Source: an optimization exercise on an open RTL-to-GDS flow (aim: small area, a short achievable clock period and few clock cycles). Production flows keep margins and buffers that such runs may drop. Only simulation tests tie the RTL to the original design; equivalence was not proved. The series may have gaps, and a smaller design here may also do less where the tests do not look.

<file path="flow/run.sh">
#!/bin/bash
# synth_recipe.tcl (not shown) runs the flow's synth.tcl, then flattens the netlist and writes it again
# the make line also repeats each setting of config.mk as NAME=value (left out here)
make -C /OpenROAD-flow-scripts/flow DESIGN_CONFIG=/design/flow/config.mk WORK_HOME=/design/flow/orfs CLKGATE_MAP_FILE= SYNTH_SCRIPT=/design/flow/synth_recipe.tcl finish
</file>
<file path="flow/config.mk">
export PLATFORM = sky130hd
export DESIGN_NAME = TPU
export DESIGN_NICKNAME = TPU
export VERILOG_FILES = /design/flow/design.v
export SDC_FILE = /design/flow/constraint.sdc
export NUM_CORES = 4
export LEC_CHECK = 0
export CAP_MARGIN = 20
export CORE_MARGIN = 2
export CORE_UTILIZATION = 40
export SLEW_MARGIN = 20
</file>
<file path="flow/constraint.sdc">
create_clock -name core_clock -period 8.0 [get_ports {clk}]
set_input_delay 1.6000 -clock core_clock [delete_from_list [all_inputs] [get_ports {clk}]]
set_output_delay 1.6000 -clock core_clock [all_outputs]
set_load 0.01 [all_outputs]
</file>
<file path="flow/design.v">
module TPU(
    clk,
    rst_n,
    in_valid,
    K,
    M,
    N,
    busy,
    A_wr_en,
    A_index,
    A_data_in,
    A_data_out,
    B_wr_en,
    B_index,
    B_data_in,
    B_data_out,
    C_wr_en,
    C_index,
    C_data_in,
    C_data_out
);
input clk;
input rst_n;
input            in_valid;
input [7:0]      K;
input [7:0]      M;
input [7:0]      N;
output  reg      busy;
output           A_wr_en;
output [15:0]    A_index;
output [31:0]    A_data_in;
input  [31:0]    A_data_out;
output           B_wr_en;
output [15:0]    B_index;
output [31:0]    B_data_in;
input  [31:0]    B_data_out;
output           C_wr_en;
output [15:0]    C_index;
output [127:0]   C_data_in;
input  [127:0]   C_data_out;
parameter STATE_IDLE =      'd0;
parameter STATE_CALC =      'd1;
parameter STATE_WRITE =     'd2;
parameter STATE_OUTPUT =    'd3;
genvar idx, idy;
reg     [1:0] current_state, next_state;
reg     [5:0] cnt;           
reg     [5:0] subcnt;        
reg     [8:0] tile_cycle;    
reg     [1:0] write_cycle;   
wire    last_tile, last_tiles;
wire    not_finish_feedsig, finish_tile, finish_tiles, finish_calc, finish_write;
reg     [1:0] last_write_cycle;
reg     [7:0] A_row, A_col, B_row, B_col;
wire    [5:0] A_row_tile, B_col_tile;
reg     [127:0] C_data_in_reg;
reg     [7:0] in_left_buf_arr[3:0][3:0], in_top_buf_arr[3:0][3:0];
reg     pe_reset;
wire    [7:0] in_left_arr[3:0][3:0], in_top_arr[3:0][3:0];
wire    [7:0] out_bot_arr[3:0][3:0], out_right_arr[3:0][3:0];
wire    [31:0] out_sum_arr[3:0][3:0];
always @(posedge clk or negedge rst_n) begin
    if (!rst_n) current_state <= STATE_IDLE;
    else        current_state <= next_state;
end
always @(*) begin
    next_state = current_state;
    case (current_state)
        STATE_IDLE: if (in_valid)       next_state = STATE_CALC;
        STATE_CALC: if (finish_tile)    next_state = STATE_WRITE;
        STATE_WRITE: begin
            if (finish_write) begin
                if (finish_calc)        next_state = STATE_OUTPUT;
                else                    next_state = STATE_CALC;
            end
        end
        STATE_OUTPUT:                   next_state = STATE_IDLE;
        default:                        next_state = current_state;
    endcase
end
assign last_tile =          (B_col_tile == subcnt);
assign last_tiles =         (A_row_tile == cnt);
assign not_finish_feedsig = (current_state == STATE_CALC) && (tile_cycle <= A_col - 1);
assign finish_tile =        (tile_cycle == A_col + 6);
assign finish_tiles =       (last_tile) && (finish_tile);
assign finish_calc =        (last_tiles) && (finish_tiles);
assign finish_write =       (current_state == STATE_WRITE) && (write_cycle == 3);
always @(posedge clk or negedge rst_n) begin
    if (!rst_n)                 cnt <= 0;
    else if (finish_write) begin
        if (finish_calc)        cnt <= 0;
        else if (finish_tiles)  cnt <= cnt + 1;  
    end
end
always @(posedge clk or negedge rst_n) begin
    if (!rst_n)             subcnt <= 0;
    else if (finish_write) begin
        if (finish_tiles)   subcnt <= 0;
        else                subcnt <= subcnt + 1;  
    end
end
always @(posedge clk or negedge rst_n) begin
    if (!rst_n)                                                 tile_cycle <= 0;
    else if ((current_state == STATE_CALC) && (!finish_tile))   tile_cycle <= tile_cycle + 1;  
    else if (finish_write)                                      tile_cycle <= 0;
end
always @(posedge clk or negedge rst_n) begin
    if (!rst_n)                             write_cycle <= 0;
    else if (current_state == STATE_WRITE)  write_cycle <= write_cycle + 1;  
end
always @(posedge clk or negedge rst_n) begin
    if (!rst_n)                             busy <= 0;
    else if (in_valid)                      busy <= 1;
    else if (current_state == STATE_OUTPUT) busy <= 0;
end
assign A_wr_en =    0;
assign A_index =    cnt * A_col + tile_cycle;
assign A_data_in =  0;
assign B_wr_en =    0;
assign B_index =    subcnt * B_row + tile_cycle;
assign B_data_in =  0;
assign C_wr_en =    (current_state == STATE_WRITE) && !(last_tiles && (|A_row[1:0]) && (A_row[1:0] <= write_cycle));  
assign C_index =    (subcnt * A_row + cnt * 4) + write_cycle;  
assign C_data_in =  C_data_in_reg;
always @(*) begin
    case (write_cycle)
        'd0:        C_data_in_reg = {out_sum_arr[0][0], out_sum_arr[0][1], out_sum_arr[0][2], out_sum_arr[0][3]};
        'd1:        C_data_in_reg = {out_sum_arr[1][0], out_sum_arr[1][1], out_sum_arr[1][2], out_sum_arr[1][3]};
        'd2:        C_data_in_reg = {out_sum_arr[2][0], out_sum_arr[2][1], out_sum_arr[2][2], out_sum_arr[2][3]};
        'd3:        C_data_in_reg = {out_sum_arr[3][0], out_sum_arr[3][1], out_sum_arr[3][2], out_sum_arr[3][3]};
        default:    C_data_in_reg = 0;
    endcase
end
always @(posedge clk or negedge rst_n) begin
    if (!rst_n) begin
        A_row <= 0;
        A_col <= 0;
        B_col <= 0;
    end
    else if (in_valid) begin
        A_row <= M;
        A_col <= K;
        B_col <= N;
    end
end
always @(*) begin
    B_row = A_col;
end
assign A_row_tile = A_row[7:2] + |A_row[1:0] - 1;  
assign B_col_tile = B_col[7:2] + |B_col[1:0] - 1;  
generate
    for (idx=0; idx<4; idx=idx+1) begin
        always @(posedge clk or negedge rst_n) begin
            if (!rst_n)                     in_left_buf_arr[idx][idx] <= 0;
            else if (not_finish_feedsig)    in_left_buf_arr[idx][idx] <= A_data_out[(3-idx)*8+7:(3-idx)*8];
            else                            in_left_buf_arr[idx][idx] <= 0;
        end
        always @(posedge clk or negedge rst_n) begin
            if (!rst_n)                     in_top_buf_arr[idx][idx] <= 0;
            else if (not_finish_feedsig)    in_top_buf_arr[idx][idx] <= B_data_out[(3-idx)*8+7:(3-idx)*8];
            else                            in_top_buf_arr[idx][idx] <= 0;
        end
    end
    for (idx=1; idx<4; idx=idx+1) begin
        for (idy=0; idy< idx; idy=idy+1) begin
            always @(posedge clk or negedge rst_n) begin
                if (!rst_n) in_left_buf_arr[idx][idy] <= 0;
                else        in_left_buf_arr[idx][idy] <= in_left_buf_arr[idx][idy+1];
            end
            always @(posedge clk or negedge rst_n) begin
                if (!rst_n) in_top_buf_arr[idx][idy] <= 0;
                else        in_top_buf_arr[idx][idy] <= in_top_buf_arr[idx][idy+1];
            end
        end
    end
endgenerate
always @(posedge clk or negedge rst_n) begin
    if (!rst_n) pe_reset <= 1;
    else        pe_reset <= finish_write;
end
generate
    for (idx=0; idx<4; idx=idx+1) begin
        assign in_left_arr[idx][0] = in_left_buf_arr[idx][0];
    end
    for (idx=0; idx<4; idx=idx+1) begin
        for (idy=1; idy<4; idy=idy+1) begin
            assign in_left_arr[idx][idy] = out_right_arr[idx][idy-1];
        end
    end
    for (idy=0; idy<4; idy=idy+1) begin
        assign in_top_arr[0][idy] = in_top_buf_arr[idy][0];
    end
    for (idx=1; idx<4; idx=idx+1) begin
        for (idy=0; idy<4; idy=idy+1) begin
            assign in_top_arr[idx][idy] = out_bot_arr[idx-1][idy];
        end
    end
endgenerate
generate
    for (idx=0; idx<4; idx=idx+1) begin
        for (idy=0; idy<4; idy=idy+1) begin
            PE pe(
                .clk        (clk),
                .rst_n      (rst_n),
                .reset      (pe_reset),
                .in_top     (in_top_arr     [idx][idy]),
                .in_left    (in_left_arr    [idx][idy]),
                .out_bot    (out_bot_arr    [idx][idy]),
                .out_right  (out_right_arr  [idx][idy]),
                .out_sum    (out_sum_arr    [idx][idy])
            );
        end
    end
endgenerate
endmodule
module PE (
    clk,
    rst_n,
    reset,
    in_top,
    in_left,
    out_bot,
    out_right,
    out_sum
);
input clk;
input rst_n;
input reset;
input       [ 7:0]  in_top, in_left;
output reg  [ 7:0]  out_bot, out_right;
output reg  [31:0]  out_sum;
always @(posedge clk or negedge rst_n) begin
    if (!rst_n)     out_sum <= 0;
    else if (reset) out_sum <= 0;
    else            out_sum <= out_sum + in_top * in_left;
end
always @(posedge clk or negedge rst_n) begin
    if (!rst_n)     out_bot <= 0;
    else            out_bot <= in_top;
end
always @(posedge clk or negedge rst_n) begin
    if (!rst_n)     out_right <= 0;
    else            out_right <= in_left;
end
endmodule
</file>
Run 1, placement by cell class:
Fill, decap, tap and diode cells in grey.
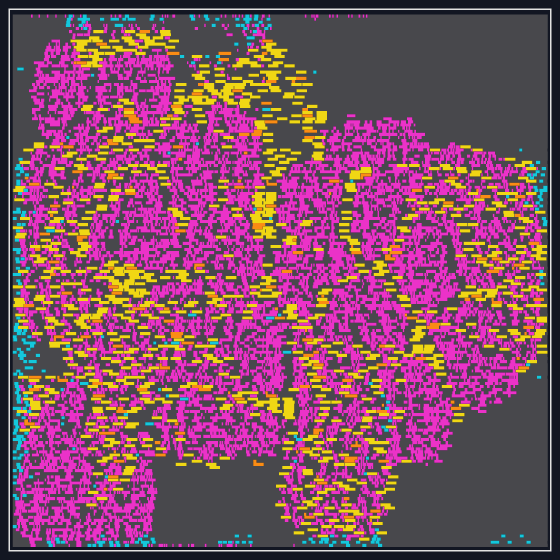
Key: flops = yellow [cells 915]; other buffers and delay cells = cyan [cells 311]; clock drivers and dummy loads = orange [cells 202]; combinational and other logic = magenta [cells 8,229]
Final Cell Area: 0.09714 mm^2
Core Rows: 171
core area: 0.2174 mm^2
Final Util: 44.69%
fraction of area in registers: 23.58%

Run 1, I/O nets highlighted:
Bar = 100 um.
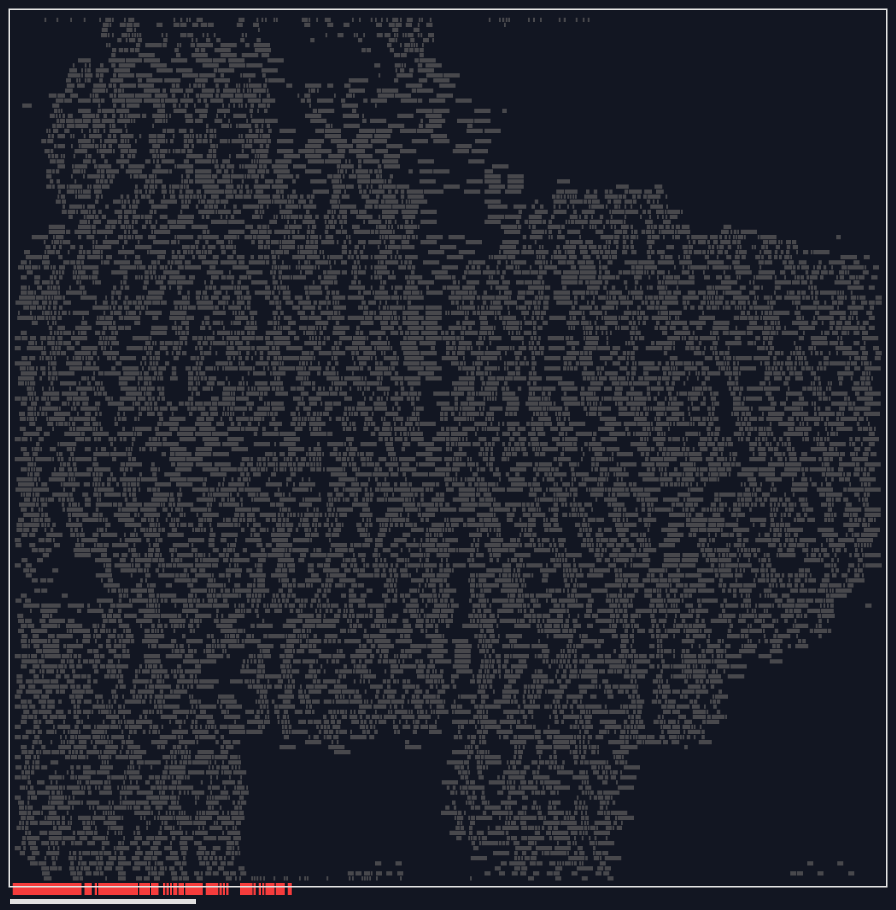
Key: `C_data_out` = red [bits 128, direction input, edge bottom, end cells 0]

==> out/summary.txt, run 1 <==
FF-to-FF path depth: 22
Number of synthesized flops with an enable pin: 0
Worst-path clk slew: 60 ps
RePlAce Congestion: 0.8908
Wire length on met3: 9429 um
Final setup fails: 0
Fraction of the mapped netlist area in adder cells: 29.85%
Critical path class: register to output pin
CP arrival: 5970 ps
Main combinational cell family by area after synthesis: adder cells
Top post-synthesis cells by area: dfrtp_1 (26%), fa_1 (16%), ha_1 (14%), and2_1 (6.7%), inv_1 (5.4%)
Endpoint, Worst Hold: in_left_buf_arr[1][3]
CP max FO: 18
CTS sink cnt: 915
Largest net degree at the start of global routing: 218
Reg2Reg Setup Slack: 700 ps
Hold Path Depth: 0
Number of global-route vias before repair: 68,520
Cts bufs inserted: 110
Layout cells sized above 1: 3.386%
Period utilisation layout: 94.58%
Final-stage net count: 11,464
Fillcell total: 20,859
Worst-skew pair later-pin latency: 800 ps
Synth-to-layout area growth: 10.98%
Total Routing Usage GR: 20.95%
Global-route wire length before repair: 375,000 um
Status: no timing/DRC/antenna violations
M1 WL: 101,000 um
Layout Skew: 89.98 ps
Sequential standard cell area: 0.02291 mm^2
Max layer used: met4
Number of hold buffers added after cts: 0
Setup Fix Bufs, Post-CTS: 0
Die width: 471.8 um
TritonCTS clock tree: built
Slew Limit Fails: 0
Antenna violations before repair: 4
Testbench counts for the RTL of run 1, summed over its fixed seeds: cycles 160,404.
Run 1, CTS result over the die:
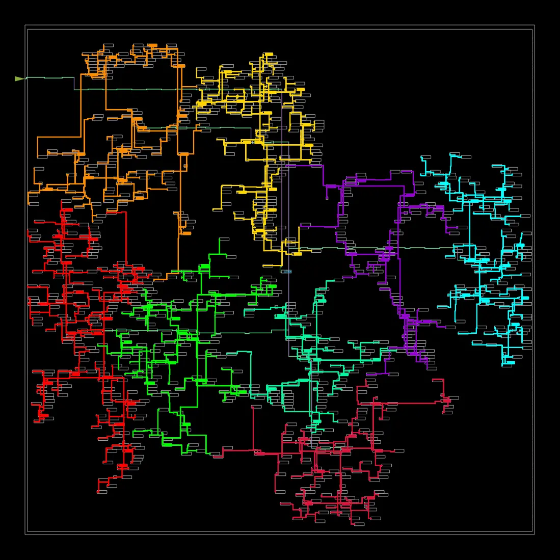
H-tree depth: 3
Root Driver: clkbuf_16

Run 1, wire density map:
The die is cut into 24 by 24 equal tiles; dark purple is low, yellow is high, scaled to the fullest tile. Values are wire area over tile area, all layers added.
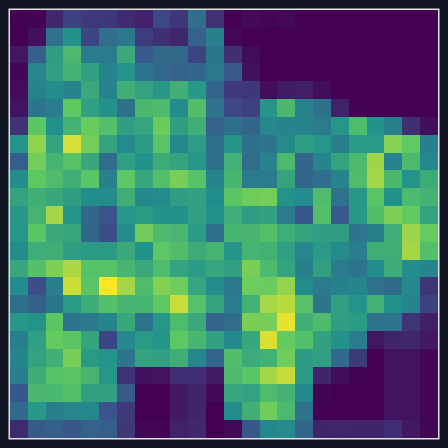
The fullest tile reaches 0.39. 14% of the tiles are nearly empty. The emptiest ninth of the die: top right.
vias post-DR: 66,743
final wirelength: 233,500 um
Routed WL per cell: 18.66 um

## run 1: critical path, stage by stage (launching register included)
cell and delay [ps]:
dfrtp_1 840, nand2_1 180, fa_1 550, fa_1 430, fa_1 490, inv_1 50
fa_1 430, ha_1 320, nand2_1 90, o21ai_0 90, or3_1 350, a32o_1 270
o221a_2 270, nor2_1 110, xnor2_1 130, clkdlybuf4s50_1 550
## run 1: metrics by stage
step | util [%] | cell area, um^2 | std cells | hold slack, ps | setup slack (ps)
2_1_floorplan | - | 87780 | 9413 | 331.2 | 1814
3_3_place_gp | 42.90 | 93260 | 12309 | 331.6 | 777.2
3_5_place_dp | 42.90 | 93260 | 12309 | 334.7 | 744.9
4_1_cts | 44.68 | 97130 | 12511 | 339.0 | 118.2
5_1_grt | 44.68 | 97130 | 12511 | 345.1 | 83.22
6_report | 44.69 | 97140 | 12513 | 340.4 | 433.6
## run 1: worst max path at each step
stage          slack (ps)                             startpoint  cells after the start                              endpoint
2_1_floorplan        1810                  in_top_buf_arr[15][1]                     22  genblk7[0].genblk1[0].pe.out_sum[28]
3_3_place_gp          780  genblk7[0].genblk1[0].pe.out_right[6]                     23  genblk7[0].genblk1[1].pe.out_sum[30]
3_5_place_dp          740                   in_top_buf_arr[3][5]                     22  genblk7[0].genblk1[3].pe.out_sum[26]
4_1_cts               120                              subcnt[0]                     18                           C_index[13]
5_1_grt                80                               A_col[3]                     19                           B_index[11]
6_report              430                              subcnt[5]                     15                           C_index[13]
## run 1: registers in the layout (all words and copies together), names as in the netlist, 8 cells and up
signal and cells:
genblk7.genblk1.pe.out_sum 512, genblk7.genblk1.pe.out_bot 96, genblk7.genblk1.pe.out_right 96, in_left_buf_arr 80, in_top_buf_arr 80, tile_cycle 9
A_col 8, A_row 8, B_col 8
## run 1: cells in the mapped netlist, drive strengths merged, types with 40 or more instances
cell type	n
a21oi	444
nand4	71
nor2b	106
xor2	232
xnor2	383
ha	994
a31oi	40
o21ai	243
o21a	70
nand2	538
clkbuf	177
inv	1248
and2	945
and3	83
dfrtp	914
a222oi	130
a21o	169
nor4	41
nand2b	76
or3	73
buf	92
a211oi	125
nor2	655
nand3	146
nor3	133
fa	684
mux2i	134
## run 1: layout make-up
type	instances	share of cell area, %
Timing Repair Buffer	311	3.223
Multi-Input combinational cell	6981	60.71
Antenna cell	2	0.005152
Tap cell	2854	3.676
Sequential cell	915	23.58
Clock inverter	53	0.7664
Clock buffer	149	3.211
Inverter	1248	4.822
## run 1: kinds of logic (layout without fill, tap and decap cells)
logic type / Yosys count / in the layout
adders and majority gates: 1678 / 1678
buffers and inverters: 1517 / 1761
and+or+nand+nor: 2988 / 2988
other: 1 / 70
DFF: 915 / 915
muxes: 154 / 154
AOI/OAI and AO/OA: 1478 / 1478
xor gates and xnor gates: 615 / 615
## run 1: layer usage
| layer | vias to the layer above | track usage, % |
|---|---|---|
| met3 | 316 | 2.415 |
| met2 | 1395 | 36.49 |
| met1 | 33480 | 27.12 |
| met5 | - | 0 |
| met4 | 0 | 6.582 |
| li1 | 31552 | - |
Run 1, clock routing:
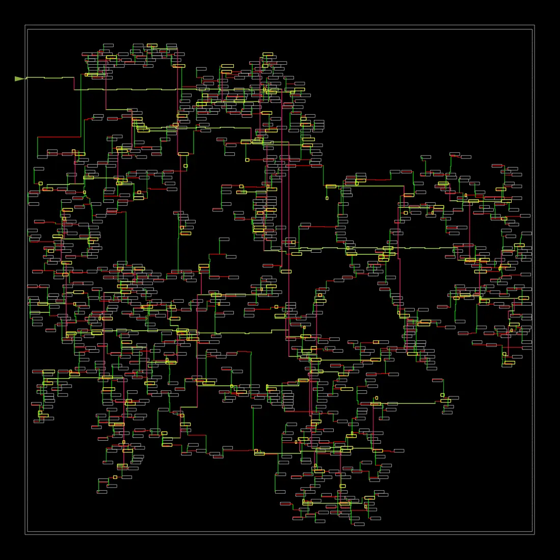

==> run 2: a larger rewrite; changed files in full <==
==> flow/design.v <==
module TPU(
    clk,
    rst_n,
    in_valid,
    K,
    M,
    N,
    busy,
    A_wr_en,
    A_index,
    A_data_in,
    A_data_out,
    B_wr_en,
    B_index,
    B_data_in,
    B_data_out,
    C_wr_en,
    C_index,
    C_data_in,
    C_data_out
);
input clk;
input rst_n;
input            in_valid;
input [7:0]      K;
input [7:0]      M;
input [7:0]      N;
output  reg      busy;
output           A_wr_en;
output [15:0]    A_index;
output [31:0]    A_data_in;
input  [31:0]    A_data_out;
output           B_wr_en;
output [15:0]    B_index;
output [31:0]    B_data_in;
input  [31:0]    B_data_out;
output           C_wr_en;
output [15:0]    C_index;
output [127:0]   C_data_in;
input  [127:0]   C_data_out;
parameter PIPE = 0;      
genvar r, c;
reg  [7:0] k_last;       
reg  [7:0] k_end;        
reg  [5:0] mt_last;      
reg  [5:0] nt_last;      
reg  [3:0] last_rows;    
reg  [3:0] top_row;      
wire [5:0] mt_last_in = M[7:2] + {5'd0, |M[1:0]} - 6'd1;
wire [5:0] nt_last_in = N[7:2] + {5'd0, |N[1:0]} - 6'd1;
always @(posedge clk or negedge rst_n) begin
    if (!rst_n) begin
        k_last    <= 8'd0;
        k_end     <= 8'd3;
        mt_last   <= 6'd0;
        nt_last   <= 6'd0;
        last_rows <= 4'hF;
        top_row   <= 4'h8;
    end else if (in_valid) begin
        k_last    <= K - 8'd1;
        k_end     <= (K < 8'd4) ? 8'd3 : K - 8'd1;
        mt_last   <= mt_last_in;
        nt_last   <= nt_last_in;
        case (M[1:0])
            2'd1:    begin last_rows <= 4'b0001; top_row <= 4'b0001; end
            2'd2:    begin last_rows <= 4'b0011; top_row <= 4'b0010; end
            2'd3:    begin last_rows <= 4'b0111; top_row <= 4'b0100; end
            default: begin last_rows <= 4'b1111; top_row <= 4'b1000; end
        endcase
    end
end
reg        issuing;
reg  [7:0] kc;
reg  [5:0] ic, jc;
reg [13:0] a_addr, b_addr, b_base;
wire k_valid   = (kc <= k_last);
wire tile_end  = (kc == k_end);
wire i_end     = (ic == mt_last);
wire j_end     = (jc == nt_last);
always @(posedge clk or negedge rst_n) begin
    if (!rst_n) begin
        issuing <= 1'b0;
        kc      <= 8'd0;
        ic      <= 6'd0;
        jc      <= 6'd0;
        a_addr  <= 14'd0;
        b_addr  <= 14'd0;
        b_base  <= 14'd0;
    end else if (in_valid) begin
        issuing <= 1'b1;
        kc      <= 8'd0;
        ic      <= 6'd0;
        jc      <= 6'd0;
        a_addr  <= 14'd0;
        b_addr  <= 14'd0;
        b_base  <= 14'd0;
    end else if (issuing) begin
        if (tile_end) begin
            kc <= 8'd0;
            if (i_end) begin
                ic     <= 6'd0;
                jc     <= jc + 6'd1;
                a_addr <= 14'd0;
                b_base <= b_addr + {13'd0, k_valid};
                b_addr <= b_addr + {13'd0, k_valid};
                if (j_end) issuing <= 1'b0;
            end else begin
                ic     <= ic + 6'd1;
                a_addr <= a_addr + {13'd0, k_valid};
                b_addr <= b_base;
            end
        end else begin
            kc <= kc + 8'd1;
            if (k_valid) begin
                a_addr <= a_addr + 14'd1;
                b_addr <= b_addr + 14'd1;
            end
        end
    end
end
assign A_wr_en   = 1'b0;
assign A_data_in = 32'd0;
assign B_wr_en   = 1'b0;
assign B_data_in = 32'd0;
assign A_index   = {2'd0, a_addr};
assign B_index   = {2'd0, b_addr};
localparam CW = 11;
wire [3:0] wmask = i_end ? last_rows : 4'hF;
wire [3:0] fmask = (i_end & j_end) ? top_row : 4'h0;
wire          iss_v     = issuing & k_valid;
wire [CW-1:0] ctl_issue = {fmask, wmask, (kc == k_last), issuing & (kc == 8'd0), iss_v};
reg  [31:0] a_q, b_q;
reg  [CW-1:0] ctl_q;
always @(posedge clk) begin
    a_q <= A_data_out & {32{iss_v}};
    b_q <= B_data_out;
end
always @(posedge clk or negedge rst_n) begin
    if (!rst_n) ctl_q <= {CW{1'b0}};
    else        ctl_q <= ctl_issue;
end
reg  [31:0] b_d [1:3];
reg  [7:0]  a1_d1, a2_d1, a2_d2, a3_d1, a3_d2, a3_d3;
reg  [CW-1:0] ctl_d [1:3];
always @(posedge clk) begin
    b_d[1] <= b_q;
    b_d[2] <= b_d[1];
    b_d[3] <= b_d[2];
    a1_d1  <= a_q[23:16];
    a2_d1  <= a_q[15:8];
    a2_d2  <= a2_d1;
    a3_d1  <= a_q[7:0];
    a3_d2  <= a3_d1;
    a3_d3  <= a3_d2;
end
always @(posedge clk or negedge rst_n) begin
    if (!rst_n) begin
        ctl_d[1] <= {CW{1'b0}};
        ctl_d[2] <= {CW{1'b0}};
        ctl_d[3] <= {CW{1'b0}};
    end else begin
        ctl_d[1] <= ctl_q;
        ctl_d[2] <= ctl_d[1];
        ctl_d[3] <= ctl_d[2];
    end
end
wire [7:0]  a_row [0:3];
wire [31:0] b_row [0:3];
wire [CW-1:0] ctl_row [0:3];
assign a_row[0] = a_q[31:24];
assign a_row[1] = a1_d1;
assign a_row[2] = a2_d2;
assign a_row[3] = a3_d3;
assign b_row[0] = b_q;
assign b_row[1] = b_d[1];
assign b_row[2] = b_d[2];
assign b_row[3] = b_d[3];
assign ctl_row[0] = ctl_q;
assign ctl_row[1] = ctl_d[1];
assign ctl_row[2] = ctl_d[2];
assign ctl_row[3] = ctl_d[3];
wire [23:0] acc [0:3][0:3];
reg  [3:0]  wr_row;       
reg  [3:0]  fin_row;      
generate
    for (r = 0; r < 4; r = r + 1) begin : row
        wire [CW-1:0] ctl_m;
        wire [15:0] p [0:3];
        if (PIPE) begin : pp
            reg [CW-1:0] ctl_p;
            reg [15:0] p_q [0:3];
            always @(posedge clk or negedge rst_n) begin
                if (!rst_n) ctl_p <= {CW{1'b0}};
                else        ctl_p <= ctl_row[r];
            end
            for (c = 0; c < 4; c = c + 1) begin : col
                always @(posedge clk) p_q[c] <= a_row[r] * b_row[r][31-8*c -: 8];
                assign p[c] = p_q[c];
            end
            assign ctl_m = ctl_p;
        end else begin : np
            for (c = 0; c < 4; c = c + 1) begin : col
                assign p[c] = a_row[r] * b_row[r][31-8*c -: 8];
            end
            assign ctl_m = ctl_row[r];
        end
        for (c = 0; c < 4; c = c + 1) begin : pe
            reg [23:0] s;
            always @(posedge clk) begin
                s <= (ctl_m[1] ? 24'd0 : s) + {8'd0, p[c]};
            end
            assign acc[r][c] = s;
        end
        always @(posedge clk or negedge rst_n) begin
            if (!rst_n) begin
                wr_row[r]  <= 1'b0;
                fin_row[r] <= 1'b0;
            end else begin
                wr_row[r]  <= ctl_m[0] & ctl_m[2] & ctl_m[3+r];
                fin_row[r] <= ctl_m[0] & ctl_m[2] & ctl_m[7+r];
            end
        end
    end
endgenerate
reg [13:0] c_addr;
always @(posedge clk or negedge rst_n) begin
    if (!rst_n)         c_addr <= 14'd0;
    else if (in_valid)  c_addr <= 14'd0;
    else if (C_wr_en)   c_addr <= c_addr + 14'd1;
end
assign C_wr_en = |wr_row;
assign C_index = {2'd0, c_addr};
generate
    for (c = 0; c < 4; c = c + 1) begin : cout
        assign C_data_in[127-32*c -: 32] = {8'd0,
              ({24{wr_row[0]}} & acc[0][c]) | ({24{wr_row[1]}} & acc[1][c])
            | ({24{wr_row[2]}} & acc[2][c]) | ({24{wr_row[3]}} & acc[3][c])};
    end
endgenerate
always @(posedge clk or negedge rst_n) begin
    if (!rst_n)          busy <= 1'b0;
    else if (in_valid)   busy <= 1'b1;
    else if (|fin_row)   busy <= 1'b0;
end
endmodule
Run 2, clock routing:
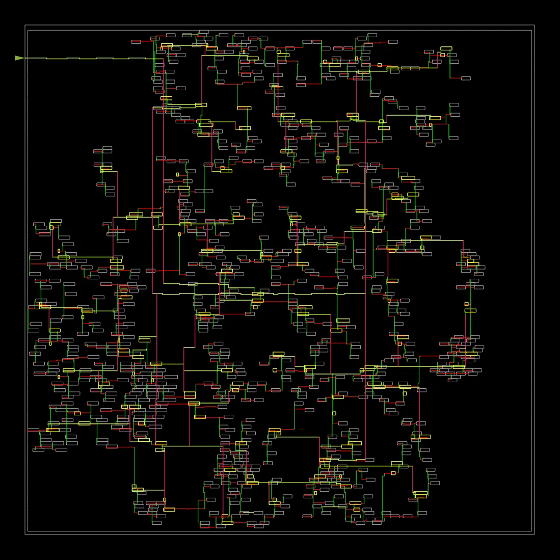
Layout Skew: 49.03 ps
FF+latch count: 744

==> run 2 against run 1 <==
Still clean. Die area is 22% lower. Global-route usage is 0.066 points lower. First-iteration DRC count is 37% lower. Critical path depth is 5 higher. Non-clock buffer count is 25 lower. Fmax is 28% higher. Synthesized cell count is 19% lower. Via count is 24% lower. Highest routed layer is now met5.
==> out/summary.txt, run 2 <==
Final std cells w/o fill: 10,012 (-20%)
Most frequent cell after synthesis: inv_1
Buf+Inv Stages, Crit Path: 6 (+4)
Most flops, register: row.pe.s
Critical path class: register to register
Cells along the critical path: buf_4 > inv_1 > buf_4 > nand2_1 > fa_1 > inv_1 > fa_1 > ha_1 > inv_1 > fa_1 > inv_1 > ha_1 > a21o_1 > a21oi_1 > nor2b_1 > o31a_1 > a31oi_1 > o31ai_1 > nand3_1 > mux2_2
Root Driver: clkbuf_16
TritonCTS clock tree: built
Final setup fails: 0 (unchanged)
Setup Fix Bufs, Post-CTS: 0 (unchanged)
Worst-skew pair later-pin latency: 750 ps (-50 ps)
Top post-synthesis cells by area: fa_1 (23%), dfxtp_1 (17%), ha_1 (13%), inv_1 (7.6%), and2_1 (5.9%)
Core area: 0.1697 mm^2 (-22%)
Placed insts: 9,838 (-20%)
Cts bufs inserted: 93 (-15%)
CP arrival: 6500 ps (+530 ps)
Core Rows: 151 (-12%)
H-tree depth: 3 (unchanged)
Largest regs: row.pe.s: 384 flops, b_d: 96 flops
CTS sink cnt: 744 (-19%)
Die width: 417.8 um (-11%)
Status: no timing/DRC/antenna violations
Vias post-DR: 50,584 (-24%)
Number of synthesized flops with an enable pin: 0 (unchanged)
Testbench counts for the RTL of run 2, summed over its fixed seeds: cycles 122,561.
Run 2, I/O nets highlighted:
Bar = 100 um.
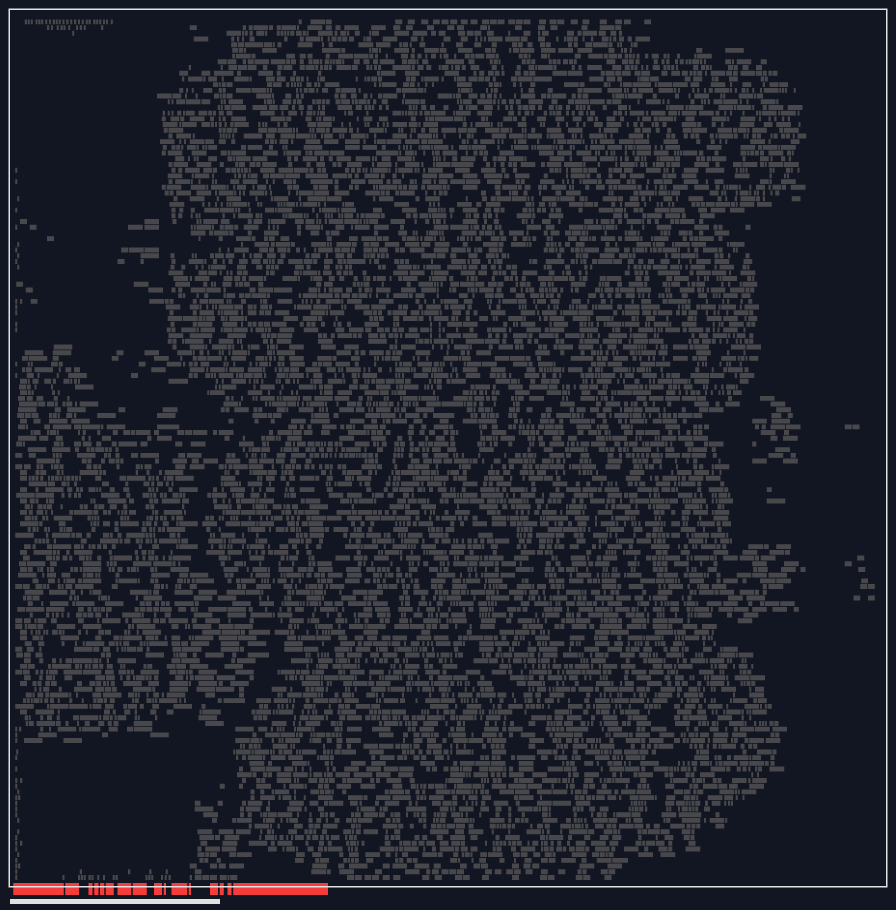
Key: `C_data_out` = red [bits 128, direction input, edge bottom, end cells 0]
PortBufs: 230
I/O pin cnt: 463

run 2: cell types whose count changed in the layout (fill, tap and decap cells not counted), sizes merged, moves of 216 or more:
| cell | previous run | this run |
|---|---|---|
| dfrtp | 914 | 147 |
| a21oi | 444 | 228 |
| and2 | 945 | 647 |
| dfxtp | 0 | 592 |
| nor2 | 655 | 288 |
| ha | 994 | 685 |
run 2: final timing paths:
check	depth (start not counted)	slack, ps	to	start
max	20	2090	row[1].pe[2].s[20]	ctl_d[1][1]
min	0	320	a2_d1[6]	a_q[14]
max reg2reg	20	2090	row[1].pe[2].s[20]	ctl_d[1][1]
min reg2reg	0	320	a2_d1[6]	a_q[14]
max in group asynchronous	2	5510	wr_row[0]	rst_n
min in group asynchronous	1	900	nt_last[0]	rst_n
run 2: stage by stage:
stage                     cell area, um^2  setup slack, ps  hold slack, ps
after global placement              72620             2136           310.9
final                               75970             2089           321.8
after global routing                75970             1663           327.4
after detailed placement            72630             2082           312.0
after CTS                           75970             2027           324.2
after floorplan                     68860             2759           309.6
run 2: cells by family after synthesis:
kind of cell / after synthesis / share of synthesized area [%]
flops: 744 / 22.87
fa+ha+maj: 1485 / 35.90
simple gates: 2277 / 17.00
other cells: 2 / 0.01097
xor+xnor: 312 / 3.991
mux: 26 / 0.4002
buf+inv: 1752 / 10.20
compound gates: 998 / 9.622
run 2: layout make-up:
type                            count  area share, %
Clock buffer                      123          3.452
Inverter                         1387          6.853
Multi-Input combinational cell   5203          60.86
Sequential cell                   744          20.66
Tap cell                         2218          3.653
Timing Repair Buffer              286          3.579
Clock inverter                     51         0.9454
run 2: worst register-to-register path, stage by stage, from the launching register on:
cell and delay, ps:
dfrtp_2 380, buf_4 260, inv_1 200, buf_4 550, nand2_1 190, fa_1 460
inv_1 90, fa_1 390, ha_1 280, inv_1 50, fa_1 520, inv_1 60
ha_1 270, a21o_1 120, a21oi_1 90, nor2b_1 170, o31a_1 230, a31oi_1 160
o31ai_1 810, nand3_1 170, mux2_2 300
run 2: metal layers:
layer,up-vias,global-route usage [%],share of wire [%]
met5,-,0,0.082
li1,23939,-,-
met1,25250,28.67,46
met4,22,7.814,3.7
met3,248,2.958,5.2
met2,1125,33.40,45
Run 2, metal layers overlaid:
Two of the layers only.
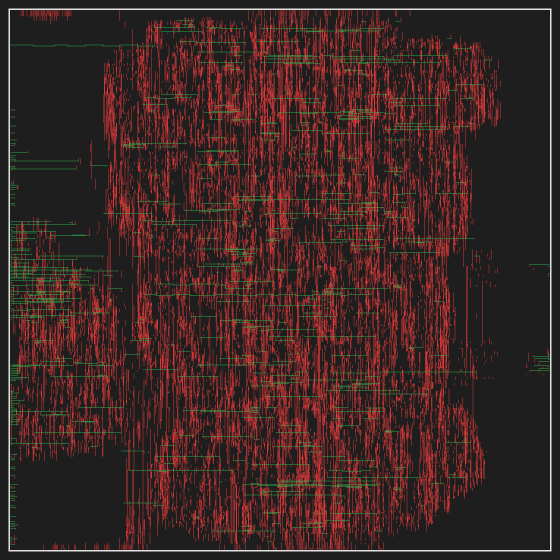

==> run 3: a larger rewrite; changed files in full <==
==> flow/design.v <==
module TPU(
    clk,
    rst_n,
    in_valid,
    K,
    M,
    N,
    busy,
    A_wr_en,
    A_index,
    A_data_in,
    A_data_out,
    B_wr_en,
    B_index,
    B_data_in,
    B_data_out,
    C_wr_en,
    C_index,
    C_data_in,
    C_data_out
);
input clk;
input rst_n;
input            in_valid;
input [7:0]      K;
input [7:0]      M;
input [7:0]      N;
output  reg      busy;
output           A_wr_en;
output [15:0]    A_index;
output [31:0]    A_data_in;
input  [31:0]    A_data_out;
output           B_wr_en;
output [15:0]    B_index;
output [31:0]    B_data_in;
input  [31:0]    B_data_out;
output           C_wr_en;
output [15:0]    C_index;
output [127:0]   C_data_in;
input  [127:0]   C_data_out;
parameter PIPE = 0;      
reg  [7:0] k_last;       
reg  [7:0] k_end;        
reg  [5:0] mt_last;      
reg  [5:0] nt_last;      
reg  [3:0] last_rows;    
reg  [3:0] top_row;      
wire [5:0] mt_last_in = M[7:2] + {5'd0, |M[1:0]} - 6'd1;
wire [5:0] nt_last_in = N[7:2] + {5'd0, |N[1:0]} - 6'd1;
always @(posedge clk or negedge rst_n) begin
    if (!rst_n) begin
        k_last    <= 8'd0;
        k_end     <= 8'd3;
        mt_last   <= 6'd0;
        nt_last   <= 6'd0;
        last_rows <= 4'hF;
        top_row   <= 4'h8;
    end else if (in_valid) begin
        k_last    <= K - 8'd1;
        k_end     <= (K < 8'd4) ? 8'd3 : K - 8'd1;
        mt_last   <= mt_last_in;
        nt_last   <= nt_last_in;
        case (M[1:0])
            2'd1:    begin last_rows <= 4'b0001; top_row <= 4'b0001; end
            2'd2:    begin last_rows <= 4'b0011; top_row <= 4'b0010; end
            2'd3:    begin last_rows <= 4'b0111; top_row <= 4'b0100; end
            default: begin last_rows <= 4'b1111; top_row <= 4'b1000; end
        endcase
    end
end
reg        issuing;
reg  [7:0] kc;
reg  [5:0] ic, jc;
reg [13:0] a_addr, b_addr, b_base;
wire k_valid   = (kc <= k_last);
wire tile_end  = (kc == k_end);
wire i_end     = (ic == mt_last);
wire j_end     = (jc == nt_last);
always @(posedge clk or negedge rst_n) begin
    if (!rst_n) begin
        issuing <= 1'b0;
        kc      <= 8'd0;
        ic      <= 6'd0;
        jc      <= 6'd0;
        a_addr  <= 14'd0;
        b_addr  <= 14'd0;
        b_base  <= 14'd0;
    end else if (in_valid) begin
        issuing <= 1'b1;
        kc      <= 8'd0;
        ic      <= 6'd0;
        jc      <= 6'd0;
        a_addr  <= 14'd0;
        b_addr  <= 14'd0;
        b_base  <= 14'd0;
    end else if (issuing) begin
        if (tile_end) begin
            kc <= 8'd0;
            if (i_end) begin
                ic     <= 6'd0;
                jc     <= jc + 6'd1;
                a_addr <= 14'd0;
                b_base <= b_addr + {13'd0, k_valid};
                b_addr <= b_addr + {13'd0, k_valid};
                if (j_end) issuing <= 1'b0;
            end else begin
                ic     <= ic + 6'd1;
                a_addr <= a_addr + {13'd0, k_valid};
                b_addr <= b_base;
            end
        end else begin
            kc <= kc + 8'd1;
            if (k_valid) begin
                a_addr <= a_addr + 14'd1;
                b_addr <= b_addr + 14'd1;
            end
        end
    end
end
assign A_wr_en   = 1'b0;
assign A_data_in = 32'd0;
assign B_wr_en   = 1'b0;
assign B_data_in = 32'd0;
assign A_index   = {2'd0, a_addr};
assign B_index   = {2'd0, b_addr};
wire       iss_v   = issuing & k_valid;
wire       iss_clr = issuing & (kc == 8'd0);
wire       iss_wr  = iss_v & (kc == k_last);
wire [3:0] wmask   = i_end ? last_rows : 4'hF;
wire [3:0] fmask   = (i_end & j_end) ? top_row : 4'h0;
reg  [31:0] a_q, b_q;
always @(posedge clk) begin
    a_q <= A_data_out & {32{iss_v}};
    b_q <= B_data_out;
end
reg  [31:0] b_d [1:3];
reg  [7:0]  a1_d1, a2_d1, a2_d2, a3_d1, a3_d2, a3_d3;
always @(posedge clk) begin
    b_d[1] <= b_q;
    b_d[2] <= b_d[1];
    b_d[3] <= b_d[2];
    a1_d1  <= a_q[23:16];
    a2_d1  <= a_q[15:8];
    a2_d2  <= a2_d1;
    a3_d1  <= a_q[7:0];
    a3_d2  <= a3_d1;
    a3_d3  <= a3_d2;
end
wire [7:0]  a_row [0:3];
wire [31:0] b_row [0:3];
assign a_row[0] = a_q[31:24];
assign a_row[1] = a1_d1;
assign a_row[2] = a2_d2;
assign a_row[3] = a3_d3;
assign b_row[0] = b_q;
assign b_row[1] = b_d[1];
assign b_row[2] = b_d[2];
assign b_row[3] = b_d[3];
reg        clr_d [0:3][0:2];
reg  [3:0] clr_c [0:3];
reg  [4:0] wr_d [0:3];
reg  [4:0] fin_d [0:3];
wire [3:0] wr_row, fin_row;
always @(posedge clk) begin
    clr_d[1][0] <= iss_clr;
    clr_d[2][0] <= iss_clr;
    clr_d[2][1] <= clr_d[2][0];
    clr_d[3][0] <= iss_clr;
    clr_d[3][1] <= clr_d[3][0];
    clr_d[3][2] <= clr_d[3][1];
    clr_c[0]    <= {4{iss_clr}};
    clr_c[1]    <= {4{clr_d[1][0]}};
    clr_c[2]    <= {4{clr_d[2][1]}};
    clr_c[3]    <= {4{clr_d[3][2]}};
end
genvar r, c;
generate
    for (r = 0; r < 4; r = r + 1) begin : flag
        always @(posedge clk or negedge rst_n) begin
            if (!rst_n) begin
                wr_d[r]  <= 5'd0;
                fin_d[r] <= 5'd0;
            end else begin
                wr_d[r]  <= {wr_d[r][3:0], iss_wr & wmask[r]};
                fin_d[r] <= {fin_d[r][3:0], iss_wr & fmask[r]};
            end
        end
        assign wr_row[r]  = wr_d[r][r+1];
        assign fin_row[r] = fin_d[r][r+1];
    end
endgenerate
wire [23:0] acc_x [0:3][0:3];
wire [23:0] acc_y [0:3][0:3];
generate
    for (r = 0; r < 4; r = r + 1) begin : row
        for (c = 0; c < 4; c = c + 1) begin : pe
            TPU_mac mac (
                .clk (clk),
                .clr (clr_c[r][c]),
                .a   (a_row[r]),
                .b   (b_row[r][31-8*c -: 8]),
                .x   (acc_x[r][c]),
                .y   (acc_y[r][c])
            );
        end
    end
endgenerate
reg [23:0] out_q [0:3];
reg        wr_q, fin_q;
reg [13:0] c_addr;
generate
    for (c = 0; c < 4; c = c + 1) begin : cout
        wire [23:0] sx = ({24{wr_row[0]}} & acc_x[0][c]) | ({24{wr_row[1]}} & acc_x[1][c])
                       | ({24{wr_row[2]}} & acc_x[2][c]) | ({24{wr_row[3]}} & acc_x[3][c]);
        wire [23:0] sy = ({24{wr_row[0]}} & acc_y[0][c]) | ({24{wr_row[1]}} & acc_y[1][c])
                       | ({24{wr_row[2]}} & acc_y[2][c]) | ({24{wr_row[3]}} & acc_y[3][c]);
        always @(posedge clk) out_q[c] <= sx + sy;
        assign C_data_in[127-32*c -: 32] = {8'd0, out_q[c]};
    end
endgenerate
always @(posedge clk or negedge rst_n) begin
    if (!rst_n) begin
        wr_q  <= 1'b0;
        fin_q <= 1'b0;
    end else begin
        wr_q  <= |wr_row;
        fin_q <= |fin_row;
    end
end
always @(posedge clk or negedge rst_n) begin
    if (!rst_n)         c_addr <= 14'd0;
    else if (in_valid)  c_addr <= 14'd0;
    else if (wr_q)      c_addr <= c_addr + 14'd1;
end
assign C_wr_en = wr_q;
assign C_index = {2'd0, c_addr};
always @(posedge clk or negedge rst_n) begin
    if (!rst_n)          busy <= 1'b0;
    else if (in_valid)   busy <= 1'b1;
    else if (fin_q)      busy <= 1'b0;
end
endmodule
module TPU_mac (
    input             clk,
    input             clr,
    input      [7:0]  a,
    input      [7:0]  b,
    output     [23:0] x,
    output     [23:0] y
);
reg  [23:0] xr;
reg  [23:0] yr;
wire [23:0] xc = xr & {24{~clr}};
wire [23:0] yfull;
assign yfull[0] = yr[0];
assign yfull[1] = yr[1];
assign yfull[2] = yr[2];
assign yfull[3] = yr[3];
assign yfull[4] = yr[4];
assign yfull[5] = yr[5];
assign yfull[6] = yr[6];
assign yfull[7] = yr[7];
assign yfull[8] = yr[8];
assign yfull[9] = yr[9];
assign yfull[10] = yr[10];
assign yfull[11] = yr[11];
assign yfull[12] = yr[12];
assign yfull[13] = yr[13];
assign yfull[14] = yr[14];
assign yfull[15] = yr[15];
assign yfull[16] = yr[16];
assign yfull[17] = yr[17];
assign yfull[18] = yr[18];
assign yfull[19] = yr[19];
assign yfull[20] = yr[20];
assign yfull[21] = yr[21];
assign yfull[22] = yr[22];
assign yfull[23] = yr[23];
wire [23:0] yc = yfull & {24{~clr}};
wire p0_0 = a[0] & b[0];
wire p0_1 = a[0] & b[1];
wire p0_2 = a[0] & b[2];
wire p0_3 = a[0] & b[3];
wire p0_4 = a[0] & b[4];
wire p0_5 = a[0] & b[5];
wire p0_6 = a[0] & b[6];
wire p0_7 = a[0] & b[7];
wire p1_0 = a[1] & b[0];
wire p1_1 = a[1] & b[1];
wire p1_2 = a[1] & b[2];
wire p1_3 = a[1] & b[3];
wire p1_4 = a[1] & b[4];
wire p1_5 = a[1] & b[5];
wire p1_6 = a[1] & b[6];
wire p1_7 = a[1] & b[7];
wire p2_0 = a[2] & b[0];
wire p2_1 = a[2] & b[1];
wire p2_2 = a[2] & b[2];
wire p2_3 = a[2] & b[3];
wire p2_4 = a[2] & b[4];
wire p2_5 = a[2] & b[5];
wire p2_6 = a[2] & b[6];
wire p2_7 = a[2] & b[7];
wire p3_0 = a[3] & b[0];
wire p3_1 = a[3] & b[1];
wire p3_2 = a[3] & b[2];
wire p3_3 = a[3] & b[3];
wire p3_4 = a[3] & b[4];
wire p3_5 = a[3] & b[5];
wire p3_6 = a[3] & b[6];
wire p3_7 = a[3] & b[7];
wire p4_0 = a[4] & b[0];
wire p4_1 = a[4] & b[1];
wire p4_2 = a[4] & b[2];
wire p4_3 = a[4] & b[3];
wire p4_4 = a[4] & b[4];
wire p4_5 = a[4] & b[5];
wire p4_6 = a[4] & b[6];
wire p4_7 = a[4] & b[7];
wire p5_0 = a[5] & b[0];
wire p5_1 = a[5] & b[1];
wire p5_2 = a[5] & b[2];
wire p5_3 = a[5] & b[3];
wire p5_4 = a[5] & b[4];
wire p5_5 = a[5] & b[5];
wire p5_6 = a[5] & b[6];
wire p5_7 = a[5] & b[7];
wire p6_0 = a[6] & b[0];
wire p6_1 = a[6] & b[1];
wire p6_2 = a[6] & b[2];
wire p6_3 = a[6] & b[3];
wire p6_4 = a[6] & b[4];
wire p6_5 = a[6] & b[5];
wire p6_6 = a[6] & b[6];
wire p6_7 = a[6] & b[7];
wire p7_0 = a[7] & b[0];
wire p7_1 = a[7] & b[1];
wire p7_2 = a[7] & b[2];
wire p7_3 = a[7] & b[3];
wire p7_4 = a[7] & b[4];
wire p7_5 = a[7] & b[5];
wire p7_6 = a[7] & b[6];
wire p7_7 = a[7] & b[7];
wire t1 = xc[7] ^ yc[7];
wire t2 = xc[7] & yc[7];
wire t3 = xc[8] ^ yc[8];
wire t4 = xc[8] & yc[8];
wire t5 = xc[4] ^ yc[4];
wire t6 = xc[4] & yc[4];
wire t7 = xc[5] ^ yc[5] ^ p0_5;
wire t8 = (xc[5] & yc[5]) | (xc[5] & p0_5) | (yc[5] & p0_5);
wire t9 = p1_4 ^ p2_3;
wire t10 = p1_4 & p2_3;
wire t11 = xc[6] ^ yc[6] ^ p0_6;
wire t12 = (xc[6] & yc[6]) | (xc[6] & p0_6) | (yc[6] & p0_6);
wire t13 = p1_5 ^ p2_4 ^ p3_3;
wire t14 = (p1_5 & p2_4) | (p1_5 & p3_3) | (p2_4 & p3_3);
wire t15 = p4_2 ^ p5_1;
wire t16 = p4_2 & p5_1;
wire t17 = t1 ^ p0_7 ^ p1_6;
wire t18 = (t1 & p0_7) | (t1 & p1_6) | (p0_7 & p1_6);
wire t19 = p2_5 ^ p3_4 ^ p4_3;
wire t20 = (p2_5 & p3_4) | (p2_5 & p4_3) | (p3_4 & p4_3);
wire t21 = p5_2 ^ p6_1 ^ p7_0;
wire t22 = (p5_2 & p6_1) | (p5_2 & p7_0) | (p6_1 & p7_0);
wire t23 = t2 ^ t3 ^ p1_7;
wire t24 = (t2 & t3) | (t2 & p1_7) | (t3 & p1_7);
wire t25 = p2_6 ^ p3_5 ^ p4_4;
wire t26 = (p2_6 & p3_5) | (p2_6 & p4_4) | (p3_5 & p4_4);
wire t27 = p5_3 ^ p6_2 ^ p7_1;
wire t28 = (p5_3 & p6_2) | (p5_3 & p7_1) | (p6_2 & p7_1);
wire t29 = t4 ^ xc[9] ^ yc[9];
wire t30 = (t4 & xc[9]) | (t4 & yc[9]) | (xc[9] & yc[9]);
wire t31 = p2_7 ^ p3_6 ^ p4_5;
wire t32 = (p2_7 & p3_6) | (p2_7 & p4_5) | (p3_6 & p4_5);
wire t33 = p5_4 ^ p6_3 ^ p7_2;
wire t34 = (p5_4 & p6_3) | (p5_4 & p7_2) | (p6_3 & p7_2);
wire t35 = xc[10] ^ yc[10] ^ p3_7;
wire t36 = (xc[10] & yc[10]) | (xc[10] & p3_7) | (yc[10] & p3_7);
wire t37 = p4_6 ^ p5_5 ^ p6_4;
wire t38 = (p4_6 & p5_5) | (p4_6 & p6_4) | (p5_5 & p6_4);
wire t39 = xc[11] ^ yc[11] ^ p4_7;
wire t40 = (xc[11] & yc[11]) | (xc[11] & p4_7) | (yc[11] & p4_7);
wire t41 = xc[2] ^ yc[2];
wire t42 = xc[2] & yc[2];
wire t43 = xc[3] ^ yc[3] ^ p0_3;
wire t44 = (xc[3] & yc[3]) | (xc[3] & p0_3) | (yc[3] & p0_3);
wire t45 = p1_2 ^ p2_1;
wire t46 = p1_2 & p2_1;
wire t47 = t5 ^ p0_4 ^ p1_3;
wire t48 = (t5 & p0_4) | (t5 & p1_3) | (p0_4 & p1_3);
wire t49 = p2_2 ^ p3_1 ^ p4_0;
wire t50 = (p2_2 & p3_1) | (p2_2 & p4_0) | (p3_1 & p4_0);
wire t51 = t6 ^ t7 ^ t9;
wire t52 = (t6 & t7) | (t6 & t9) | (t7 & t9);
wire t53 = p3_2 ^ p4_1 ^ p5_0;
wire t54 = (p3_2 & p4_1) | (p3_2 & p5_0) | (p4_1 & p5_0);
wire t55 = t8 ^ t10 ^ t11;
wire t56 = (t8 & t10) | (t8 & t11) | (t10 & t11);
wire t57 = t13 ^ t15 ^ p6_0;
wire t58 = (t13 & t15) | (t13 & p6_0) | (t15 & p6_0);
wire t59 = t12 ^ t14 ^ t16;
wire t60 = (t12 & t14) | (t12 & t16) | (t14 & t16);
wire t61 = t17 ^ t19 ^ t21;
wire t62 = (t17 & t19) | (t17 & t21) | (t19 & t21);
wire t63 = t18 ^ t20 ^ t22;
wire t64 = (t18 & t20) | (t18 & t22) | (t20 & t22);
wire t65 = t23 ^ t25 ^ t27;
wire t66 = (t23 & t25) | (t23 & t27) | (t25 & t27);
wire t67 = t24 ^ t26 ^ t28;
wire t68 = (t24 & t26) | (t24 & t28) | (t26 & t28);
wire t69 = t29 ^ t31 ^ t33;
wire t70 = (t29 & t31) | (t29 & t33) | (t31 & t33);
wire t71 = t30 ^ t32 ^ t34;
wire t72 = (t30 & t32) | (t30 & t34) | (t32 & t34);
wire t73 = t35 ^ t37 ^ p7_3;
wire t74 = (t35 & t37) | (t35 & p7_3) | (t37 & p7_3);
wire t75 = t36 ^ t38 ^ t39;
wire t76 = (t36 & t38) | (t36 & t39) | (t38 & t39);
wire t77 = p5_6 ^ p6_5 ^ p7_4;
wire t78 = (p5_6 & p6_5) | (p5_6 & p7_4) | (p6_5 & p7_4);
wire t79 = t40 ^ xc[12] ^ yc[12];
wire t80 = (t40 & xc[12]) | (t40 & yc[12]) | (xc[12] & yc[12]);
wire t81 = p5_7 ^ p6_6 ^ p7_5;
wire t82 = (p5_7 & p6_6) | (p5_7 & p7_5) | (p6_6 & p7_5);
wire t83 = xc[13] ^ yc[13] ^ p6_7;
wire t84 = (xc[13] & yc[13]) | (xc[13] & p6_7) | (yc[13] & p6_7);
wire t85 = xc[1] ^ yc[1];
wire t86 = xc[1] & yc[1];
wire t87 = t41 ^ p0_2 ^ p1_1;
wire t88 = (t41 & p0_2) | (t41 & p1_1) | (p0_2 & p1_1);
wire t89 = t42 ^ t43 ^ t45;
wire t90 = (t42 & t43) | (t42 & t45) | (t43 & t45);
wire t91 = t44 ^ t46 ^ t47;
wire t92 = (t44 & t46) | (t44 & t47) | (t46 & t47);
wire t93 = t48 ^ t50 ^ t51;
wire t94 = (t48 & t50) | (t48 & t51) | (t50 & t51);
wire t95 = t52 ^ t54 ^ t55;
wire t96 = (t52 & t54) | (t52 & t55) | (t54 & t55);
wire t97 = t56 ^ t58 ^ t59;
wire t98 = (t56 & t58) | (t56 & t59) | (t58 & t59);
wire t99 = t60 ^ t62 ^ t63;
wire t100 = (t60 & t62) | (t60 & t63) | (t62 & t63);
wire t101 = t64 ^ t66 ^ t67;
wire t102 = (t64 & t66) | (t64 & t67) | (t66 & t67);
wire t103 = t68 ^ t70 ^ t71;
wire t104 = (t68 & t70) | (t68 & t71) | (t70 & t71);
wire t105 = t72 ^ t74 ^ t75;
wire t106 = (t72 & t74) | (t72 & t75) | (t74 & t75);
wire t107 = t76 ^ t78 ^ t79;
wire t108 = (t76 & t78) | (t76 & t79) | (t78 & t79);
wire t109 = t80 ^ t82 ^ t83;
wire t110 = (t80 & t82) | (t80 & t83) | (t82 & t83);
wire t111 = t84 ^ xc[14] ^ yc[14];
wire t112 = (t84 & xc[14]) | (t84 & yc[14]) | (xc[14] & yc[14]);
wire t113 = xc[0] ^ yc[0];
wire t114 = xc[0] & yc[0];
wire t115 = t85 ^ p0_1 ^ p1_0;
wire t116 = (t85 & p0_1) | (t85 & p1_0) | (p0_1 & p1_0);
wire t117 = t86 ^ t87 ^ p2_0;
wire t118 = (t86 & t87) | (t86 & p2_0) | (t87 & p2_0);
wire t119 = t88 ^ t89 ^ p3_0;
wire t120 = (t88 & t89) | (t88 & p3_0) | (t89 & p3_0);
wire t121 = t90 ^ t91 ^ t49;
wire t122 = (t90 & t91) | (t90 & t49) | (t91 & t49);
wire t123 = t92 ^ t93 ^ t53;
wire t124 = (t92 & t93) | (t92 & t53) | (t93 & t53);
wire t125 = t94 ^ t95 ^ t57;
wire t126 = (t94 & t95) | (t94 & t57) | (t95 & t57);
wire t127 = t96 ^ t97 ^ t61;
wire t128 = (t96 & t97) | (t96 & t61) | (t97 & t61);
wire t129 = t98 ^ t99 ^ t65;
wire t130 = (t98 & t99) | (t98 & t65) | (t99 & t65);
wire t131 = t100 ^ t101 ^ t69;
wire t132 = (t100 & t101) | (t100 & t69) | (t101 & t69);
wire t133 = t102 ^ t103 ^ t73;
wire t134 = (t102 & t103) | (t102 & t73) | (t103 & t73);
wire t135 = t104 ^ t105 ^ t77;
wire t136 = (t104 & t105) | (t104 & t77) | (t105 & t77);
wire t137 = t106 ^ t107 ^ t81;
wire t138 = (t106 & t107) | (t106 & t81) | (t107 & t81);
wire t139 = t108 ^ t109 ^ p7_6;
wire t140 = (t108 & t109) | (t108 & p7_6) | (t109 & p7_6);
wire t141 = t110 ^ t111 ^ p7_7;
wire t142 = (t110 & t111) | (t110 & p7_7) | (t111 & p7_7);
wire t143 = t112 ^ xc[15] ^ yc[15];
wire t144 = (t112 & xc[15]) | (t112 & yc[15]) | (xc[15] & yc[15]);
wire t145 = xc[16] ^ yc[16];
wire t146 = xc[16] & yc[16];
wire t147 = xc[17] ^ yc[17];
wire t148 = xc[17] & yc[17];
wire t149 = xc[18] ^ yc[18];
wire t150 = xc[18] & yc[18];
wire t151 = xc[19] ^ yc[19];
wire t152 = xc[19] & yc[19];
wire t153 = xc[20] ^ yc[20];
wire t154 = xc[20] & yc[20];
wire t155 = xc[21] ^ yc[21];
wire t156 = xc[21] & yc[21];
wire t157 = xc[22] ^ yc[22];
wire t158 = xc[22] & yc[22];
wire t159 = xc[23] ^ yc[23];
wire t160 = xc[23] & yc[23];
always @(posedge clk) begin
    xr <= {t158, t156, t154, t152, t150, t148, t146, t144, t142, t140, t138, t136, t134, t132, t130, t128, t126, t124, t122, t120, t118, t116, t114, t113};
    yr <= {t159, t157, t155, t153, t151, t149, t147, t145, t143, t141, t139, t137, t135, t133, t131, t129, t127, t125, t123, t121, t119, t117, t115, p0_0};
end
assign x = xr;
assign y = yfull;
endmodule
Run 3, metal layers overlaid:
Two of the layers only.
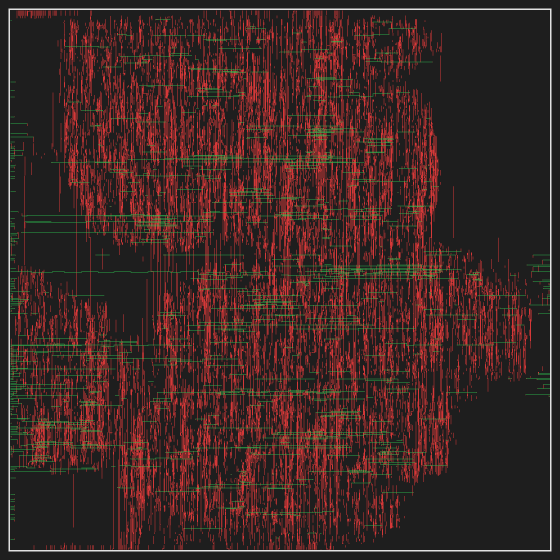
Key: metal 2 = red [wire length 88.1 mm]; metal 3 = green [wire length 12,400 um]

==> run 3 against run 2 <==
Clock skew fell by 21 ps. Hold slack got worse by 2.7 ps. Via count rose by 1.0%. Final cell count rose by 2.1%. Global-route usage rose by 0.055 points. First-iteration DRC count rose by 13%. Non-clock buffer count fell by 18. Area after synthesis rose by 12%. Largest cell class unchanged.
==> out/summary.txt, run 3 <==
Layout Skew: 27.76 ps (-21.27 ps)
Critical path class: register to register
Status: no timing/DRC/antenna violations
Initial DRC count: 3,249
Layout cells sized above 1: 4.253%
Root Driver: clkbuf_16
Cts bufs inserted: 148 (+59%)
Total Routing Usage GR: 20.94%
Most frequent cell after synthesis: inv_1
Commonest non-fill, non-tap cell in the layout: inv_1
Worst-skew pair later-pin latency: 830 ps (+80 ps)
End of the worst register-to-register path: out_q[2][21]
Setup Fix Bufs, Post-CTS: 0 (unchanged)
Crit path capture type: register
Core area: 0.1902 mm^2 (+12%)
Vias/cell: 4.996
Die width: 441.4 um (+5.7%)
Synth cell count leaders: inv_1 (1,082), dfxtp_1 (1,076), fa_1 (1,012), and2_1 (747), nor2b_1 (590)
Sequential standard cell area: 0.02514 mm^2
Reg2reg start: wr_d[0][1]
Global-route wire length before repair: 316,000 um
Number of synthesized flops with an enable pin: 0 (unchanged)
Reg2Reg Setup Slack: 3470 ps (+1380 ps)
CTS sink cnt: 1,218 (+64%)
H-tree depth: 4 (+1)
Period utilisation layout: 56.65%
Top post-synthesis cells by area: dfxtp_1 (28%), fa_1 (26%), ha_1 (6.2%), and2_1 (6.1%), inv_1 (5.3%)
Largest regs: row.pe.mac.xr: 384 flops, row.pe.mac.yr: 384 flops
PortBufs: 230 (unchanged)
Cells along the critical path: buf_12 > a22oi_1 > nand2_1 > ha_1 > a211oi_1 > o21ai_1 > a31oi_1 > o21ai_1 > a31oi_1 > o311ai_1 > a21oi_1 > xnor2_1
Total die area: 0.1948 mm^2
Worst-path clk slew: 60 ps
WP data required: 8730 ps
Number of hold buffers added after cts: 0
I/O pin cnt: 463 (unchanged)
TritonCTS clock tree: built
CP Launch Point: wr_d[0][1]
Place WS: 3575 ps (+1493 ps)
Worst Hold Class: register to register
Mapped Area: 0.07651 mm^2
Final setup fails: 0 (unchanged)
Final setup margin: 3468 ps (+1379 ps)
FF-to-FF path depth: 12 (-40%)
Crit path to: out_q[2][21]
RSZ-0062 raised after global routing: no
Final std cells w/o fill: 10,226 (+2.1%)
Final wirelength: 198,200 um
Core Rows: 160 (+6.0%)
Placed insts: 9,952 (+1.2%)
Levels on crit path: 12 (-40%)
Most frequent cells in the layout: inv_1 (1,082), dfxtp_1 (1,063), fa_1 (1,012), and2_1 (747), nor2b_1 (590)
Vias post-DR: 51,091 (+1.0%)
CP arrival: 5260 ps (-1240 ps)
Post-DRT Antenna Nets: 0
Buf+Inv Stages, Crit Path: 1 (-5)
Testbench counts for the RTL of run 3, summed over its fixed seeds: cycles 122,601.
Run 3, I/O nets highlighted:
Bar = 100 um.
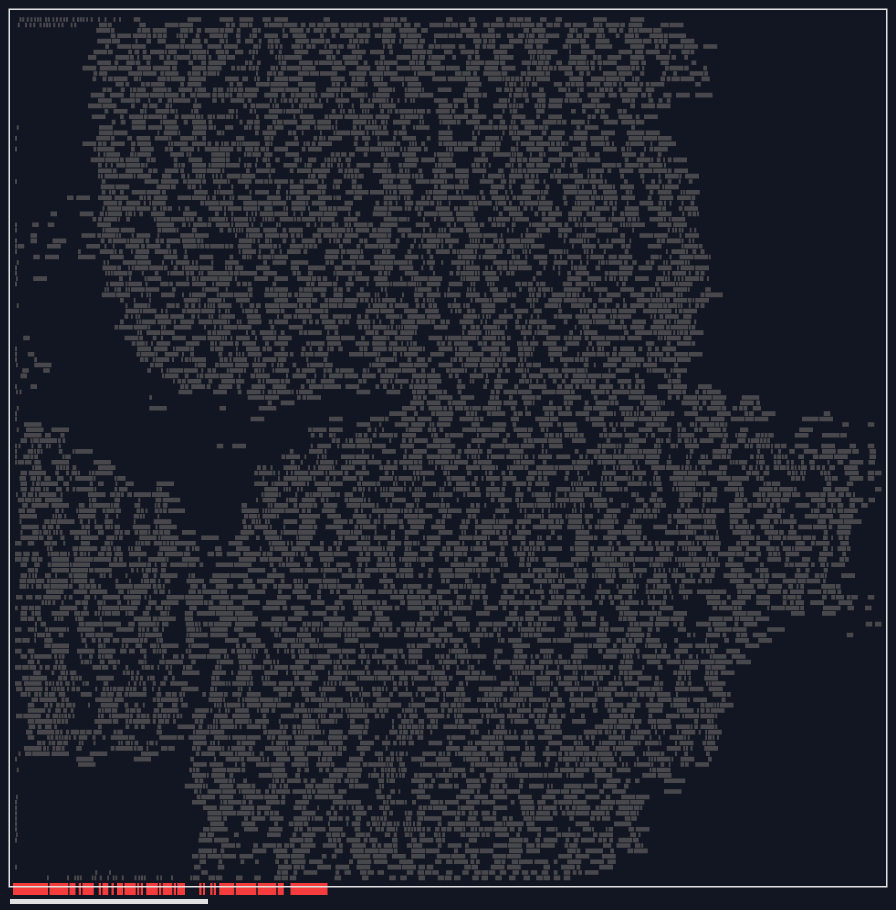
Key: `C_data_out` = red [bits 128, direction input, edge bottom, end cells 0]

## run 3: layer usage
metal / wire (um) / share of wire (%) / GRT usage (%) / vias up
met5: 109 / 0.055 / 0 / -
met4: 4753 / 2.4 / 5.689 / 18
met3: 12410 / 6.3 / 4.220 / 277
met2: 88120 / 44 / 32.39 / 1316
met1: 92830 / 47 / 29.82 / 26167
li1: - / - / - / 23313
## run 3: kinds of logic after synthesis
family	synth area share (%)
other	0.004901
and+or+nand+nor	17.38
DFF	32.80
buffers and inverters	7.902
adders and majority gates	32.64
AOI/OAI and AO/OA	7.102
muxes	0.1930
xor gates and xnor gates	1.969
## run 3: per-stage QoR
step           hold slack, ps  cell area (um^2)
5_1_grt                 323.9             85740
3_5_place_dp            312.1             80790
3_3_place_gp            311.7             80790
2_1_floorplan           309.6             76900
6_report                319.0             85740
4_1_cts                 322.8             85740
## run 3: how the worst min path moves through the flow
stage                        start       end  cells after the start
after floorplan            a_q[16]  a1_d1[0]                      0
after global placement      a_q[7]  a3_d1[7]                      0
after detailed placement    a_q[7]  a3_d1[7]                      0
after CTS                 a3_d1[1]  a3_d2[1]                      0
after global routing      a3_d1[1]  a3_d2[1]                      0
final                     a3_d1[1]  a3_d2[1]                      0
## run 3: layout make-up
cell class	count	area share (%)
well taps	2511	3.664
clock buffers	208	4.958
multi-input cells	4872	53.36
repair buffers	268	3.130
flip-flops and latches	1218	29.32
clock inverters	63	0.8113
inverters	1083	4.741
diodes	3	0.008755
Run 3, wire density map:
The die is cut into 22 by 22 equal tiles; dark purple is low, yellow is high, scaled to the fullest tile. Values are wire area over tile area, all layers added.
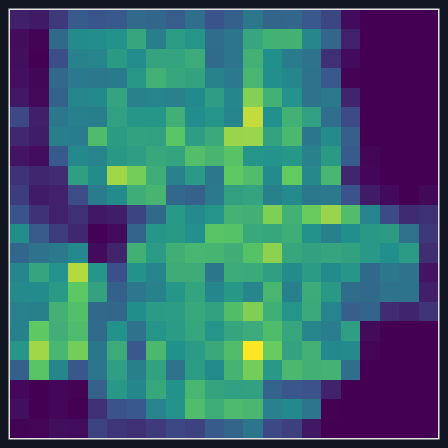

==> run 4: a larger rewrite; changed files in full <==
==> flow/design.v <==
module TPU(
    clk,
    rst_n,
    in_valid,
    K,
    M,
    N,
    busy,
    A_wr_en,
    A_index,
    A_data_in,
    A_data_out,
    B_wr_en,
    B_index,
    B_data_in,
    B_data_out,
    C_wr_en,
    C_index,
    C_data_in,
    C_data_out
);
input clk;
input rst_n;
input            in_valid;
input [7:0]      K;
input [7:0]      M;
input [7:0]      N;
output  reg      busy;
output           A_wr_en;
output [15:0]    A_index;
output [31:0]    A_data_in;
input  [31:0]    A_data_out;
output           B_wr_en;
output [15:0]    B_index;
output [31:0]    B_data_in;
input  [31:0]    B_data_out;
output           C_wr_en;
output [15:0]    C_index;
output [127:0]   C_data_in;
input  [127:0]   C_data_out;
reg  [7:0] k_end;        
reg  [2:0] pad1;         
reg        k_one;        
reg  [5:0] mt_last;      
reg        mt_zero;      
reg  [3:0] last_rows;    
reg  [3:0] top_row;      
wire [5:0] mt_last_in = M[7:2] + {5'd0, |M[1:0]} - 6'd1;
wire [5:0] nt_last_in = N[7:2] + {5'd0, |N[1:0]} - 6'd1;
wire       k_small    = (K[7:2] == 6'd0);                
wire [7:0] k_end_in   = k_small ? 8'd3 : K - 8'd1;
always @(posedge clk) begin
    if (in_valid) begin
        k_end     <= k_end_in;
        pad1      <= k_small ? 3'd5 - {1'b0, K[1:0]} : 3'd1;
        k_one     <= (K == 8'd1);
        mt_last   <= mt_last_in;
        mt_zero   <= (mt_last_in == 6'd0);
        case (M[1:0])
            2'd1:    begin last_rows <= 4'b0001; top_row <= 4'b0001; end
            2'd2:    begin last_rows <= 4'b0011; top_row <= 4'b0010; end
            2'd3:    begin last_rows <= 4'b0111; top_row <= 4'b0100; end
            default: begin last_rows <= 4'b1111; top_row <= 4'b1000; end
        endcase
    end
end
reg        issuing;
reg  [7:0] kd;           
reg  [5:0] id, jd;       
reg        f_te;         
reg        f_k0;         
reg        f_kv;         
reg        f_kl;         
reg        f_ie;         
reg        f_je;         
reg [13:0] a_addr, b_addr, b_base;
always @(posedge clk or negedge rst_n) begin
    if (!rst_n)                          issuing <= 1'b0;
    else if (in_valid)                   issuing <= 1'b1;
    else if (f_te & f_ie & f_je)         issuing <= 1'b0;
end
always @(posedge clk) begin
    if (in_valid) begin
        kd     <= k_end_in;
        id     <= mt_last_in;
        jd     <= nt_last_in;
        f_te   <= 1'b0;
        f_k0   <= 1'b1;
        f_kv   <= 1'b1;
        f_kl   <= (K == 8'd1);
        f_ie   <= (mt_last_in == 6'd0);
        f_je   <= (nt_last_in == 6'd0);
        a_addr <= 14'd0;
        b_addr <= 14'd0;
        b_base <= 14'd0;
    end else if (issuing) begin
        f_k0 <= f_te;
        if (f_te) begin
            kd   <= k_end;
            f_te <= 1'b0;
            f_kv <= 1'b1;
            f_kl <= k_one;
            if (f_ie) begin
                id     <= mt_last;
                f_ie   <= mt_zero;
                jd     <= jd - 6'd1;
                f_je   <= (jd == 6'd1);
                a_addr <= 14'd0;
                b_base <= b_addr + {13'd0, f_kv};
                b_addr <= b_addr + {13'd0, f_kv};
            end else begin
                id     <= id - 6'd1;
                f_ie   <= (id == 6'd1);
                a_addr <= a_addr + {13'd0, f_kv};
                b_addr <= b_base;
            end
        end else begin
            kd   <= kd - 8'd1;
            f_te <= (kd == 8'd1);
            f_kv <= (kd >= {5'd0, pad1});
            f_kl <= (kd == {5'd0, pad1});
            if (f_kv) begin
                a_addr <= a_addr + 14'd1;
                b_addr <= b_addr + 14'd1;
            end
        end
    end
end
assign A_wr_en   = 1'b0;
assign A_data_in = 32'd0;
assign B_wr_en   = 1'b0;
assign B_data_in = 32'd0;
assign A_index   = {2'd0, a_addr};
assign B_index   = {2'd0, b_addr};
wire       iss_v   = issuing & f_kv;
wire       iss_clr = issuing & f_k0;
wire       iss_wr  = iss_v & f_kl;
wire [3:0] wmask   = f_ie ? last_rows : 4'hF;
wire [3:0] fmask   = (f_ie & f_je) ? top_row : 4'h0;
reg  [31:0] a_q, b_q;
always @(posedge clk) begin
    a_q <= A_data_out & {32{iss_v}};
    b_q <= B_data_out;
end
reg  [31:0] b_d [1:3];
reg  [7:0]  a1_d1, a2_d1, a2_d2, a3_d1, a3_d2, a3_d3;
always @(posedge clk) begin
    b_d[1] <= b_q;
    b_d[2] <= b_d[1];
    b_d[3] <= b_d[2];
    a1_d1  <= a_q[23:16];
    a2_d1  <= a_q[15:8];
    a2_d2  <= a2_d1;
    a3_d1  <= a_q[7:0];
    a3_d2  <= a3_d1;
    a3_d3  <= a3_d2;
end
wire [7:0]  a_row [0:3];
wire [31:0] b_row [0:3];
assign a_row[0] = a_q[31:24];
assign a_row[1] = a1_d1;
assign a_row[2] = a2_d2;
assign a_row[3] = a3_d3;
assign b_row[0] = b_q;
assign b_row[1] = b_d[1];
assign b_row[2] = b_d[2];
assign b_row[3] = b_d[3];
reg        clr_d [0:3][0:2];
reg  [3:0] clr_c [0:3];
reg  [4:0] wr_d [0:3];
reg  [4:0] fin_d [0:3];
wire [3:0] wr_row, fin_row;
always @(posedge clk) begin
    clr_d[1][0] <= iss_clr;
    clr_d[2][0] <= iss_clr;
    clr_d[2][1] <= clr_d[2][0];
    clr_d[3][0] <= iss_clr;
    clr_d[3][1] <= clr_d[3][0];
    clr_d[3][2] <= clr_d[3][1];
    clr_c[0]    <= {4{iss_clr}};
    clr_c[1]    <= {4{clr_d[1][0]}};
    clr_c[2]    <= {4{clr_d[2][1]}};
    clr_c[3]    <= {4{clr_d[3][2]}};
end
genvar r, c;
generate
    for (r = 0; r < 4; r = r + 1) begin : flag
        always @(posedge clk or negedge rst_n) begin
            if (!rst_n) begin
                wr_d[r]  <= 5'd0;
                fin_d[r] <= 5'd0;
            end else begin
                wr_d[r]  <= {wr_d[r][3:0], iss_wr & wmask[r]};
                fin_d[r] <= {fin_d[r][3:0], iss_wr & fmask[r]};
            end
        end
        assign wr_row[r]  = wr_d[r][r+1];
        assign fin_row[r] = fin_d[r][r+1];
    end
endgenerate
wire [23:0] acc_x [0:3][0:3];
wire [23:0] acc_y [0:3][0:3];
generate
    for (r = 0; r < 4; r = r + 1) begin : row
        for (c = 0; c < 4; c = c + 1) begin : pe
            TPU_mac mac (
                .clk (clk),
                .clr (clr_c[r][c]),
                .a   (a_row[r]),
                .b   (b_row[r][31-8*c -: 8]),
                .x   (acc_x[r][c]),
                .y   (acc_y[r][c])
            );
        end
    end
endgenerate
reg [23:0] out_q [0:3];
reg [3:0]  sel [0:3];
always @(posedge clk) begin
    sel[0] <= {4{wr_d[0][0]}};
    sel[1] <= {4{wr_d[1][1]}};
    sel[2] <= {4{wr_d[2][2]}};
    sel[3] <= {4{wr_d[3][3]}};
end
reg        wr_q, fin_q;
reg [13:0] c_addr;
generate
    for (c = 0; c < 4; c = c + 1) begin : cout
        wire [23:0] sx = ({24{sel[0][c]}} & acc_x[0][c]) | ({24{sel[1][c]}} & acc_x[1][c])
                       | ({24{sel[2][c]}} & acc_x[2][c]) | ({24{sel[3][c]}} & acc_x[3][c]);
        wire [23:0] sy = ({24{sel[0][c]}} & acc_y[0][c]) | ({24{sel[1][c]}} & acc_y[1][c])
                       | ({24{sel[2][c]}} & acc_y[2][c]) | ({24{sel[3][c]}} & acc_y[3][c]);
        always @(posedge clk) out_q[c] <= sx + sy;
        assign C_data_in[127-32*c -: 32] = {8'd0, out_q[c]};
    end
endgenerate
always @(posedge clk or negedge rst_n) begin
    if (!rst_n) begin
        wr_q  <= 1'b0;
        fin_q <= 1'b0;
    end else begin
        wr_q  <= |wr_row;
        fin_q <= |fin_row;
    end
end
always @(posedge clk or negedge rst_n) begin
    if (!rst_n)         c_addr <= 14'd0;
    else if (in_valid)  c_addr <= 14'd0;
    else if (wr_q)      c_addr <= c_addr + 14'd1;
end
assign C_wr_en = wr_q;
assign C_index = {2'd0, c_addr};
always @(posedge clk or negedge rst_n) begin
    if (!rst_n)          busy <= 1'b0;
    else if (in_valid)   busy <= 1'b1;
    else if (fin_q)      busy <= 1'b0;
end
endmodule
module TPU_mac (
    input             clk,
    input             clr,
    input      [7:0]  a,
    input      [7:0]  b,
    output     [23:0] x,
    output     [23:0] y
);
reg  [23:0] xr;
reg  [23:0] yr;
wire [23:0] xc = xr & {24{~clr}};
wire [23:0] yfull;
assign yfull[0] = yr[0];
assign yfull[1] = yr[1];
assign yfull[2] = yr[2];
assign yfull[3] = yr[3];
assign yfull[4] = yr[4];
assign yfull[5] = yr[5];
assign yfull[6] = yr[6];
assign yfull[7] = yr[7];
assign yfull[8] = yr[8];
assign yfull[9] = yr[9];
assign yfull[10] = yr[10];
assign yfull[11] = yr[11];
assign yfull[12] = yr[12];
assign yfull[13] = yr[13];
assign yfull[14] = yr[14];
assign yfull[15] = yr[15];
assign yfull[16] = yr[16];
assign yfull[17] = yr[17];
assign yfull[18] = yr[18];
assign yfull[19] = yr[19];
assign yfull[20] = yr[20];
assign yfull[21] = yr[21];
assign yfull[22] = yr[22];
assign yfull[23] = yr[23];
wire [23:0] yc = yfull & {24{~clr}};
wire p0_0 = a[0] & b[0];
wire p0_1 = a[0] & b[1];
wire p0_2 = a[0] & b[2];
wire p0_3 = a[0] & b[3];
wire p0_4 = a[0] & b[4];
wire p0_5 = a[0] & b[5];
wire p0_6 = a[0] & b[6];
wire p0_7 = a[0] & b[7];
wire p1_0 = a[1] & b[0];
wire p1_1 = a[1] & b[1];
wire p1_2 = a[1] & b[2];
wire p1_3 = a[1] & b[3];
wire p1_4 = a[1] & b[4];
wire p1_5 = a[1] & b[5];
wire p1_6 = a[1] & b[6];
wire p1_7 = a[1] & b[7];
wire p2_0 = a[2] & b[0];
wire p2_1 = a[2] & b[1];
wire p2_2 = a[2] & b[2];
wire p2_3 = a[2] & b[3];
wire p2_4 = a[2] & b[4];
wire p2_5 = a[2] & b[5];
wire p2_6 = a[2] & b[6];
wire p2_7 = a[2] & b[7];
wire p3_0 = a[3] & b[0];
wire p3_1 = a[3] & b[1];
wire p3_2 = a[3] & b[2];
wire p3_3 = a[3] & b[3];
wire p3_4 = a[3] & b[4];
wire p3_5 = a[3] & b[5];
wire p3_6 = a[3] & b[6];
wire p3_7 = a[3] & b[7];
wire p4_0 = a[4] & b[0];
wire p4_1 = a[4] & b[1];
wire p4_2 = a[4] & b[2];
wire p4_3 = a[4] & b[3];
wire p4_4 = a[4] & b[4];
wire p4_5 = a[4] & b[5];
wire p4_6 = a[4] & b[6];
wire p4_7 = a[4] & b[7];
wire p5_0 = a[5] & b[0];
wire p5_1 = a[5] & b[1];
wire p5_2 = a[5] & b[2];
wire p5_3 = a[5] & b[3];
wire p5_4 = a[5] & b[4];
wire p5_5 = a[5] & b[5];
wire p5_6 = a[5] & b[6];
wire p5_7 = a[5] & b[7];
wire p6_0 = a[6] & b[0];
wire p6_1 = a[6] & b[1];
wire p6_2 = a[6] & b[2];
wire p6_3 = a[6] & b[3];
wire p6_4 = a[6] & b[4];
wire p6_5 = a[6] & b[5];
wire p6_6 = a[6] & b[6];
wire p6_7 = a[6] & b[7];
wire p7_0 = a[7] & b[0];
wire p7_1 = a[7] & b[1];
wire p7_2 = a[7] & b[2];
wire p7_3 = a[7] & b[3];
wire p7_4 = a[7] & b[4];
wire p7_5 = a[7] & b[5];
wire p7_6 = a[7] & b[6];
wire p7_7 = a[7] & b[7];
wire t1 = p0_0 ^ xc[0];
wire t2 = p0_0 & xc[0];
wire t3 = p0_1 ^ p1_0 ^ xc[1];
wire t4 = (p0_1 & p1_0) | (p0_1 & xc[1]) | (p1_0 & xc[1]);
wire t5 = yc[1] ^ t2;
wire t6 = yc[1] & t2;
wire t7 = p0_2 ^ p1_1 ^ p2_0;
wire t8 = (p0_2 & p1_1) | (p0_2 & p2_0) | (p1_1 & p2_0);
wire t9 = t7 ^ xc[2] ^ yc[2];
wire t10 = (t7 & xc[2]) | (t7 & yc[2]) | (xc[2] & yc[2]);
wire t11 = t4 ^ t9;
wire t12 = t4 & t9;
wire t13 = p0_3 ^ p1_2 ^ p2_1;
wire t14 = (p0_3 & p1_2) | (p0_3 & p2_1) | (p1_2 & p2_1);
wire t15 = p3_0 ^ t8 ^ t13;
wire t16 = (p3_0 & t8) | (p3_0 & t13) | (t8 & t13);
wire t17 = xc[3] ^ yc[3] ^ t15;
wire t18 = (xc[3] & yc[3]) | (xc[3] & t15) | (yc[3] & t15);
wire t19 = t10 ^ t12;
wire t20 = t10 & t12;
wire t21 = p0_4 ^ p1_3 ^ p2_2;
wire t22 = (p0_4 & p1_3) | (p0_4 & p2_2) | (p1_3 & p2_2);
wire t23 = p3_1 ^ p4_0 ^ t14;
wire t24 = (p3_1 & p4_0) | (p3_1 & t14) | (p4_0 & t14);
wire t25 = t21 ^ xc[4] ^ yc[4];
wire t26 = (t21 & xc[4]) | (t21 & yc[4]) | (xc[4] & yc[4]);
wire t27 = t16 ^ t23 ^ t25;
wire t28 = (t16 & t23) | (t16 & t25) | (t23 & t25);
wire t29 = t18 ^ t27;
wire t30 = t18 & t27;
wire t31 = p0_5 ^ p1_4 ^ p2_3;
wire t32 = (p0_5 & p1_4) | (p0_5 & p2_3) | (p1_4 & p2_3);
wire t33 = p3_2 ^ p4_1 ^ p5_0;
wire t34 = (p3_2 & p4_1) | (p3_2 & p5_0) | (p4_1 & p5_0);
wire t35 = t22 ^ t31 ^ t33;
wire t36 = (t22 & t31) | (t22 & t33) | (t31 & t33);
wire t37 = xc[5] ^ yc[5] ^ t24;
wire t38 = (xc[5] & yc[5]) | (xc[5] & t24) | (yc[5] & t24);
wire t39 = t35 ^ t26 ^ t37;
wire t40 = (t35 & t26) | (t35 & t37) | (t26 & t37);
wire t41 = t28 ^ t39;
wire t42 = t28 & t39;
wire t43 = p0_6 ^ p1_5 ^ p2_4;
wire t44 = (p0_6 & p1_5) | (p0_6 & p2_4) | (p1_5 & p2_4);
wire t45 = p3_3 ^ p4_2 ^ p5_1;
wire t46 = (p3_3 & p4_2) | (p3_3 & p5_1) | (p4_2 & p5_1);
wire t47 = p6_0 ^ t32 ^ t34;
wire t48 = (p6_0 & t32) | (p6_0 & t34) | (t32 & t34);
wire t49 = t43 ^ t45 ^ xc[6];
wire t50 = (t43 & t45) | (t43 & xc[6]) | (t45 & xc[6]);
wire t51 = yc[6] ^ t36 ^ t47;
wire t52 = (yc[6] & t36) | (yc[6] & t47) | (t36 & t47);
wire t53 = t49 ^ t38 ^ t51;
wire t54 = (t49 & t38) | (t49 & t51) | (t38 & t51);
wire t55 = t40 ^ t53;
wire t56 = t40 & t53;
wire t57 = p0_7 ^ p1_6 ^ p2_5;
wire t58 = (p0_7 & p1_6) | (p0_7 & p2_5) | (p1_6 & p2_5);
wire t59 = p3_4 ^ p4_3 ^ p5_2;
wire t60 = (p3_4 & p4_3) | (p3_4 & p5_2) | (p4_3 & p5_2);
wire t61 = p6_1 ^ p7_0 ^ t44;
wire t62 = (p6_1 & p7_0) | (p6_1 & t44) | (p7_0 & t44);
wire t63 = t46 ^ t57 ^ t59;
wire t64 = (t46 & t57) | (t46 & t59) | (t57 & t59);
wire t65 = xc[7] ^ yc[7] ^ t48;
wire t66 = (xc[7] & yc[7]) | (xc[7] & t48) | (yc[7] & t48);
wire t67 = t61 ^ t63 ^ t50;
wire t68 = (t61 & t63) | (t61 & t50) | (t63 & t50);
wire t69 = t52 ^ t65 ^ t67;
wire t70 = (t52 & t65) | (t52 & t67) | (t65 & t67);
wire t71 = t54 ^ t69;
wire t72 = t54 & t69;
wire t73 = p1_7 ^ p2_6 ^ p3_5;
wire t74 = (p1_7 & p2_6) | (p1_7 & p3_5) | (p2_6 & p3_5);
wire t75 = p4_4 ^ p5_3 ^ p6_2;
wire t76 = (p4_4 & p5_3) | (p4_4 & p6_2) | (p5_3 & p6_2);
wire t77 = p7_1 ^ t58 ^ t60;
wire t78 = (p7_1 & t58) | (p7_1 & t60) | (t58 & t60);
wire t79 = t73 ^ t75 ^ xc[8];
wire t80 = (t73 & t75) | (t73 & xc[8]) | (t75 & xc[8]);
wire t81 = yc[8] ^ t62 ^ t64;
wire t82 = (yc[8] & t62) | (yc[8] & t64) | (t62 & t64);
wire t83 = t77 ^ t79 ^ t66;
wire t84 = (t77 & t79) | (t77 & t66) | (t79 & t66);
wire t85 = t81 ^ t68 ^ t83;
wire t86 = (t81 & t68) | (t81 & t83) | (t68 & t83);
wire t87 = t70 ^ t85;
wire t88 = t70 & t85;
wire t89 = p2_7 ^ p3_6 ^ p4_5;
wire t90 = (p2_7 & p3_6) | (p2_7 & p4_5) | (p3_6 & p4_5);
wire t91 = p5_4 ^ p6_3 ^ p7_2;
wire t92 = (p5_4 & p6_3) | (p5_4 & p7_2) | (p6_3 & p7_2);
wire t93 = t74 ^ t76 ^ t89;
wire t94 = (t74 & t76) | (t74 & t89) | (t76 & t89);
wire t95 = t91 ^ xc[9] ^ yc[9];
wire t96 = (t91 & xc[9]) | (t91 & yc[9]) | (xc[9] & yc[9]);
wire t97 = t78 ^ t93 ^ t80;
wire t98 = (t78 & t93) | (t78 & t80) | (t93 & t80);
wire t99 = t95 ^ t82 ^ t97;
wire t100 = (t95 & t82) | (t95 & t97) | (t82 & t97);
wire t101 = t84 ^ t99 ^ t86;
wire t102 = (t84 & t99) | (t84 & t86) | (t99 & t86);
wire t103 = p3_7 ^ p4_6 ^ p5_5;
wire t104 = (p3_7 & p4_6) | (p3_7 & p5_5) | (p4_6 & p5_5);
wire t105 = p6_4 ^ p7_3 ^ t90;
wire t106 = (p6_4 & p7_3) | (p6_4 & t90) | (p7_3 & t90);
wire t107 = t92 ^ t103 ^ xc[10];
wire t108 = (t92 & t103) | (t92 & xc[10]) | (t103 & xc[10]);
wire t109 = yc[10] ^ t105 ^ t94;
wire t110 = (yc[10] & t105) | (yc[10] & t94) | (t105 & t94);
wire t111 = t96 ^ t107 ^ t109;
wire t112 = (t96 & t107) | (t96 & t109) | (t107 & t109);
wire t113 = t98 ^ t111 ^ t100;
wire t114 = (t98 & t111) | (t98 & t100) | (t111 & t100);
wire t115 = p4_7 ^ p5_6 ^ p6_5;
wire t116 = (p4_7 & p5_6) | (p4_7 & p6_5) | (p5_6 & p6_5);
wire t117 = p7_4 ^ t104 ^ t115;
wire t118 = (p7_4 & t104) | (p7_4 & t115) | (t104 & t115);
wire t119 = xc[11] ^ yc[11] ^ t106;
wire t120 = (xc[11] & yc[11]) | (xc[11] & t106) | (yc[11] & t106);
wire t121 = t117 ^ t108 ^ t110;
wire t122 = (t117 & t108) | (t117 & t110) | (t108 & t110);
wire t123 = t119 ^ t121 ^ t112;
wire t124 = (t119 & t121) | (t119 & t112) | (t121 & t112);
wire t125 = p5_7 ^ p6_6 ^ p7_5;
wire t126 = (p5_7 & p6_6) | (p5_7 & p7_5) | (p6_6 & p7_5);
wire t127 = t116 ^ t125 ^ xc[12];
wire t128 = (t116 & t125) | (t116 & xc[12]) | (t125 & xc[12]);
wire t129 = yc[12] ^ t118 ^ t127;
wire t130 = (yc[12] & t118) | (yc[12] & t127) | (t118 & t127);
wire t131 = t120 ^ t129 ^ t122;
wire t132 = (t120 & t129) | (t120 & t122) | (t129 & t122);
wire t133 = p6_7 ^ p7_6 ^ t126;
wire t134 = (p6_7 & p7_6) | (p6_7 & t126) | (p7_6 & t126);
wire t135 = xc[13] ^ yc[13] ^ t133;
wire t136 = (xc[13] & yc[13]) | (xc[13] & t133) | (yc[13] & t133);
wire t137 = t128 ^ t135 ^ t130;
wire t138 = (t128 & t135) | (t128 & t130) | (t135 & t130);
wire t139 = p7_7 ^ xc[14] ^ yc[14];
wire t140 = (p7_7 & xc[14]) | (p7_7 & yc[14]) | (xc[14] & yc[14]);
wire t141 = t134 ^ t139 ^ t136;
wire t142 = (t134 & t139) | (t134 & t136) | (t139 & t136);
wire t143 = xc[15] ^ yc[15] ^ t140;
wire t144 = (xc[15] & yc[15]) | (xc[15] & t140) | (yc[15] & t140);
wire t145 = xc[16] ^ yc[16];
wire t146 = xc[16] & yc[16];
wire t147 = xc[17] ^ yc[17];
wire t148 = xc[17] & yc[17];
wire t149 = xc[18] ^ yc[18];
wire t150 = xc[18] & yc[18];
wire t151 = xc[19] ^ yc[19];
wire t152 = xc[19] & yc[19];
wire t153 = xc[20] ^ yc[20];
wire t154 = xc[20] & yc[20];
wire t155 = xc[21] ^ yc[21];
wire t156 = xc[21] & yc[21];
wire t157 = xc[22] ^ yc[22];
wire t158 = xc[22] & yc[22];
wire t159 = xc[23] ^ yc[23];
wire t160 = xc[23] & yc[23];
always @(posedge clk) begin
    xr <= {t158, t156, t154, t152, t150, t148, t146, t145, t143, t141, t137, t124, t123, t113, t88, t72, t56, t42, t30, t20, t17, t6, t3, yc[0]};
    yr <= {t159, t157, t155, t153, t151, t149, t147, t144, t142, t138, t132, t131, t114, t102, t101, t87, t71, t55, t41, t29, t19, t11, t5, t1};
end
assign x = xr;
assign y = yfull;
endmodule
Run 4, wire density map:
The die is cut into 22 by 22 equal tiles; dark purple is low, yellow is high, scaled to the fullest tile. Values are wire area over tile area, all layers added.
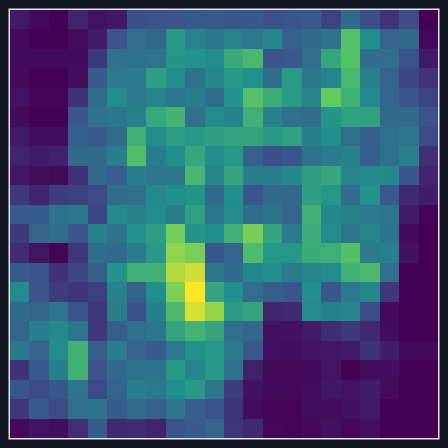
The mean over all tiles is 0.17. 7.4% of the tiles are nearly empty. The densest ninth of the die: middle. 18% of the tiles are over half the peak.

==> run 4 against run 3 <==
Highest routed layer unchanged. Register-to-register slack better by 170 ps. Critical path depth is 1 lower. Largest cell class unchanged. First-iteration DRC count decreased by 3.2%. Clock skew is 24 ps higher.
==> out/summary.txt, run 4 <==
Met3 Track Usage GR: 3.823% (-0.40 points)
Worst hold slack: 317.1 ps (-1.982 ps)
Final setup margin: 3634 ps (+165.9 ps)
Global route hottest layer: met2
Number of synthesized flops with an enable pin: 48 (+48)
CP arrival: 5050 ps (-210 ps)
Die width: 438.0 um (-0.77%)
Top post-synthesis cells by area: dfxtp_1 (30%), fa_1 (27%), ha_1 (6.2%), inv_1 (5.0%), and2_1 (4.2%)
Global-route wire length before repair: 313,500 um (-0.79%)
Period utilisation layout: 54.58% (-2.1 points)
Core Rows: 159 (-0.63%)
Largest regs: row.pe.mac.xr: 384 flops, row.pe.mac.yr: 384 flops
Status: no timing/DRC/antenna violations
H-tree depth: 4 (unchanged)
Initial DRC count: 3,145 (-3.2%)
Most frequent cell after synthesis: dfxtp_1
Total die area: 0.1918 mm^2 (-1.5%)
Core area: 0.1874 mm^2 (-1.5%)
Worst-skew pair later-pin latency: 820 ps (about the same)
Worst Hold Class: register to register
WP data required: 8680 ps (-50 ps)
TritonCTS clock tree: built
Worst-path clk slew: 60 ps (about the same)
PortBufs: 230 (unchanged)
Critical path class: register to register
Commonest non-fill, non-tap cell in the layout: dfxtp_1
Vias/cell: 4.990 (-0.13%)
Total Routing Usage GR: 21.12% (+0.18 points)
Post-DRT Antenna Nets: 0 (unchanged)
Most frequent cells in the layout: dfxtp_1 (1,110), fa_1 (1,012), inv_1 (995), nand2_1 (814), and2_1 (506)
Synth cell count leaders: dfxtp_1 (1,125), fa_1 (1,012), inv_1 (995), nand2_1 (814), and2_1 (506)
Vias post-DR: 50,387 (-1.4%)
Crit path capture type: register
Mapped Area: 0.07533 mm^2 (-1.5%)
Place WS: 3773 ps (+197.9 ps)
I/O pin cnt: 463 (unchanged)
Root Driver: clkbuf_16
Layout Skew: 51.87 ps (+24.11 ps)
RSZ-0062 raised after global routing: no
Testbench counts for the RTL of run 4, summed over its fixed seeds: cycles 122,601.
Run 4, CTS result over the die:
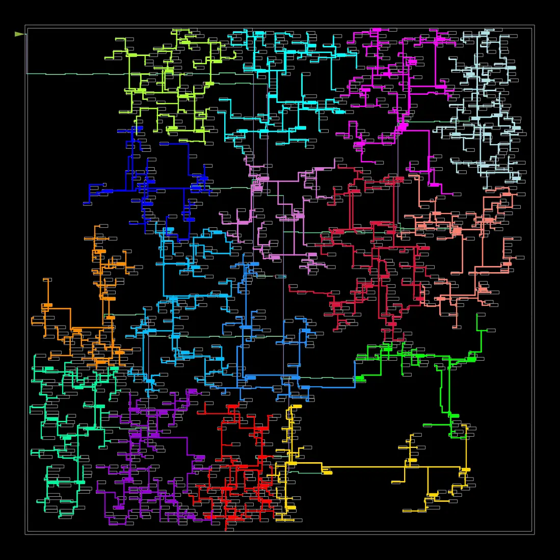
CTS sink cnt: 1,219
cts bufs inserted: 141
FF+latch count: 1,219

run 4: changes by cell type in the layout (fill, tap and decap cells not counted), sizes merged, moves of 91 or more:
| cell | before | now |
|---|---|---|
| and2 | 747 | 506 |
| nand2 | 581 | 815 |
| nor2b | 590 | 485 |
| nand2b | 166 | 266 |
| inv | 1097 | 1004 |
| dfrtp | 137 | 46 |
run 4: final cells by class:
type / instances / area [um^2]
fill: 17725 / 102800
multi-input combinational: 4840 / 44900
sequential: 1219 / 25150
clock buffer: 200 / 4115
inverter: 997 / 3742
tap: 2495 / 3122
timing repair buffer: 282 / 2760
clock inverter: 53 / 737.0
antenna: 12 / 30.03
run 4: cells by family after synthesis:
group | share of synthesized area, %
XOR/XNOR | 1.779
multiplexers | 0.2176
other | 0.004978
AO/OA/AOI/OAI | 7.117
flip-flops | 33.34
AND/OR/NAND/NOR | 16.85
buffers and inverters | 7.571
adder cells (fa/ha/maj) | 33.12
run 4: worst paths after layout:
| path | startpoint | endpoint | slack (ps) | depth (start not counted) |
|---|---|---|---|---|
| min in group asynchronous | rst_n | c_addr[0] | 870 | 2 |
| hold / removal | a3_d1[1] | a3_d2[1] | 320 | 0 |
| max in group asynchronous | rst_n | issuing | 6700 | 2 |
| setup reg to reg | sel[0][0] | out_q[2][23] | 3630 | 11 |
| setup / recovery | sel[0][0] | out_q[2][23] | 3630 | 11 |
| hold reg to reg | a3_d1[1] | a3_d2[1] | 320 | 0 |
run 4: per-layer routing:
metal | wire [um] | vias to the layer above | part of all wire (%)
met5 | 79 | - | 0.040
met4 | 7478 | 12 | 3.8
met3 | 12530 | 372 | 6.3
met2 | 92720 | 1465 | 47
met1 | 86320 | 25477 | 43
li1 | - | 23061 | -
run 4: metrics by stage:
stage / instance area (um^2) / cells
final: 84560 / 10098
after global routing: 84540 / 10092
after CTS: 84530 / 10086
after detailed placement: 79680 / 9833
after global placement: 79680 / 9833
after floorplan: 75720 / 7473
run 4: worst max-delay path: cells and delay by family, from the launching register on:
family | cells | cell delay [ps]
buffers and inverters | 1 | 540
AOI/OAI and AO/OA | 6 | 1940
and+or+nand+nor | 2 | 240
adders and majority gates | 1 | 320
xor gates and xnor gates | 1 | 140
DFF | 1 | 720
Run 4, placement by cell class:
Fill, decap, tap and diode cells in grey.
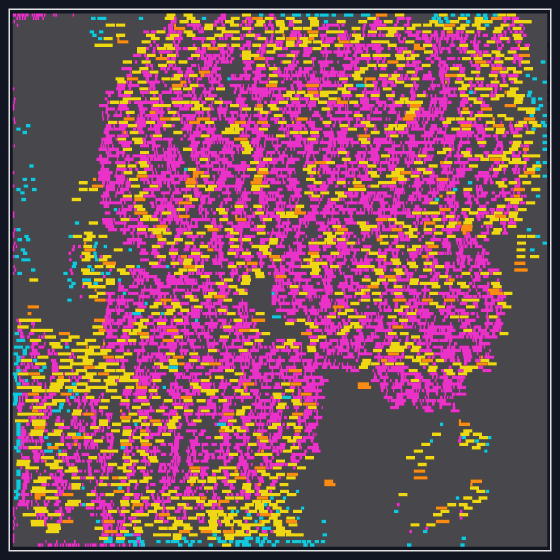

## Run 5: what changed since run 4
--- a/flow/config.mk
+++ b/flow/config.mk
@@ -8,4 +8,5 @@
 export CAP_MARGIN = 20
 export CORE_MARGIN = 2
 export CORE_UTILIZATION = 40
+export SETUP_SLACK_MARGIN = 4.6
 export SLEW_MARGIN = 20
Run 5, placement by cell class:
Fill, decap, tap and diode cells in grey.
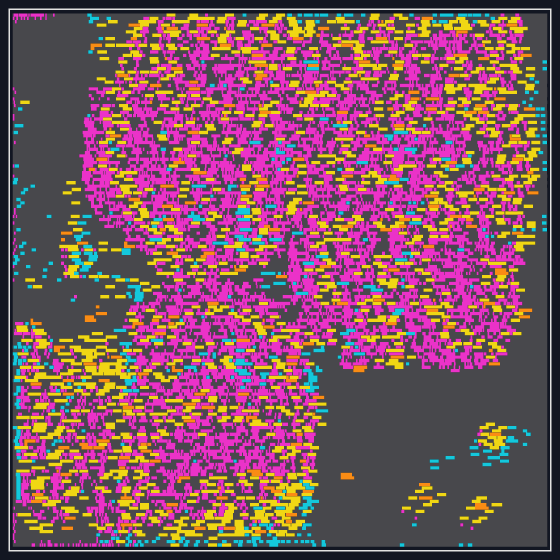
Key: flops = yellow [cells 1,219]; clock drivers and dummy loads = orange [cells 256]; combinational and other logic = magenta [cells 5,837]; other buffers and delay cells = cyan [cells 482]

==> run 5 against run 4 <==
Via count is 3.8% higher. Setup slack better by 900 ps. Core utilization is 2.6 points higher. Area after synthesis stayed put. Non-clock buffer count is 200 higher. Critical path type unchanged. Highest routed layer unchanged.
==> out/summary.txt, run 5 <==
Worst-path clk slew: 60 ps (about the same)
Mapped Area: 0.07533 mm^2 (unchanged)
Root Driver: clkbuf_16
Placed insts: 9,827 (-0.061%)
Final Cell Area: 0.08939 mm^2 (+5.7%)
Core Rows: 159 (unchanged)
Largest regs: row.pe.mac.xr: 384 flops, row.pe.mac.yr: 384 flops
Crit path capture type: register
Vias/cell: 5.076 (+1.7%)
End of the worst register-to-register path: row[3].pe[1].mac.yr[9]
Post-Synth XOR/XNOR Area: 1.779% (unchanged)
Delay-heaviest family, CP: adder cells
Commonest non-fill, non-tap cell in the layout: dfxtp_1
CTS sink cnt: 1,219 (unchanged)
Period utilisation layout: 43.36% (-11 points)
Post-DRT Antenna Nets: 0 (unchanged)
Initial DRC count: 3,525 (+12%)
Status: no timing/DRC/antenna violations
TritonCTS clock tree: built
Reg2Reg Setup Slack: 4530 ps (+900 ps)
Most frequent cells in the layout: dfxtp_1 (1,027), inv_1 (888), fa_1 (862), nand2_1 (781), nor2b_1 (485)
Main combinational cell family by area after synthesis: adder cells
Total Routing Usage GR: 23.82% (+2.7 points)
Hold Path Depth: 0 (unchanged)
Simple-gate share of the synthesized area: 16.85% (unchanged)
Endpoint, Worst Hold: a3_d3[5]
Total die area: 0.1918 mm^2 (unchanged)
Fraction of the mapped netlist area in adder cells: 33.12% (unchanged)
FF-to-FF path depth: 12 (+1)
Compound-gate portion of the synthesized area: 7.117% (unchanged)
Run 5, clock routing:
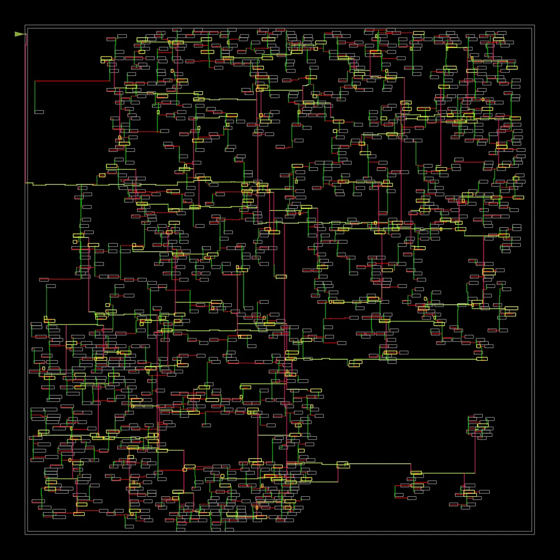
Layout Skew: 54.00 ps
clock tree buffer count of the final layout: 185
worst-skew pair later-pin latency: 830 ps
cts bufs inserted: 143

[run 5: cell counts after synthesis]
No cell type changed its count.
[run 5: layout make-up]
type                       count  area, um^2  share of cell area [%]
antenna                       16       40.04                 0.04479
clock buffer                 185        3994                   4.468
clock inverter                71        1026                   1.148
inverter                     997        3742                   4.186
multi-input combinational   4840       46030                   51.50
sequential                  1219       25310                   28.31
tap                         2495        3122                   3.492
timing repair buffer         482        6126                   6.853
[run 5: worst max-delay path by stage]
stage	cells past startpoint	from	end
4_1_cts	9	a3_d3[2]	row[3].pe[1].mac.yr[9]
2_1_floorplan	8	M[1]	f_ie
6_report	12	a3_d3[4]	row[3].pe[1].mac.yr[9]
3_5_place_dp	10	sel[2][0]	out_q[1][9]
5_1_grt	13	a2_d2[4]	row[2].pe[2].mac.yr[9]
3_3_place_gp	9	sel[2][0]	out_q[1][23]
[run 5: kinds of logic (layout without fill, tap and decap cells)]
family	count (synthesis)	count (layout)
other cells	1	120
compound gates	759	759
xor+xnor	153	153
fa+ha+maj	1387	1387
flops	1219	1219
buf+inv	1414	1735
simple gates	2421	2421
mux	16	16
[run 5: per-layer routing]
layer	share of wire, %	global-route usage [%]
met1	43	31.85
met2	45	37.61
met3	7.4	5.241
met4	4.6	9.360
met5	0.058	0
[run 5: what timing repair did]
action,in CTS,in global routing
pin swaps,152,234
resized for setup,457,280
setup buffers,141,34
gates cloned,24,7
endpoints found under the setup margin,364,176
[run 5: metrics by stage]
stage	worst slack, ps	hold WS, ps
after global placement	3798	310.5
after CTS	4466	323.7
after floorplan	4580	309.6
after detailed placement	3724	312.8
after global routing	4445	327.9
final	4531	322.3
Run 5, CTS result over the die:
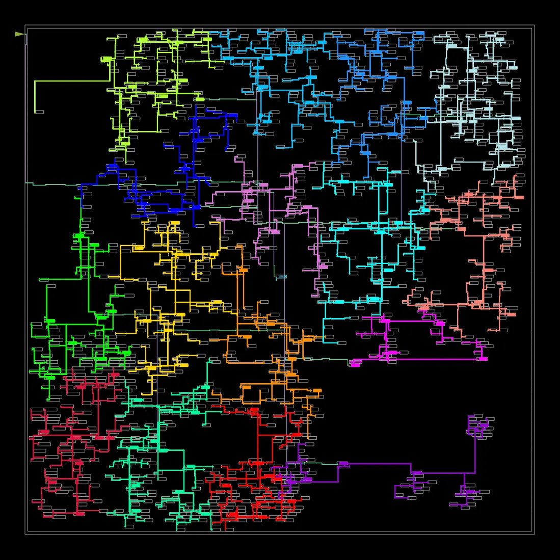

## Run 6: what changed since run 5
--- a/flow/config.mk
+++ b/flow/config.mk
@@ -8,5 +8,5 @@
 export CAP_MARGIN = 20
 export CORE_MARGIN = 2
 export CORE_UTILIZATION = 40
-export SETUP_SLACK_MARGIN = 4.6
+export SETUP_SLACK_MARGIN = 5.0
 export SLEW_MARGIN = 20
Run 6, CTS result over the die:
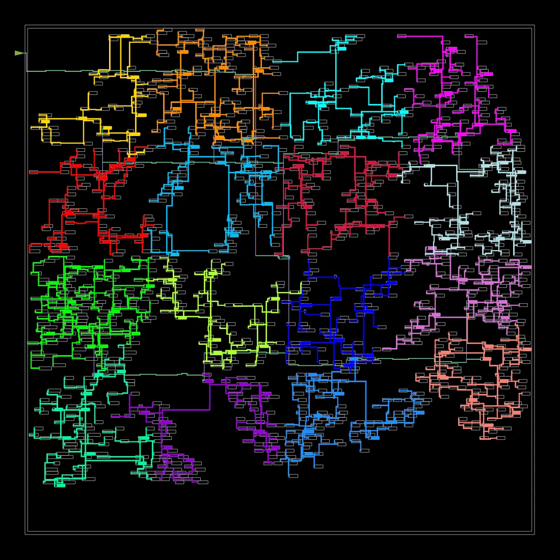
H-tree depth: 4

Run 6, placement by cell class:
Fill, decap, tap and diode cells in grey.
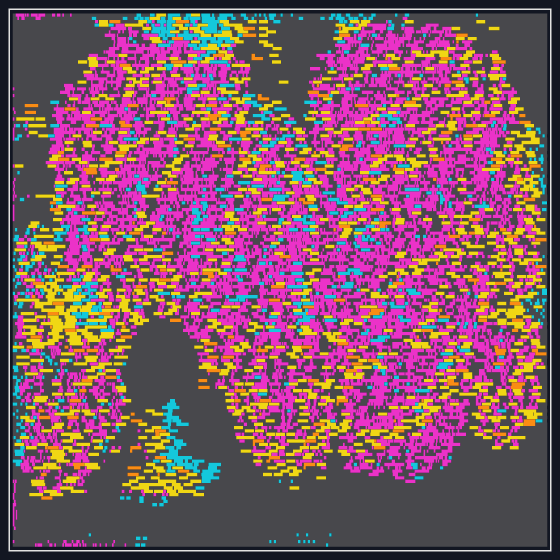
Key: combinational and other logic = magenta [cells 5,837]; flops = yellow [cells 1,219]; other buffers and delay cells = cyan [cells 784]; clock drivers and dummy loads = orange [cells 264]

==> run 6 against run 5 <==
Still clean. Synthesized cell count did not move. Core utilization rose by 3.8 points. Sequential cell count did not move. Wire length rose by 10%. Clock skew fell by 7.6 ps. Largest cell class unchanged.
==> out/summary.txt, run 6 <==
Commonest non-fill, non-tap cell in the layout: dfxtp_1
Crit path capture type: register
Most frequent cells in the layout: dfxtp_1 (1,003), inv_1 (693), nand2_1 (647), fa_1 (621), nor2b_1 (485)
Worst hold slack: 308.6 ps (-13.70 ps)
Total Routing Usage GR: 25.37% (+1.5 points)
End of the worst register-to-register path: row[0].pe[3].mac.yr[9]
Root Driver: clkbuf_16
Period utilisation layout: 43.15% (-0.21 points)
Post-DRT Antenna Nets: 0 (unchanged)
Core Rows: 159 (unchanged)
Mapped Area: 0.07533 mm^2 (unchanged)
Status: no timing/DRC/antenna violations
TritonCTS clock tree: built
Worst-path clk slew: 60 ps (about the same)
Reg2Reg Setup Slack: 4550 ps (+20 ps)
Endpoint, Worst Hold: a1_d1[7]
Total die area: 0.1918 mm^2 (unchanged)
CTS sink cnt: 1,219 (unchanged)
Vias/cell: 5.190 (+2.2%)
Area of the multi-input gates: 0.04931 mm^2 (+7.1%)
FF-to-FF path depth: 12 (unchanged)
Sequential standard cell area: 0.02542 mm^2 (+0.45%)
Initial DRC count: 3,970 (+13%)
Placed insts: 9,834 (+0.071%)
Hold Path Depth: 0 (unchanged)
Worst-skew pair later-pin latency: 810 ps (-20 ps)
## run 6: cell type report
class	instances	area share (%)
multi-input cells	4840	51.09
repair buffers	784	10.18
flip-flops and latches	1219	26.34
well taps	2495	3.235
diodes	15	0.03889
clock buffers	196	4.216
inverters	997	3.896
clock inverters	68	1.007
## run 6: stage by stage
| stage | utilization [%] |
|---|---|
| 3_5_place_dp | 42.88 |
| 4_1_cts | 49.62 |
| 5_1_grt | 51.48 |
| 2_1_floorplan | - |
| 3_3_place_gp | 42.88 |
| 6_report | 51.50 |
## run 6: kinds of logic (layout without fill, tap and decap cells)
| logic type | after synthesis | after routing | share of synthesized area (%) |
|---|---|---|---|
| simple gates | 2421 | 2421 | 16.85 |
| buf+inv | 1414 | 2045 | 7.571 |
| fa+ha+maj | 1387 | 1387 | 33.12 |
| flops | 1219 | 1219 | 33.34 |
| compound gates | 759 | 759 | 7.117 |
| xor+xnor | 153 | 153 | 1.779 |
| mux | 16 | 16 | 0.2176 |
| other cells | 1 | 119 | 0.004978 |
## run 6: layer usage
metal / GRT usage (%) / share of wire (%) / vias to the layer above
li1: - / - / 24157
met1: 32.58 / 40 / 28233
met2: 40.47 / 45 / 2080
met3: 5.409 / 8.4 / 602
met4: 12.75 / 6.4 / 14
met5: 0 / 0.039 / -
## run 6: worst max-delay path by stage
| stage | slack, ps | start | depth (start not counted) | endpoint |
|---|---|---|---|---|
| finish | 4550 | a_q[28] | 12 | row[0].pe[3].mac.yr[9] |
| global route | 4460 | a_q[28] | 12 | row[0].pe[1].mac.yr[9] |
| CTS | 4550 | a2_d2[4] | 12 | row[2].pe[2].mac.yr[9] |
| detailed placement | 3620 | sel[1][0] | 11 | out_q[1][21] |
| global placement | 3600 | sel[1][0] | 12 | out_q[0][21] |
| floorplan | 4680 | M[1] | 8 | f_ie |
## run 6: worst max-delay path: stages, from the launching register on
cell and delay, ps:
dfxtp_4 350, buf_12 160, buf_12 170, and2_4 150
fa_1 530, inv_1 60, fa_2 530, inv_2 40
fa_1 470, inv_1 50, fa_2 330, inv_2 60
fa_2 420
## run 6: what timing repair did
| item | 4_1_cts | 5_1_grt |
|---|---|---|
| endpoints found under the setup margin | 543 | 390 |
| resized for setup | 1578 | 653 |
| buffers inserted | 325 | 120 |
| pin swaps | 393 | 430 |
| hold buffers | 0 | 0 |
| endpoints found under the hold margin | 0 | 0 |
| cloned | 44 | 12 |
Run 6, I/O nets highlighted:
Bar = 100 um.
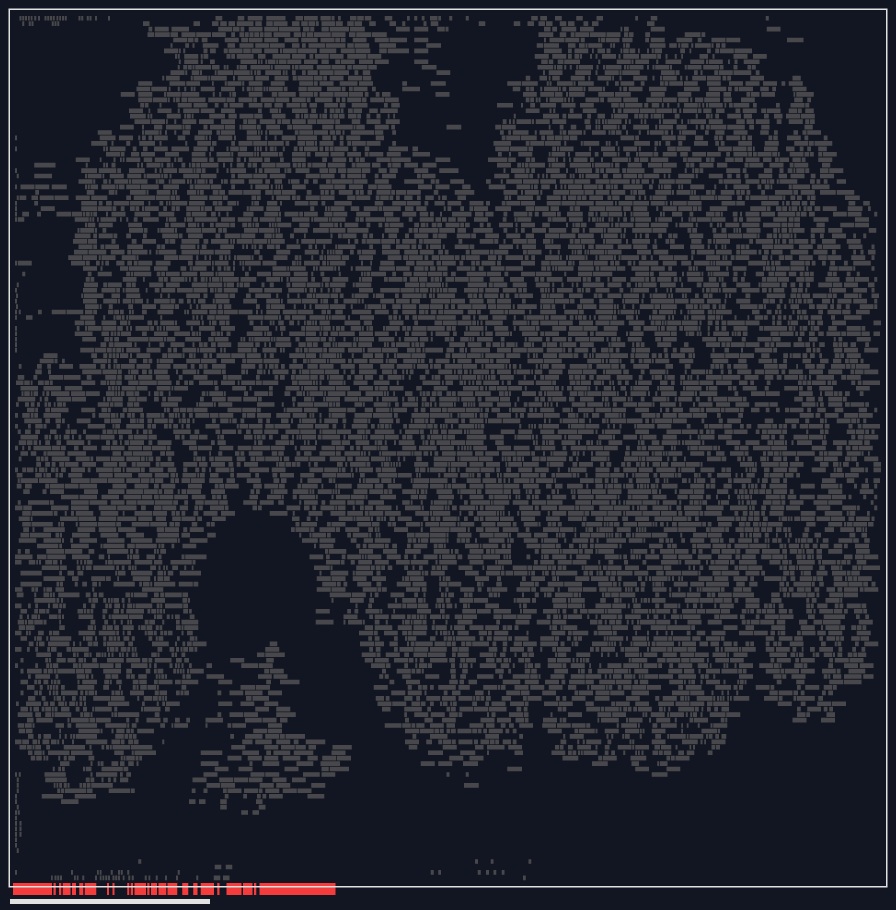

## Run 7: what changed since run 6
--- a/flow/config.mk
+++ b/flow/config.mk
@@ -7,6 +7,6 @@
 export LEC_CHECK = 0
 export CAP_MARGIN = 20
 export CORE_MARGIN = 2
-export CORE_UTILIZATION = 40
-export SETUP_SLACK_MARGIN = 5.0
+export CORE_UTILIZATION = 60
+export SETUP_SLACK_MARGIN = 4.6
 export SLEW_MARGIN = 20
Run 7, I/O nets highlighted:
Bar = 100 um.
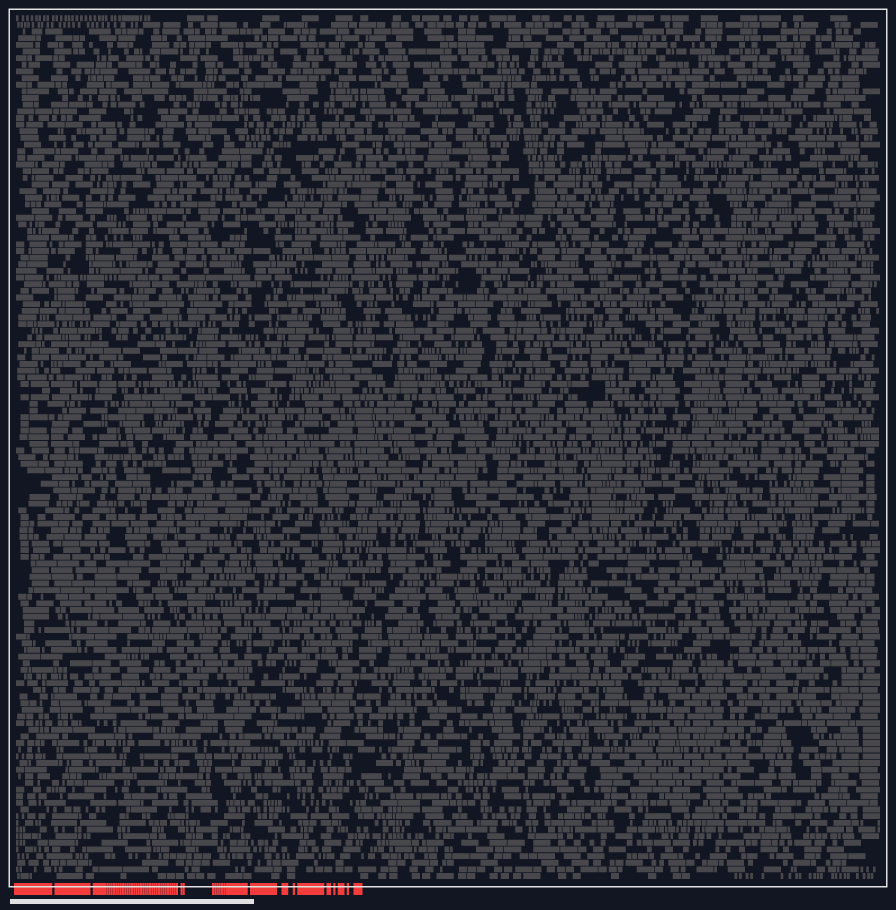
Key: `C_data_out` = red [bits 128, direction input, edge bottom, end cells 0]

==> run 7 against run 6 <==
Still clean on timing, DRC and antenna. First-iteration DRC count increased by 8.2%. Critical path depth increased by 3. Clock skew decreased by 23 ps. Clock-buffer cell count decreased by 8. Die area decreased by 33%. Core utilization increased by 19 points. Via count decreased by 3.1%. Area after synthesis unchanged. Wire length decreased by 11%.
==> out/summary.txt, run 7 <==
Post-DRT Antenna Nets: 0 (unchanged)
CP Launch Point: sel[3][0]
Cells along the critical path: buf_12 > buf_16 > buf_12 > a22oi_2 > nand2_1 > ha_4 > nand4_1 > or2_1 > o32ai_4 > nor3b_4 > buf_4 > o31ai_4 > buf_6 > a41oi_4 > xnor2_2
Cts bufs inserted: 138
Vias/cell: 5.644 (+8.8%)
Crit-path most repeated cell: buf_12
Period utilisation layout: 43.59% (+0.44 points)
CP max FO: 7
Core Rows: 130 (-18%)
Worst-skew pair later-pin latency: 780 ps (-30 ps)
Most frequent cells in the layout: dfxtp_1 (1,031), inv_1 (879), fa_1 (857), nand2_1 (765), nor2b_1 (485)
Slew Limit Fails: 0
Commonest non-fill, non-tap cell in the layout: dfxtp_1
TritonCTS clock tree: built
Clock tree buffer depth: 3
Number of hold buffers added after cts: 0 (unchanged)
Initial DRC count: 4,294 (+8.2%)
Mapped Area: 0.07533 mm^2 (unchanged)
CTS sink cnt: 1,219 (unchanged)
Area of the multi-input gates: 0.04638 mm^2 (-5.9%)
CP peak stage delay: 380 ps (-150 ps)
Worst-path clk slew: 60 ps (about the same)
Gate count of the mapped netlist: 7,370
Top FF cell, synth: dfxtp_1
Sequential standard cell area: 0.02533 mm^2 (-0.36%)
Total die area: 0.1284 mm^2 (-33%)
Status: no timing/DRC/antenna violations
Root Driver: clkbuf_16
H-tree depth: 4 (unchanged)
Final Util: 70.89% (+19 points)
Antenna violations before repair: 21
Slowest CP cell: dfxtp_4
Placed insts: 8,991 (-8.6%)
Run 7, wire density map:
The die is cut into 36 by 36 equal tiles; dark purple is low, yellow is high, scaled to the fullest tile. Values are wire area over tile area, all layers added.
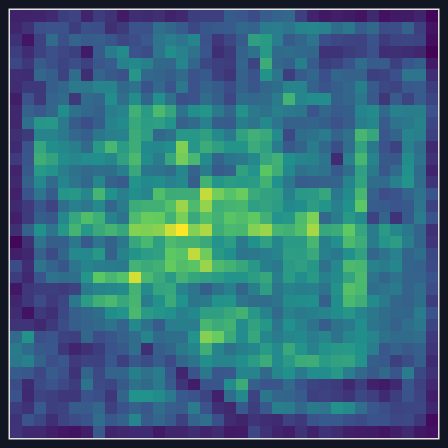
22% of the tiles are over half the peak. The fullest tile reaches 0.81. 0.20% of the tiles are nearly empty. The densest ninth of the die: middle.
final wirelength: 225,800 um
vias post-DR: 53,382
Routed WL per cell: 23.87 um
Total Routing Usage GR: 35.23%

[run 7: final cells by class]
cell class,count,area share (%)
diodes,4,0.01129
clock inverters,65,0.8890
multi-input cells,4840,52.31
inverters,997,4.221
clock buffers,188,4.383
well taps,1650,2.328
flip-flops and latches,1219,28.57
repair buffers,495,7.290
[run 7: cell families (layout without fill, tap and decap cells)]
group / count (synthesis) / in the layout / synth area share, %
AND/OR/NAND/NOR: 2421 / 2421 / 16.85
adder cells (fa/ha/maj): 1387 / 1387 / 33.12
AO/OA/AOI/OAI: 759 / 759 / 7.117
XOR/XNOR: 153 / 153 / 1.779
flip-flops: 1219 / 1219 / 33.34
other: 1 / 108 / 0.004978
buffers and inverters: 1414 / 1745 / 7.571
multiplexers: 16 / 16 / 0.2176
[run 7: metrics by stage]
step	instance area (um^2)	hold slack, ps
3_5_place_dp	78610	312.0
6_report	88670	323.7
4_1_cts	86740	322.1
3_3_place_gp	78610	311.8
5_1_grt	88660	328.3
2_1_floorplan	75740	309.6
[run 7: critical path, delay by kind of cell (launching register included)]
kind	cells	cell delay [ps]
compound gates	4	960
simple gates	4	620
xor+xnor	1	200
fa+ha+maj	1	310
buf+inv	5	860
flops	1	380
[run 7: what timing repair did]
| action | CTS | global route |
|---|---|---|
| resized for setup | 414 | 401 |
| setup endpoints to repair | 299 | 182 |
| gates cloned | 32 | 3 |
| buffers inserted | 112 | 63 |
| pin swaps | 138 | 273 |
[run 7: path summary, 6_finish.rpt]
check,to,cells past startpoint,slack (ps)
max in group asynchronous,wr_q,1,6720
min,a1_d1[6],0,320
min in group asynchronous,issuing,1,820
min reg2reg,a1_d1[6],0,320
max reg2reg,out_q[1][20],15,4510
max,out_q[1][20],15,4510
[run 7: routing by layer]
metal / routed length (um) / part of all wire, % / GRT usage (%) / vias up
met4: 9925 / 4.4 / 13.56 / 14
met5: 176 / 0.078 / 0 / -
met2: 97810 / 43 / 52.57 / 2263
met3: 23670 / 10 / 9.594 / 530
met1: 94180 / 42 / 49.14 / 27076
li1: - / - / - / 23499
Run 7, CTS result over the die:
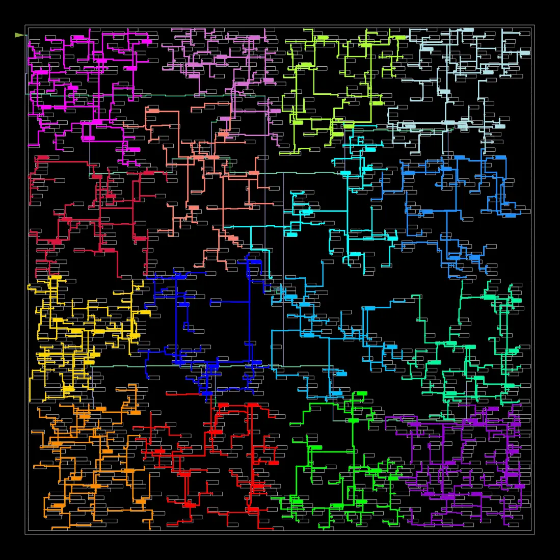

--- run 8: outline of the changes from run 7 ---
flow/design.v: 526 -> 526 lines; modules unchanged: 0
  TPU: edited, 258 -> 258 lines
  TPU_mac: edited, 268 -> 268 lines
--- a/flow/config.mk
+++ b/flow/config.mk
@@ -8,5 +8,5 @@
 export CAP_MARGIN = 20
 export CORE_MARGIN = 2
-export CORE_UTILIZATION = 60
+export CORE_UTILIZATION = 40
 export SETUP_SLACK_MARGIN = 4.6
 export SLEW_MARGIN = 20
Run 8, CTS result over the die:
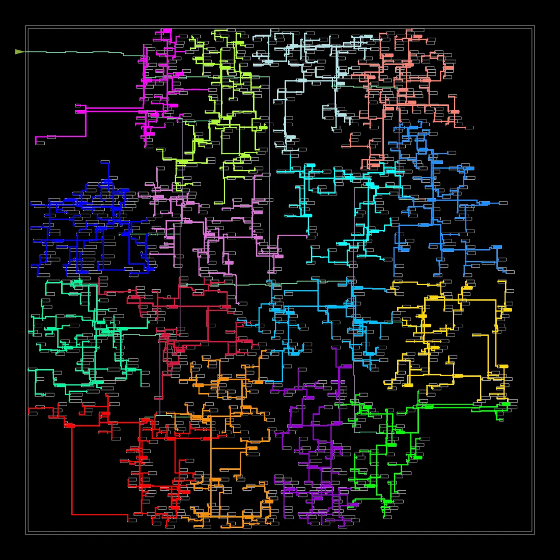
cts bufs inserted: 146

Run 8, placement by cell class:
Fill, decap, tap and diode cells in grey.
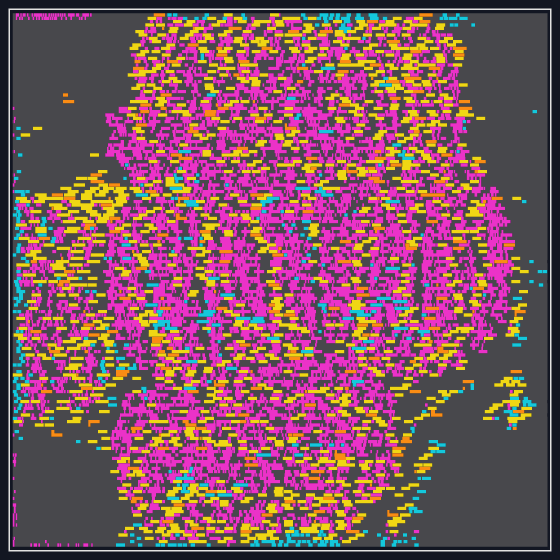
Key: other buffers and delay cells = cyan [cells 433]; flops = yellow [cells 1,219]; clock drivers and dummy loads = orange [cells 265]; combinational and other logic = magenta [cells 5,969]

==> run 8 against run 7 <==
Still clean. Non-clock buffer count fell by 62. Wire length down 1.4%. Synthesized cell count increased by 1.8%. Setup slack better by 78 ps. Critical path type unchanged.
==> out/summary.txt, run 8 <==
TritonCTS clock tree: built
Post-DRT Antenna Nets: 0 (unchanged)
Fraction of the mapped netlist area in adder cells: 32.69% (-0.43 points)
Top post-synthesis cells by area: dfxtp_1 (30%), fa_1 (27%), ha_1 (6.1%), and2_1 (5.7%), inv_1 (5.6%)
H-tree depth: 4 (unchanged)
CTS sink cnt: 1,219 (unchanged)
Post-synthesis mux area share: 0.2691% (+0.052 points)
Total die area: 0.1941 mm^2 (+51%)
Post-Synth XOR/XNOR Area: 1.688% (-0.091 points)
Vias post-DR: 52,437 (-1.8%)
Commonest non-fill, non-tap cell in the layout: inv_1
Top FF cell, synth: dfxtp_1
Most frequent cell after synthesis: inv_1
Worst-path clk slew: 60 ps (about the same)
Mapped Area: 0.07626 mm^2 (+1.2%)
Routed WL per cell: 21.39 um (-10%)
Clock tree buffer depth: 3 (unchanged)
Simple-gate share of the synthesized area: 17.27% (+0.42 points)
Die H: 440.6 um
Compound-gate portion of the synthesized area: 6.975% (-0.14 points)
Core Rows: 160 (+23%)
Vias/cell: 5.037 (-11%)
Main combinational cell family by area after synthesis: adder cells
Die width: 440.6 um
Root Driver: clkbuf_16
Placed insts: 9,988 (+11%)
Slew Limit Fails: 0 (unchanged)
Total Routing Usage GR: 23.04% (-12 points)
Initial DRC count: 3,662 (-15%)
Final wirelength: 222,700 um (-1.4%)
CP max FO: 5 (-2)
RePlAce Congestion: 0.8731
Status: no timing/DRC/antenna violations
Gate count of the mapped netlist: 7,500 (+1.8%)
Crit path launch type: register
Most frequent cells in the layout: inv_1 (1,112), dfxtp_1 (1,024), fa_1 (932), and2_1 (693), nand2_1 (596)
Final Cell Area: 0.08921 mm^2 (+0.61%)
Period utilisation layout: 42.61% (-0.98 points)
Testbench counts for the RTL of run 8, summed over its fixed seeds: cycles 122,601.
## run 8: cell count changes after synthesis, sizes merged, moves of 5 or more
cell	previous run	this run
o22ai	8	2
buf	134	123
a211oi	24	31
nand2b	266	199
and2	506	699
nand4	29	20
inv	996	1141
nor2b	485	558
nor2	155	150
nand2	815	628
clkbuf	283	292
## run 8: critical path: stages, from the launching register on
cell	delay, ps
dfxtp_4	400
buf_12	140
buf_12	120
nand2_4	50
fa_2	550
inv_2	40
fa_2	400
fa_1	540
inv_2	40
fa_1	490
inv_2	40
fa_1	470
## run 8: layout make-up
| type | count | area (um^2) | area share [%] |
|---|---|---|---|
| multi-input cells | 4828 | 45910 | 51.46 |
| flip-flops and latches | 1219 | 25320 | 28.38 |
| repair buffers | 433 | 5420 | 6.076 |
| inverters | 1141 | 4283 | 4.801 |
| clock buffers | 189 | 4120 | 4.619 |
| well taps | 2511 | 3142 | 3.522 |
| clock inverters | 76 | 980.9 | 1.100 |
| diodes | 13 | 32.53 | 0.03647 |
## run 8: what timing repair did
action | 4_1_cts | 5_1_grt
endpoints found under the hold margin | 0 | 0
cloned | 26 | 7
buffers inserted | 80 | 31
setup endpoints to repair | 313 | 109
resized for setup | 350 | 197
hold buffers | 0 | 0
pin swaps | 57 | 114
## run 8: through the flow
step           util [%]  setup WS [ps]  hold WS (ps)
2_1_floorplan         -           4579         309.6
3_3_place_gp      42.49           3515         312.5
3_5_place_dp      42.49           3483         312.1
4_1_cts           46.46           4512         314.2
5_1_grt           46.99           4495         328.8
6_report          47.01           4591         320.1
## run 8: logic make-up (layout without fill, tap and decap cells)
| kind of cell | count (synthesis) | count (layout) |
|---|---|---|
| compound gates | 752 | 752 |
| fa+ha+maj | 1385 | 1385 |
| flops | 1219 | 1219 |
| xor+xnor | 147 | 147 |
| simple gates | 2420 | 2420 |
| other cells | 1 | 117 |
| buf+inv | 1556 | 1839 |
| mux | 20 | 20 |
## run 8: routing by layer
metal  track usage, %  wire [um]
met5                0        238
met4            7.844       8367
met3            4.992      16610
met2            37.17     103200
met1            30.62      94300
## run 8: worst paths after layout
kind / start / end / slack [ps] / cells after the start
worst max-delay path: a_q[27] / row[0].pe[2].mac.yr[9] / 4590 / 11
max in group asynchronous: rst_n / issuing / 6680 / 2
worst max register to register: a_q[27] / row[0].pe[2].mac.yr[9] / 4590 / 11
min in group asynchronous: rst_n / c_addr[3] / 890 / 2
worst min register to register: a3_d1[1] / a3_d2[1] / 320 / 0
worst min-delay path: a3_d1[1] / a3_d2[1] / 320 / 0

-- afterwards: timing with drivers on the ports --
The results above use ideal ports. As a check the final layouts listed here were re-extracted and re-timed, cells and wires unchanged. Step 1 sets driving cells, clkbuf_16 on the clock port and buf_2 on the other inputs (assumed; they add their load-dependent delay and slew). Step 2 times the ports against the registers' clock, not the clock port: input delays grow and output delays shrink by t, the midpoint of the rising clock arrivals with the driver on. Slacks: ideal / step 1 / step 2; pairs: ideal / step 1.
run	shift t [ns]	setup WS [ns]	worst setup path at the end	latest minus earliest clock arrival (ns)	worst register clock-pin slew, ns
run 1	0.853	0.434 / 0.341 / 0.699	register to register	0.106 / 0.105	0.07 / 0.07
run 2	0.807	2.089 / 2.089 / 2.089	register to register	0.057 / 0.056	0.07 / 0.07
run 3	0.889	3.468 / 3.468 / 3.468	register to register	0.032 / 0.031	0.07 / 0.07
run 4	0.882	3.634 / 3.634 / 3.634	register to register	0.051 / 0.052	0.07 / 0.07
run 5	0.893	4.531 / 4.531 / 3.847	input to register	0.056 / 0.056	0.07 / 0.07
run 6	0.878	4.548 / 4.548 / 4.228	input to register	0.046 / 0.046	0.07 / 0.07
run 7	0.857	4.513 / 4.513 / 4.010	input to register	0.024 / 0.025	0.07 / 0.07
run 8	0.885	4.591 / 4.582 / 4.145	input to register	0.029 / 0.029	0.07 / 0.07
After both steps setup and hold are still met in every run listed. The setup slack of run 5, which loses most, moves by 0.000 ns with the drivers and by -0.684 ns with both steps.
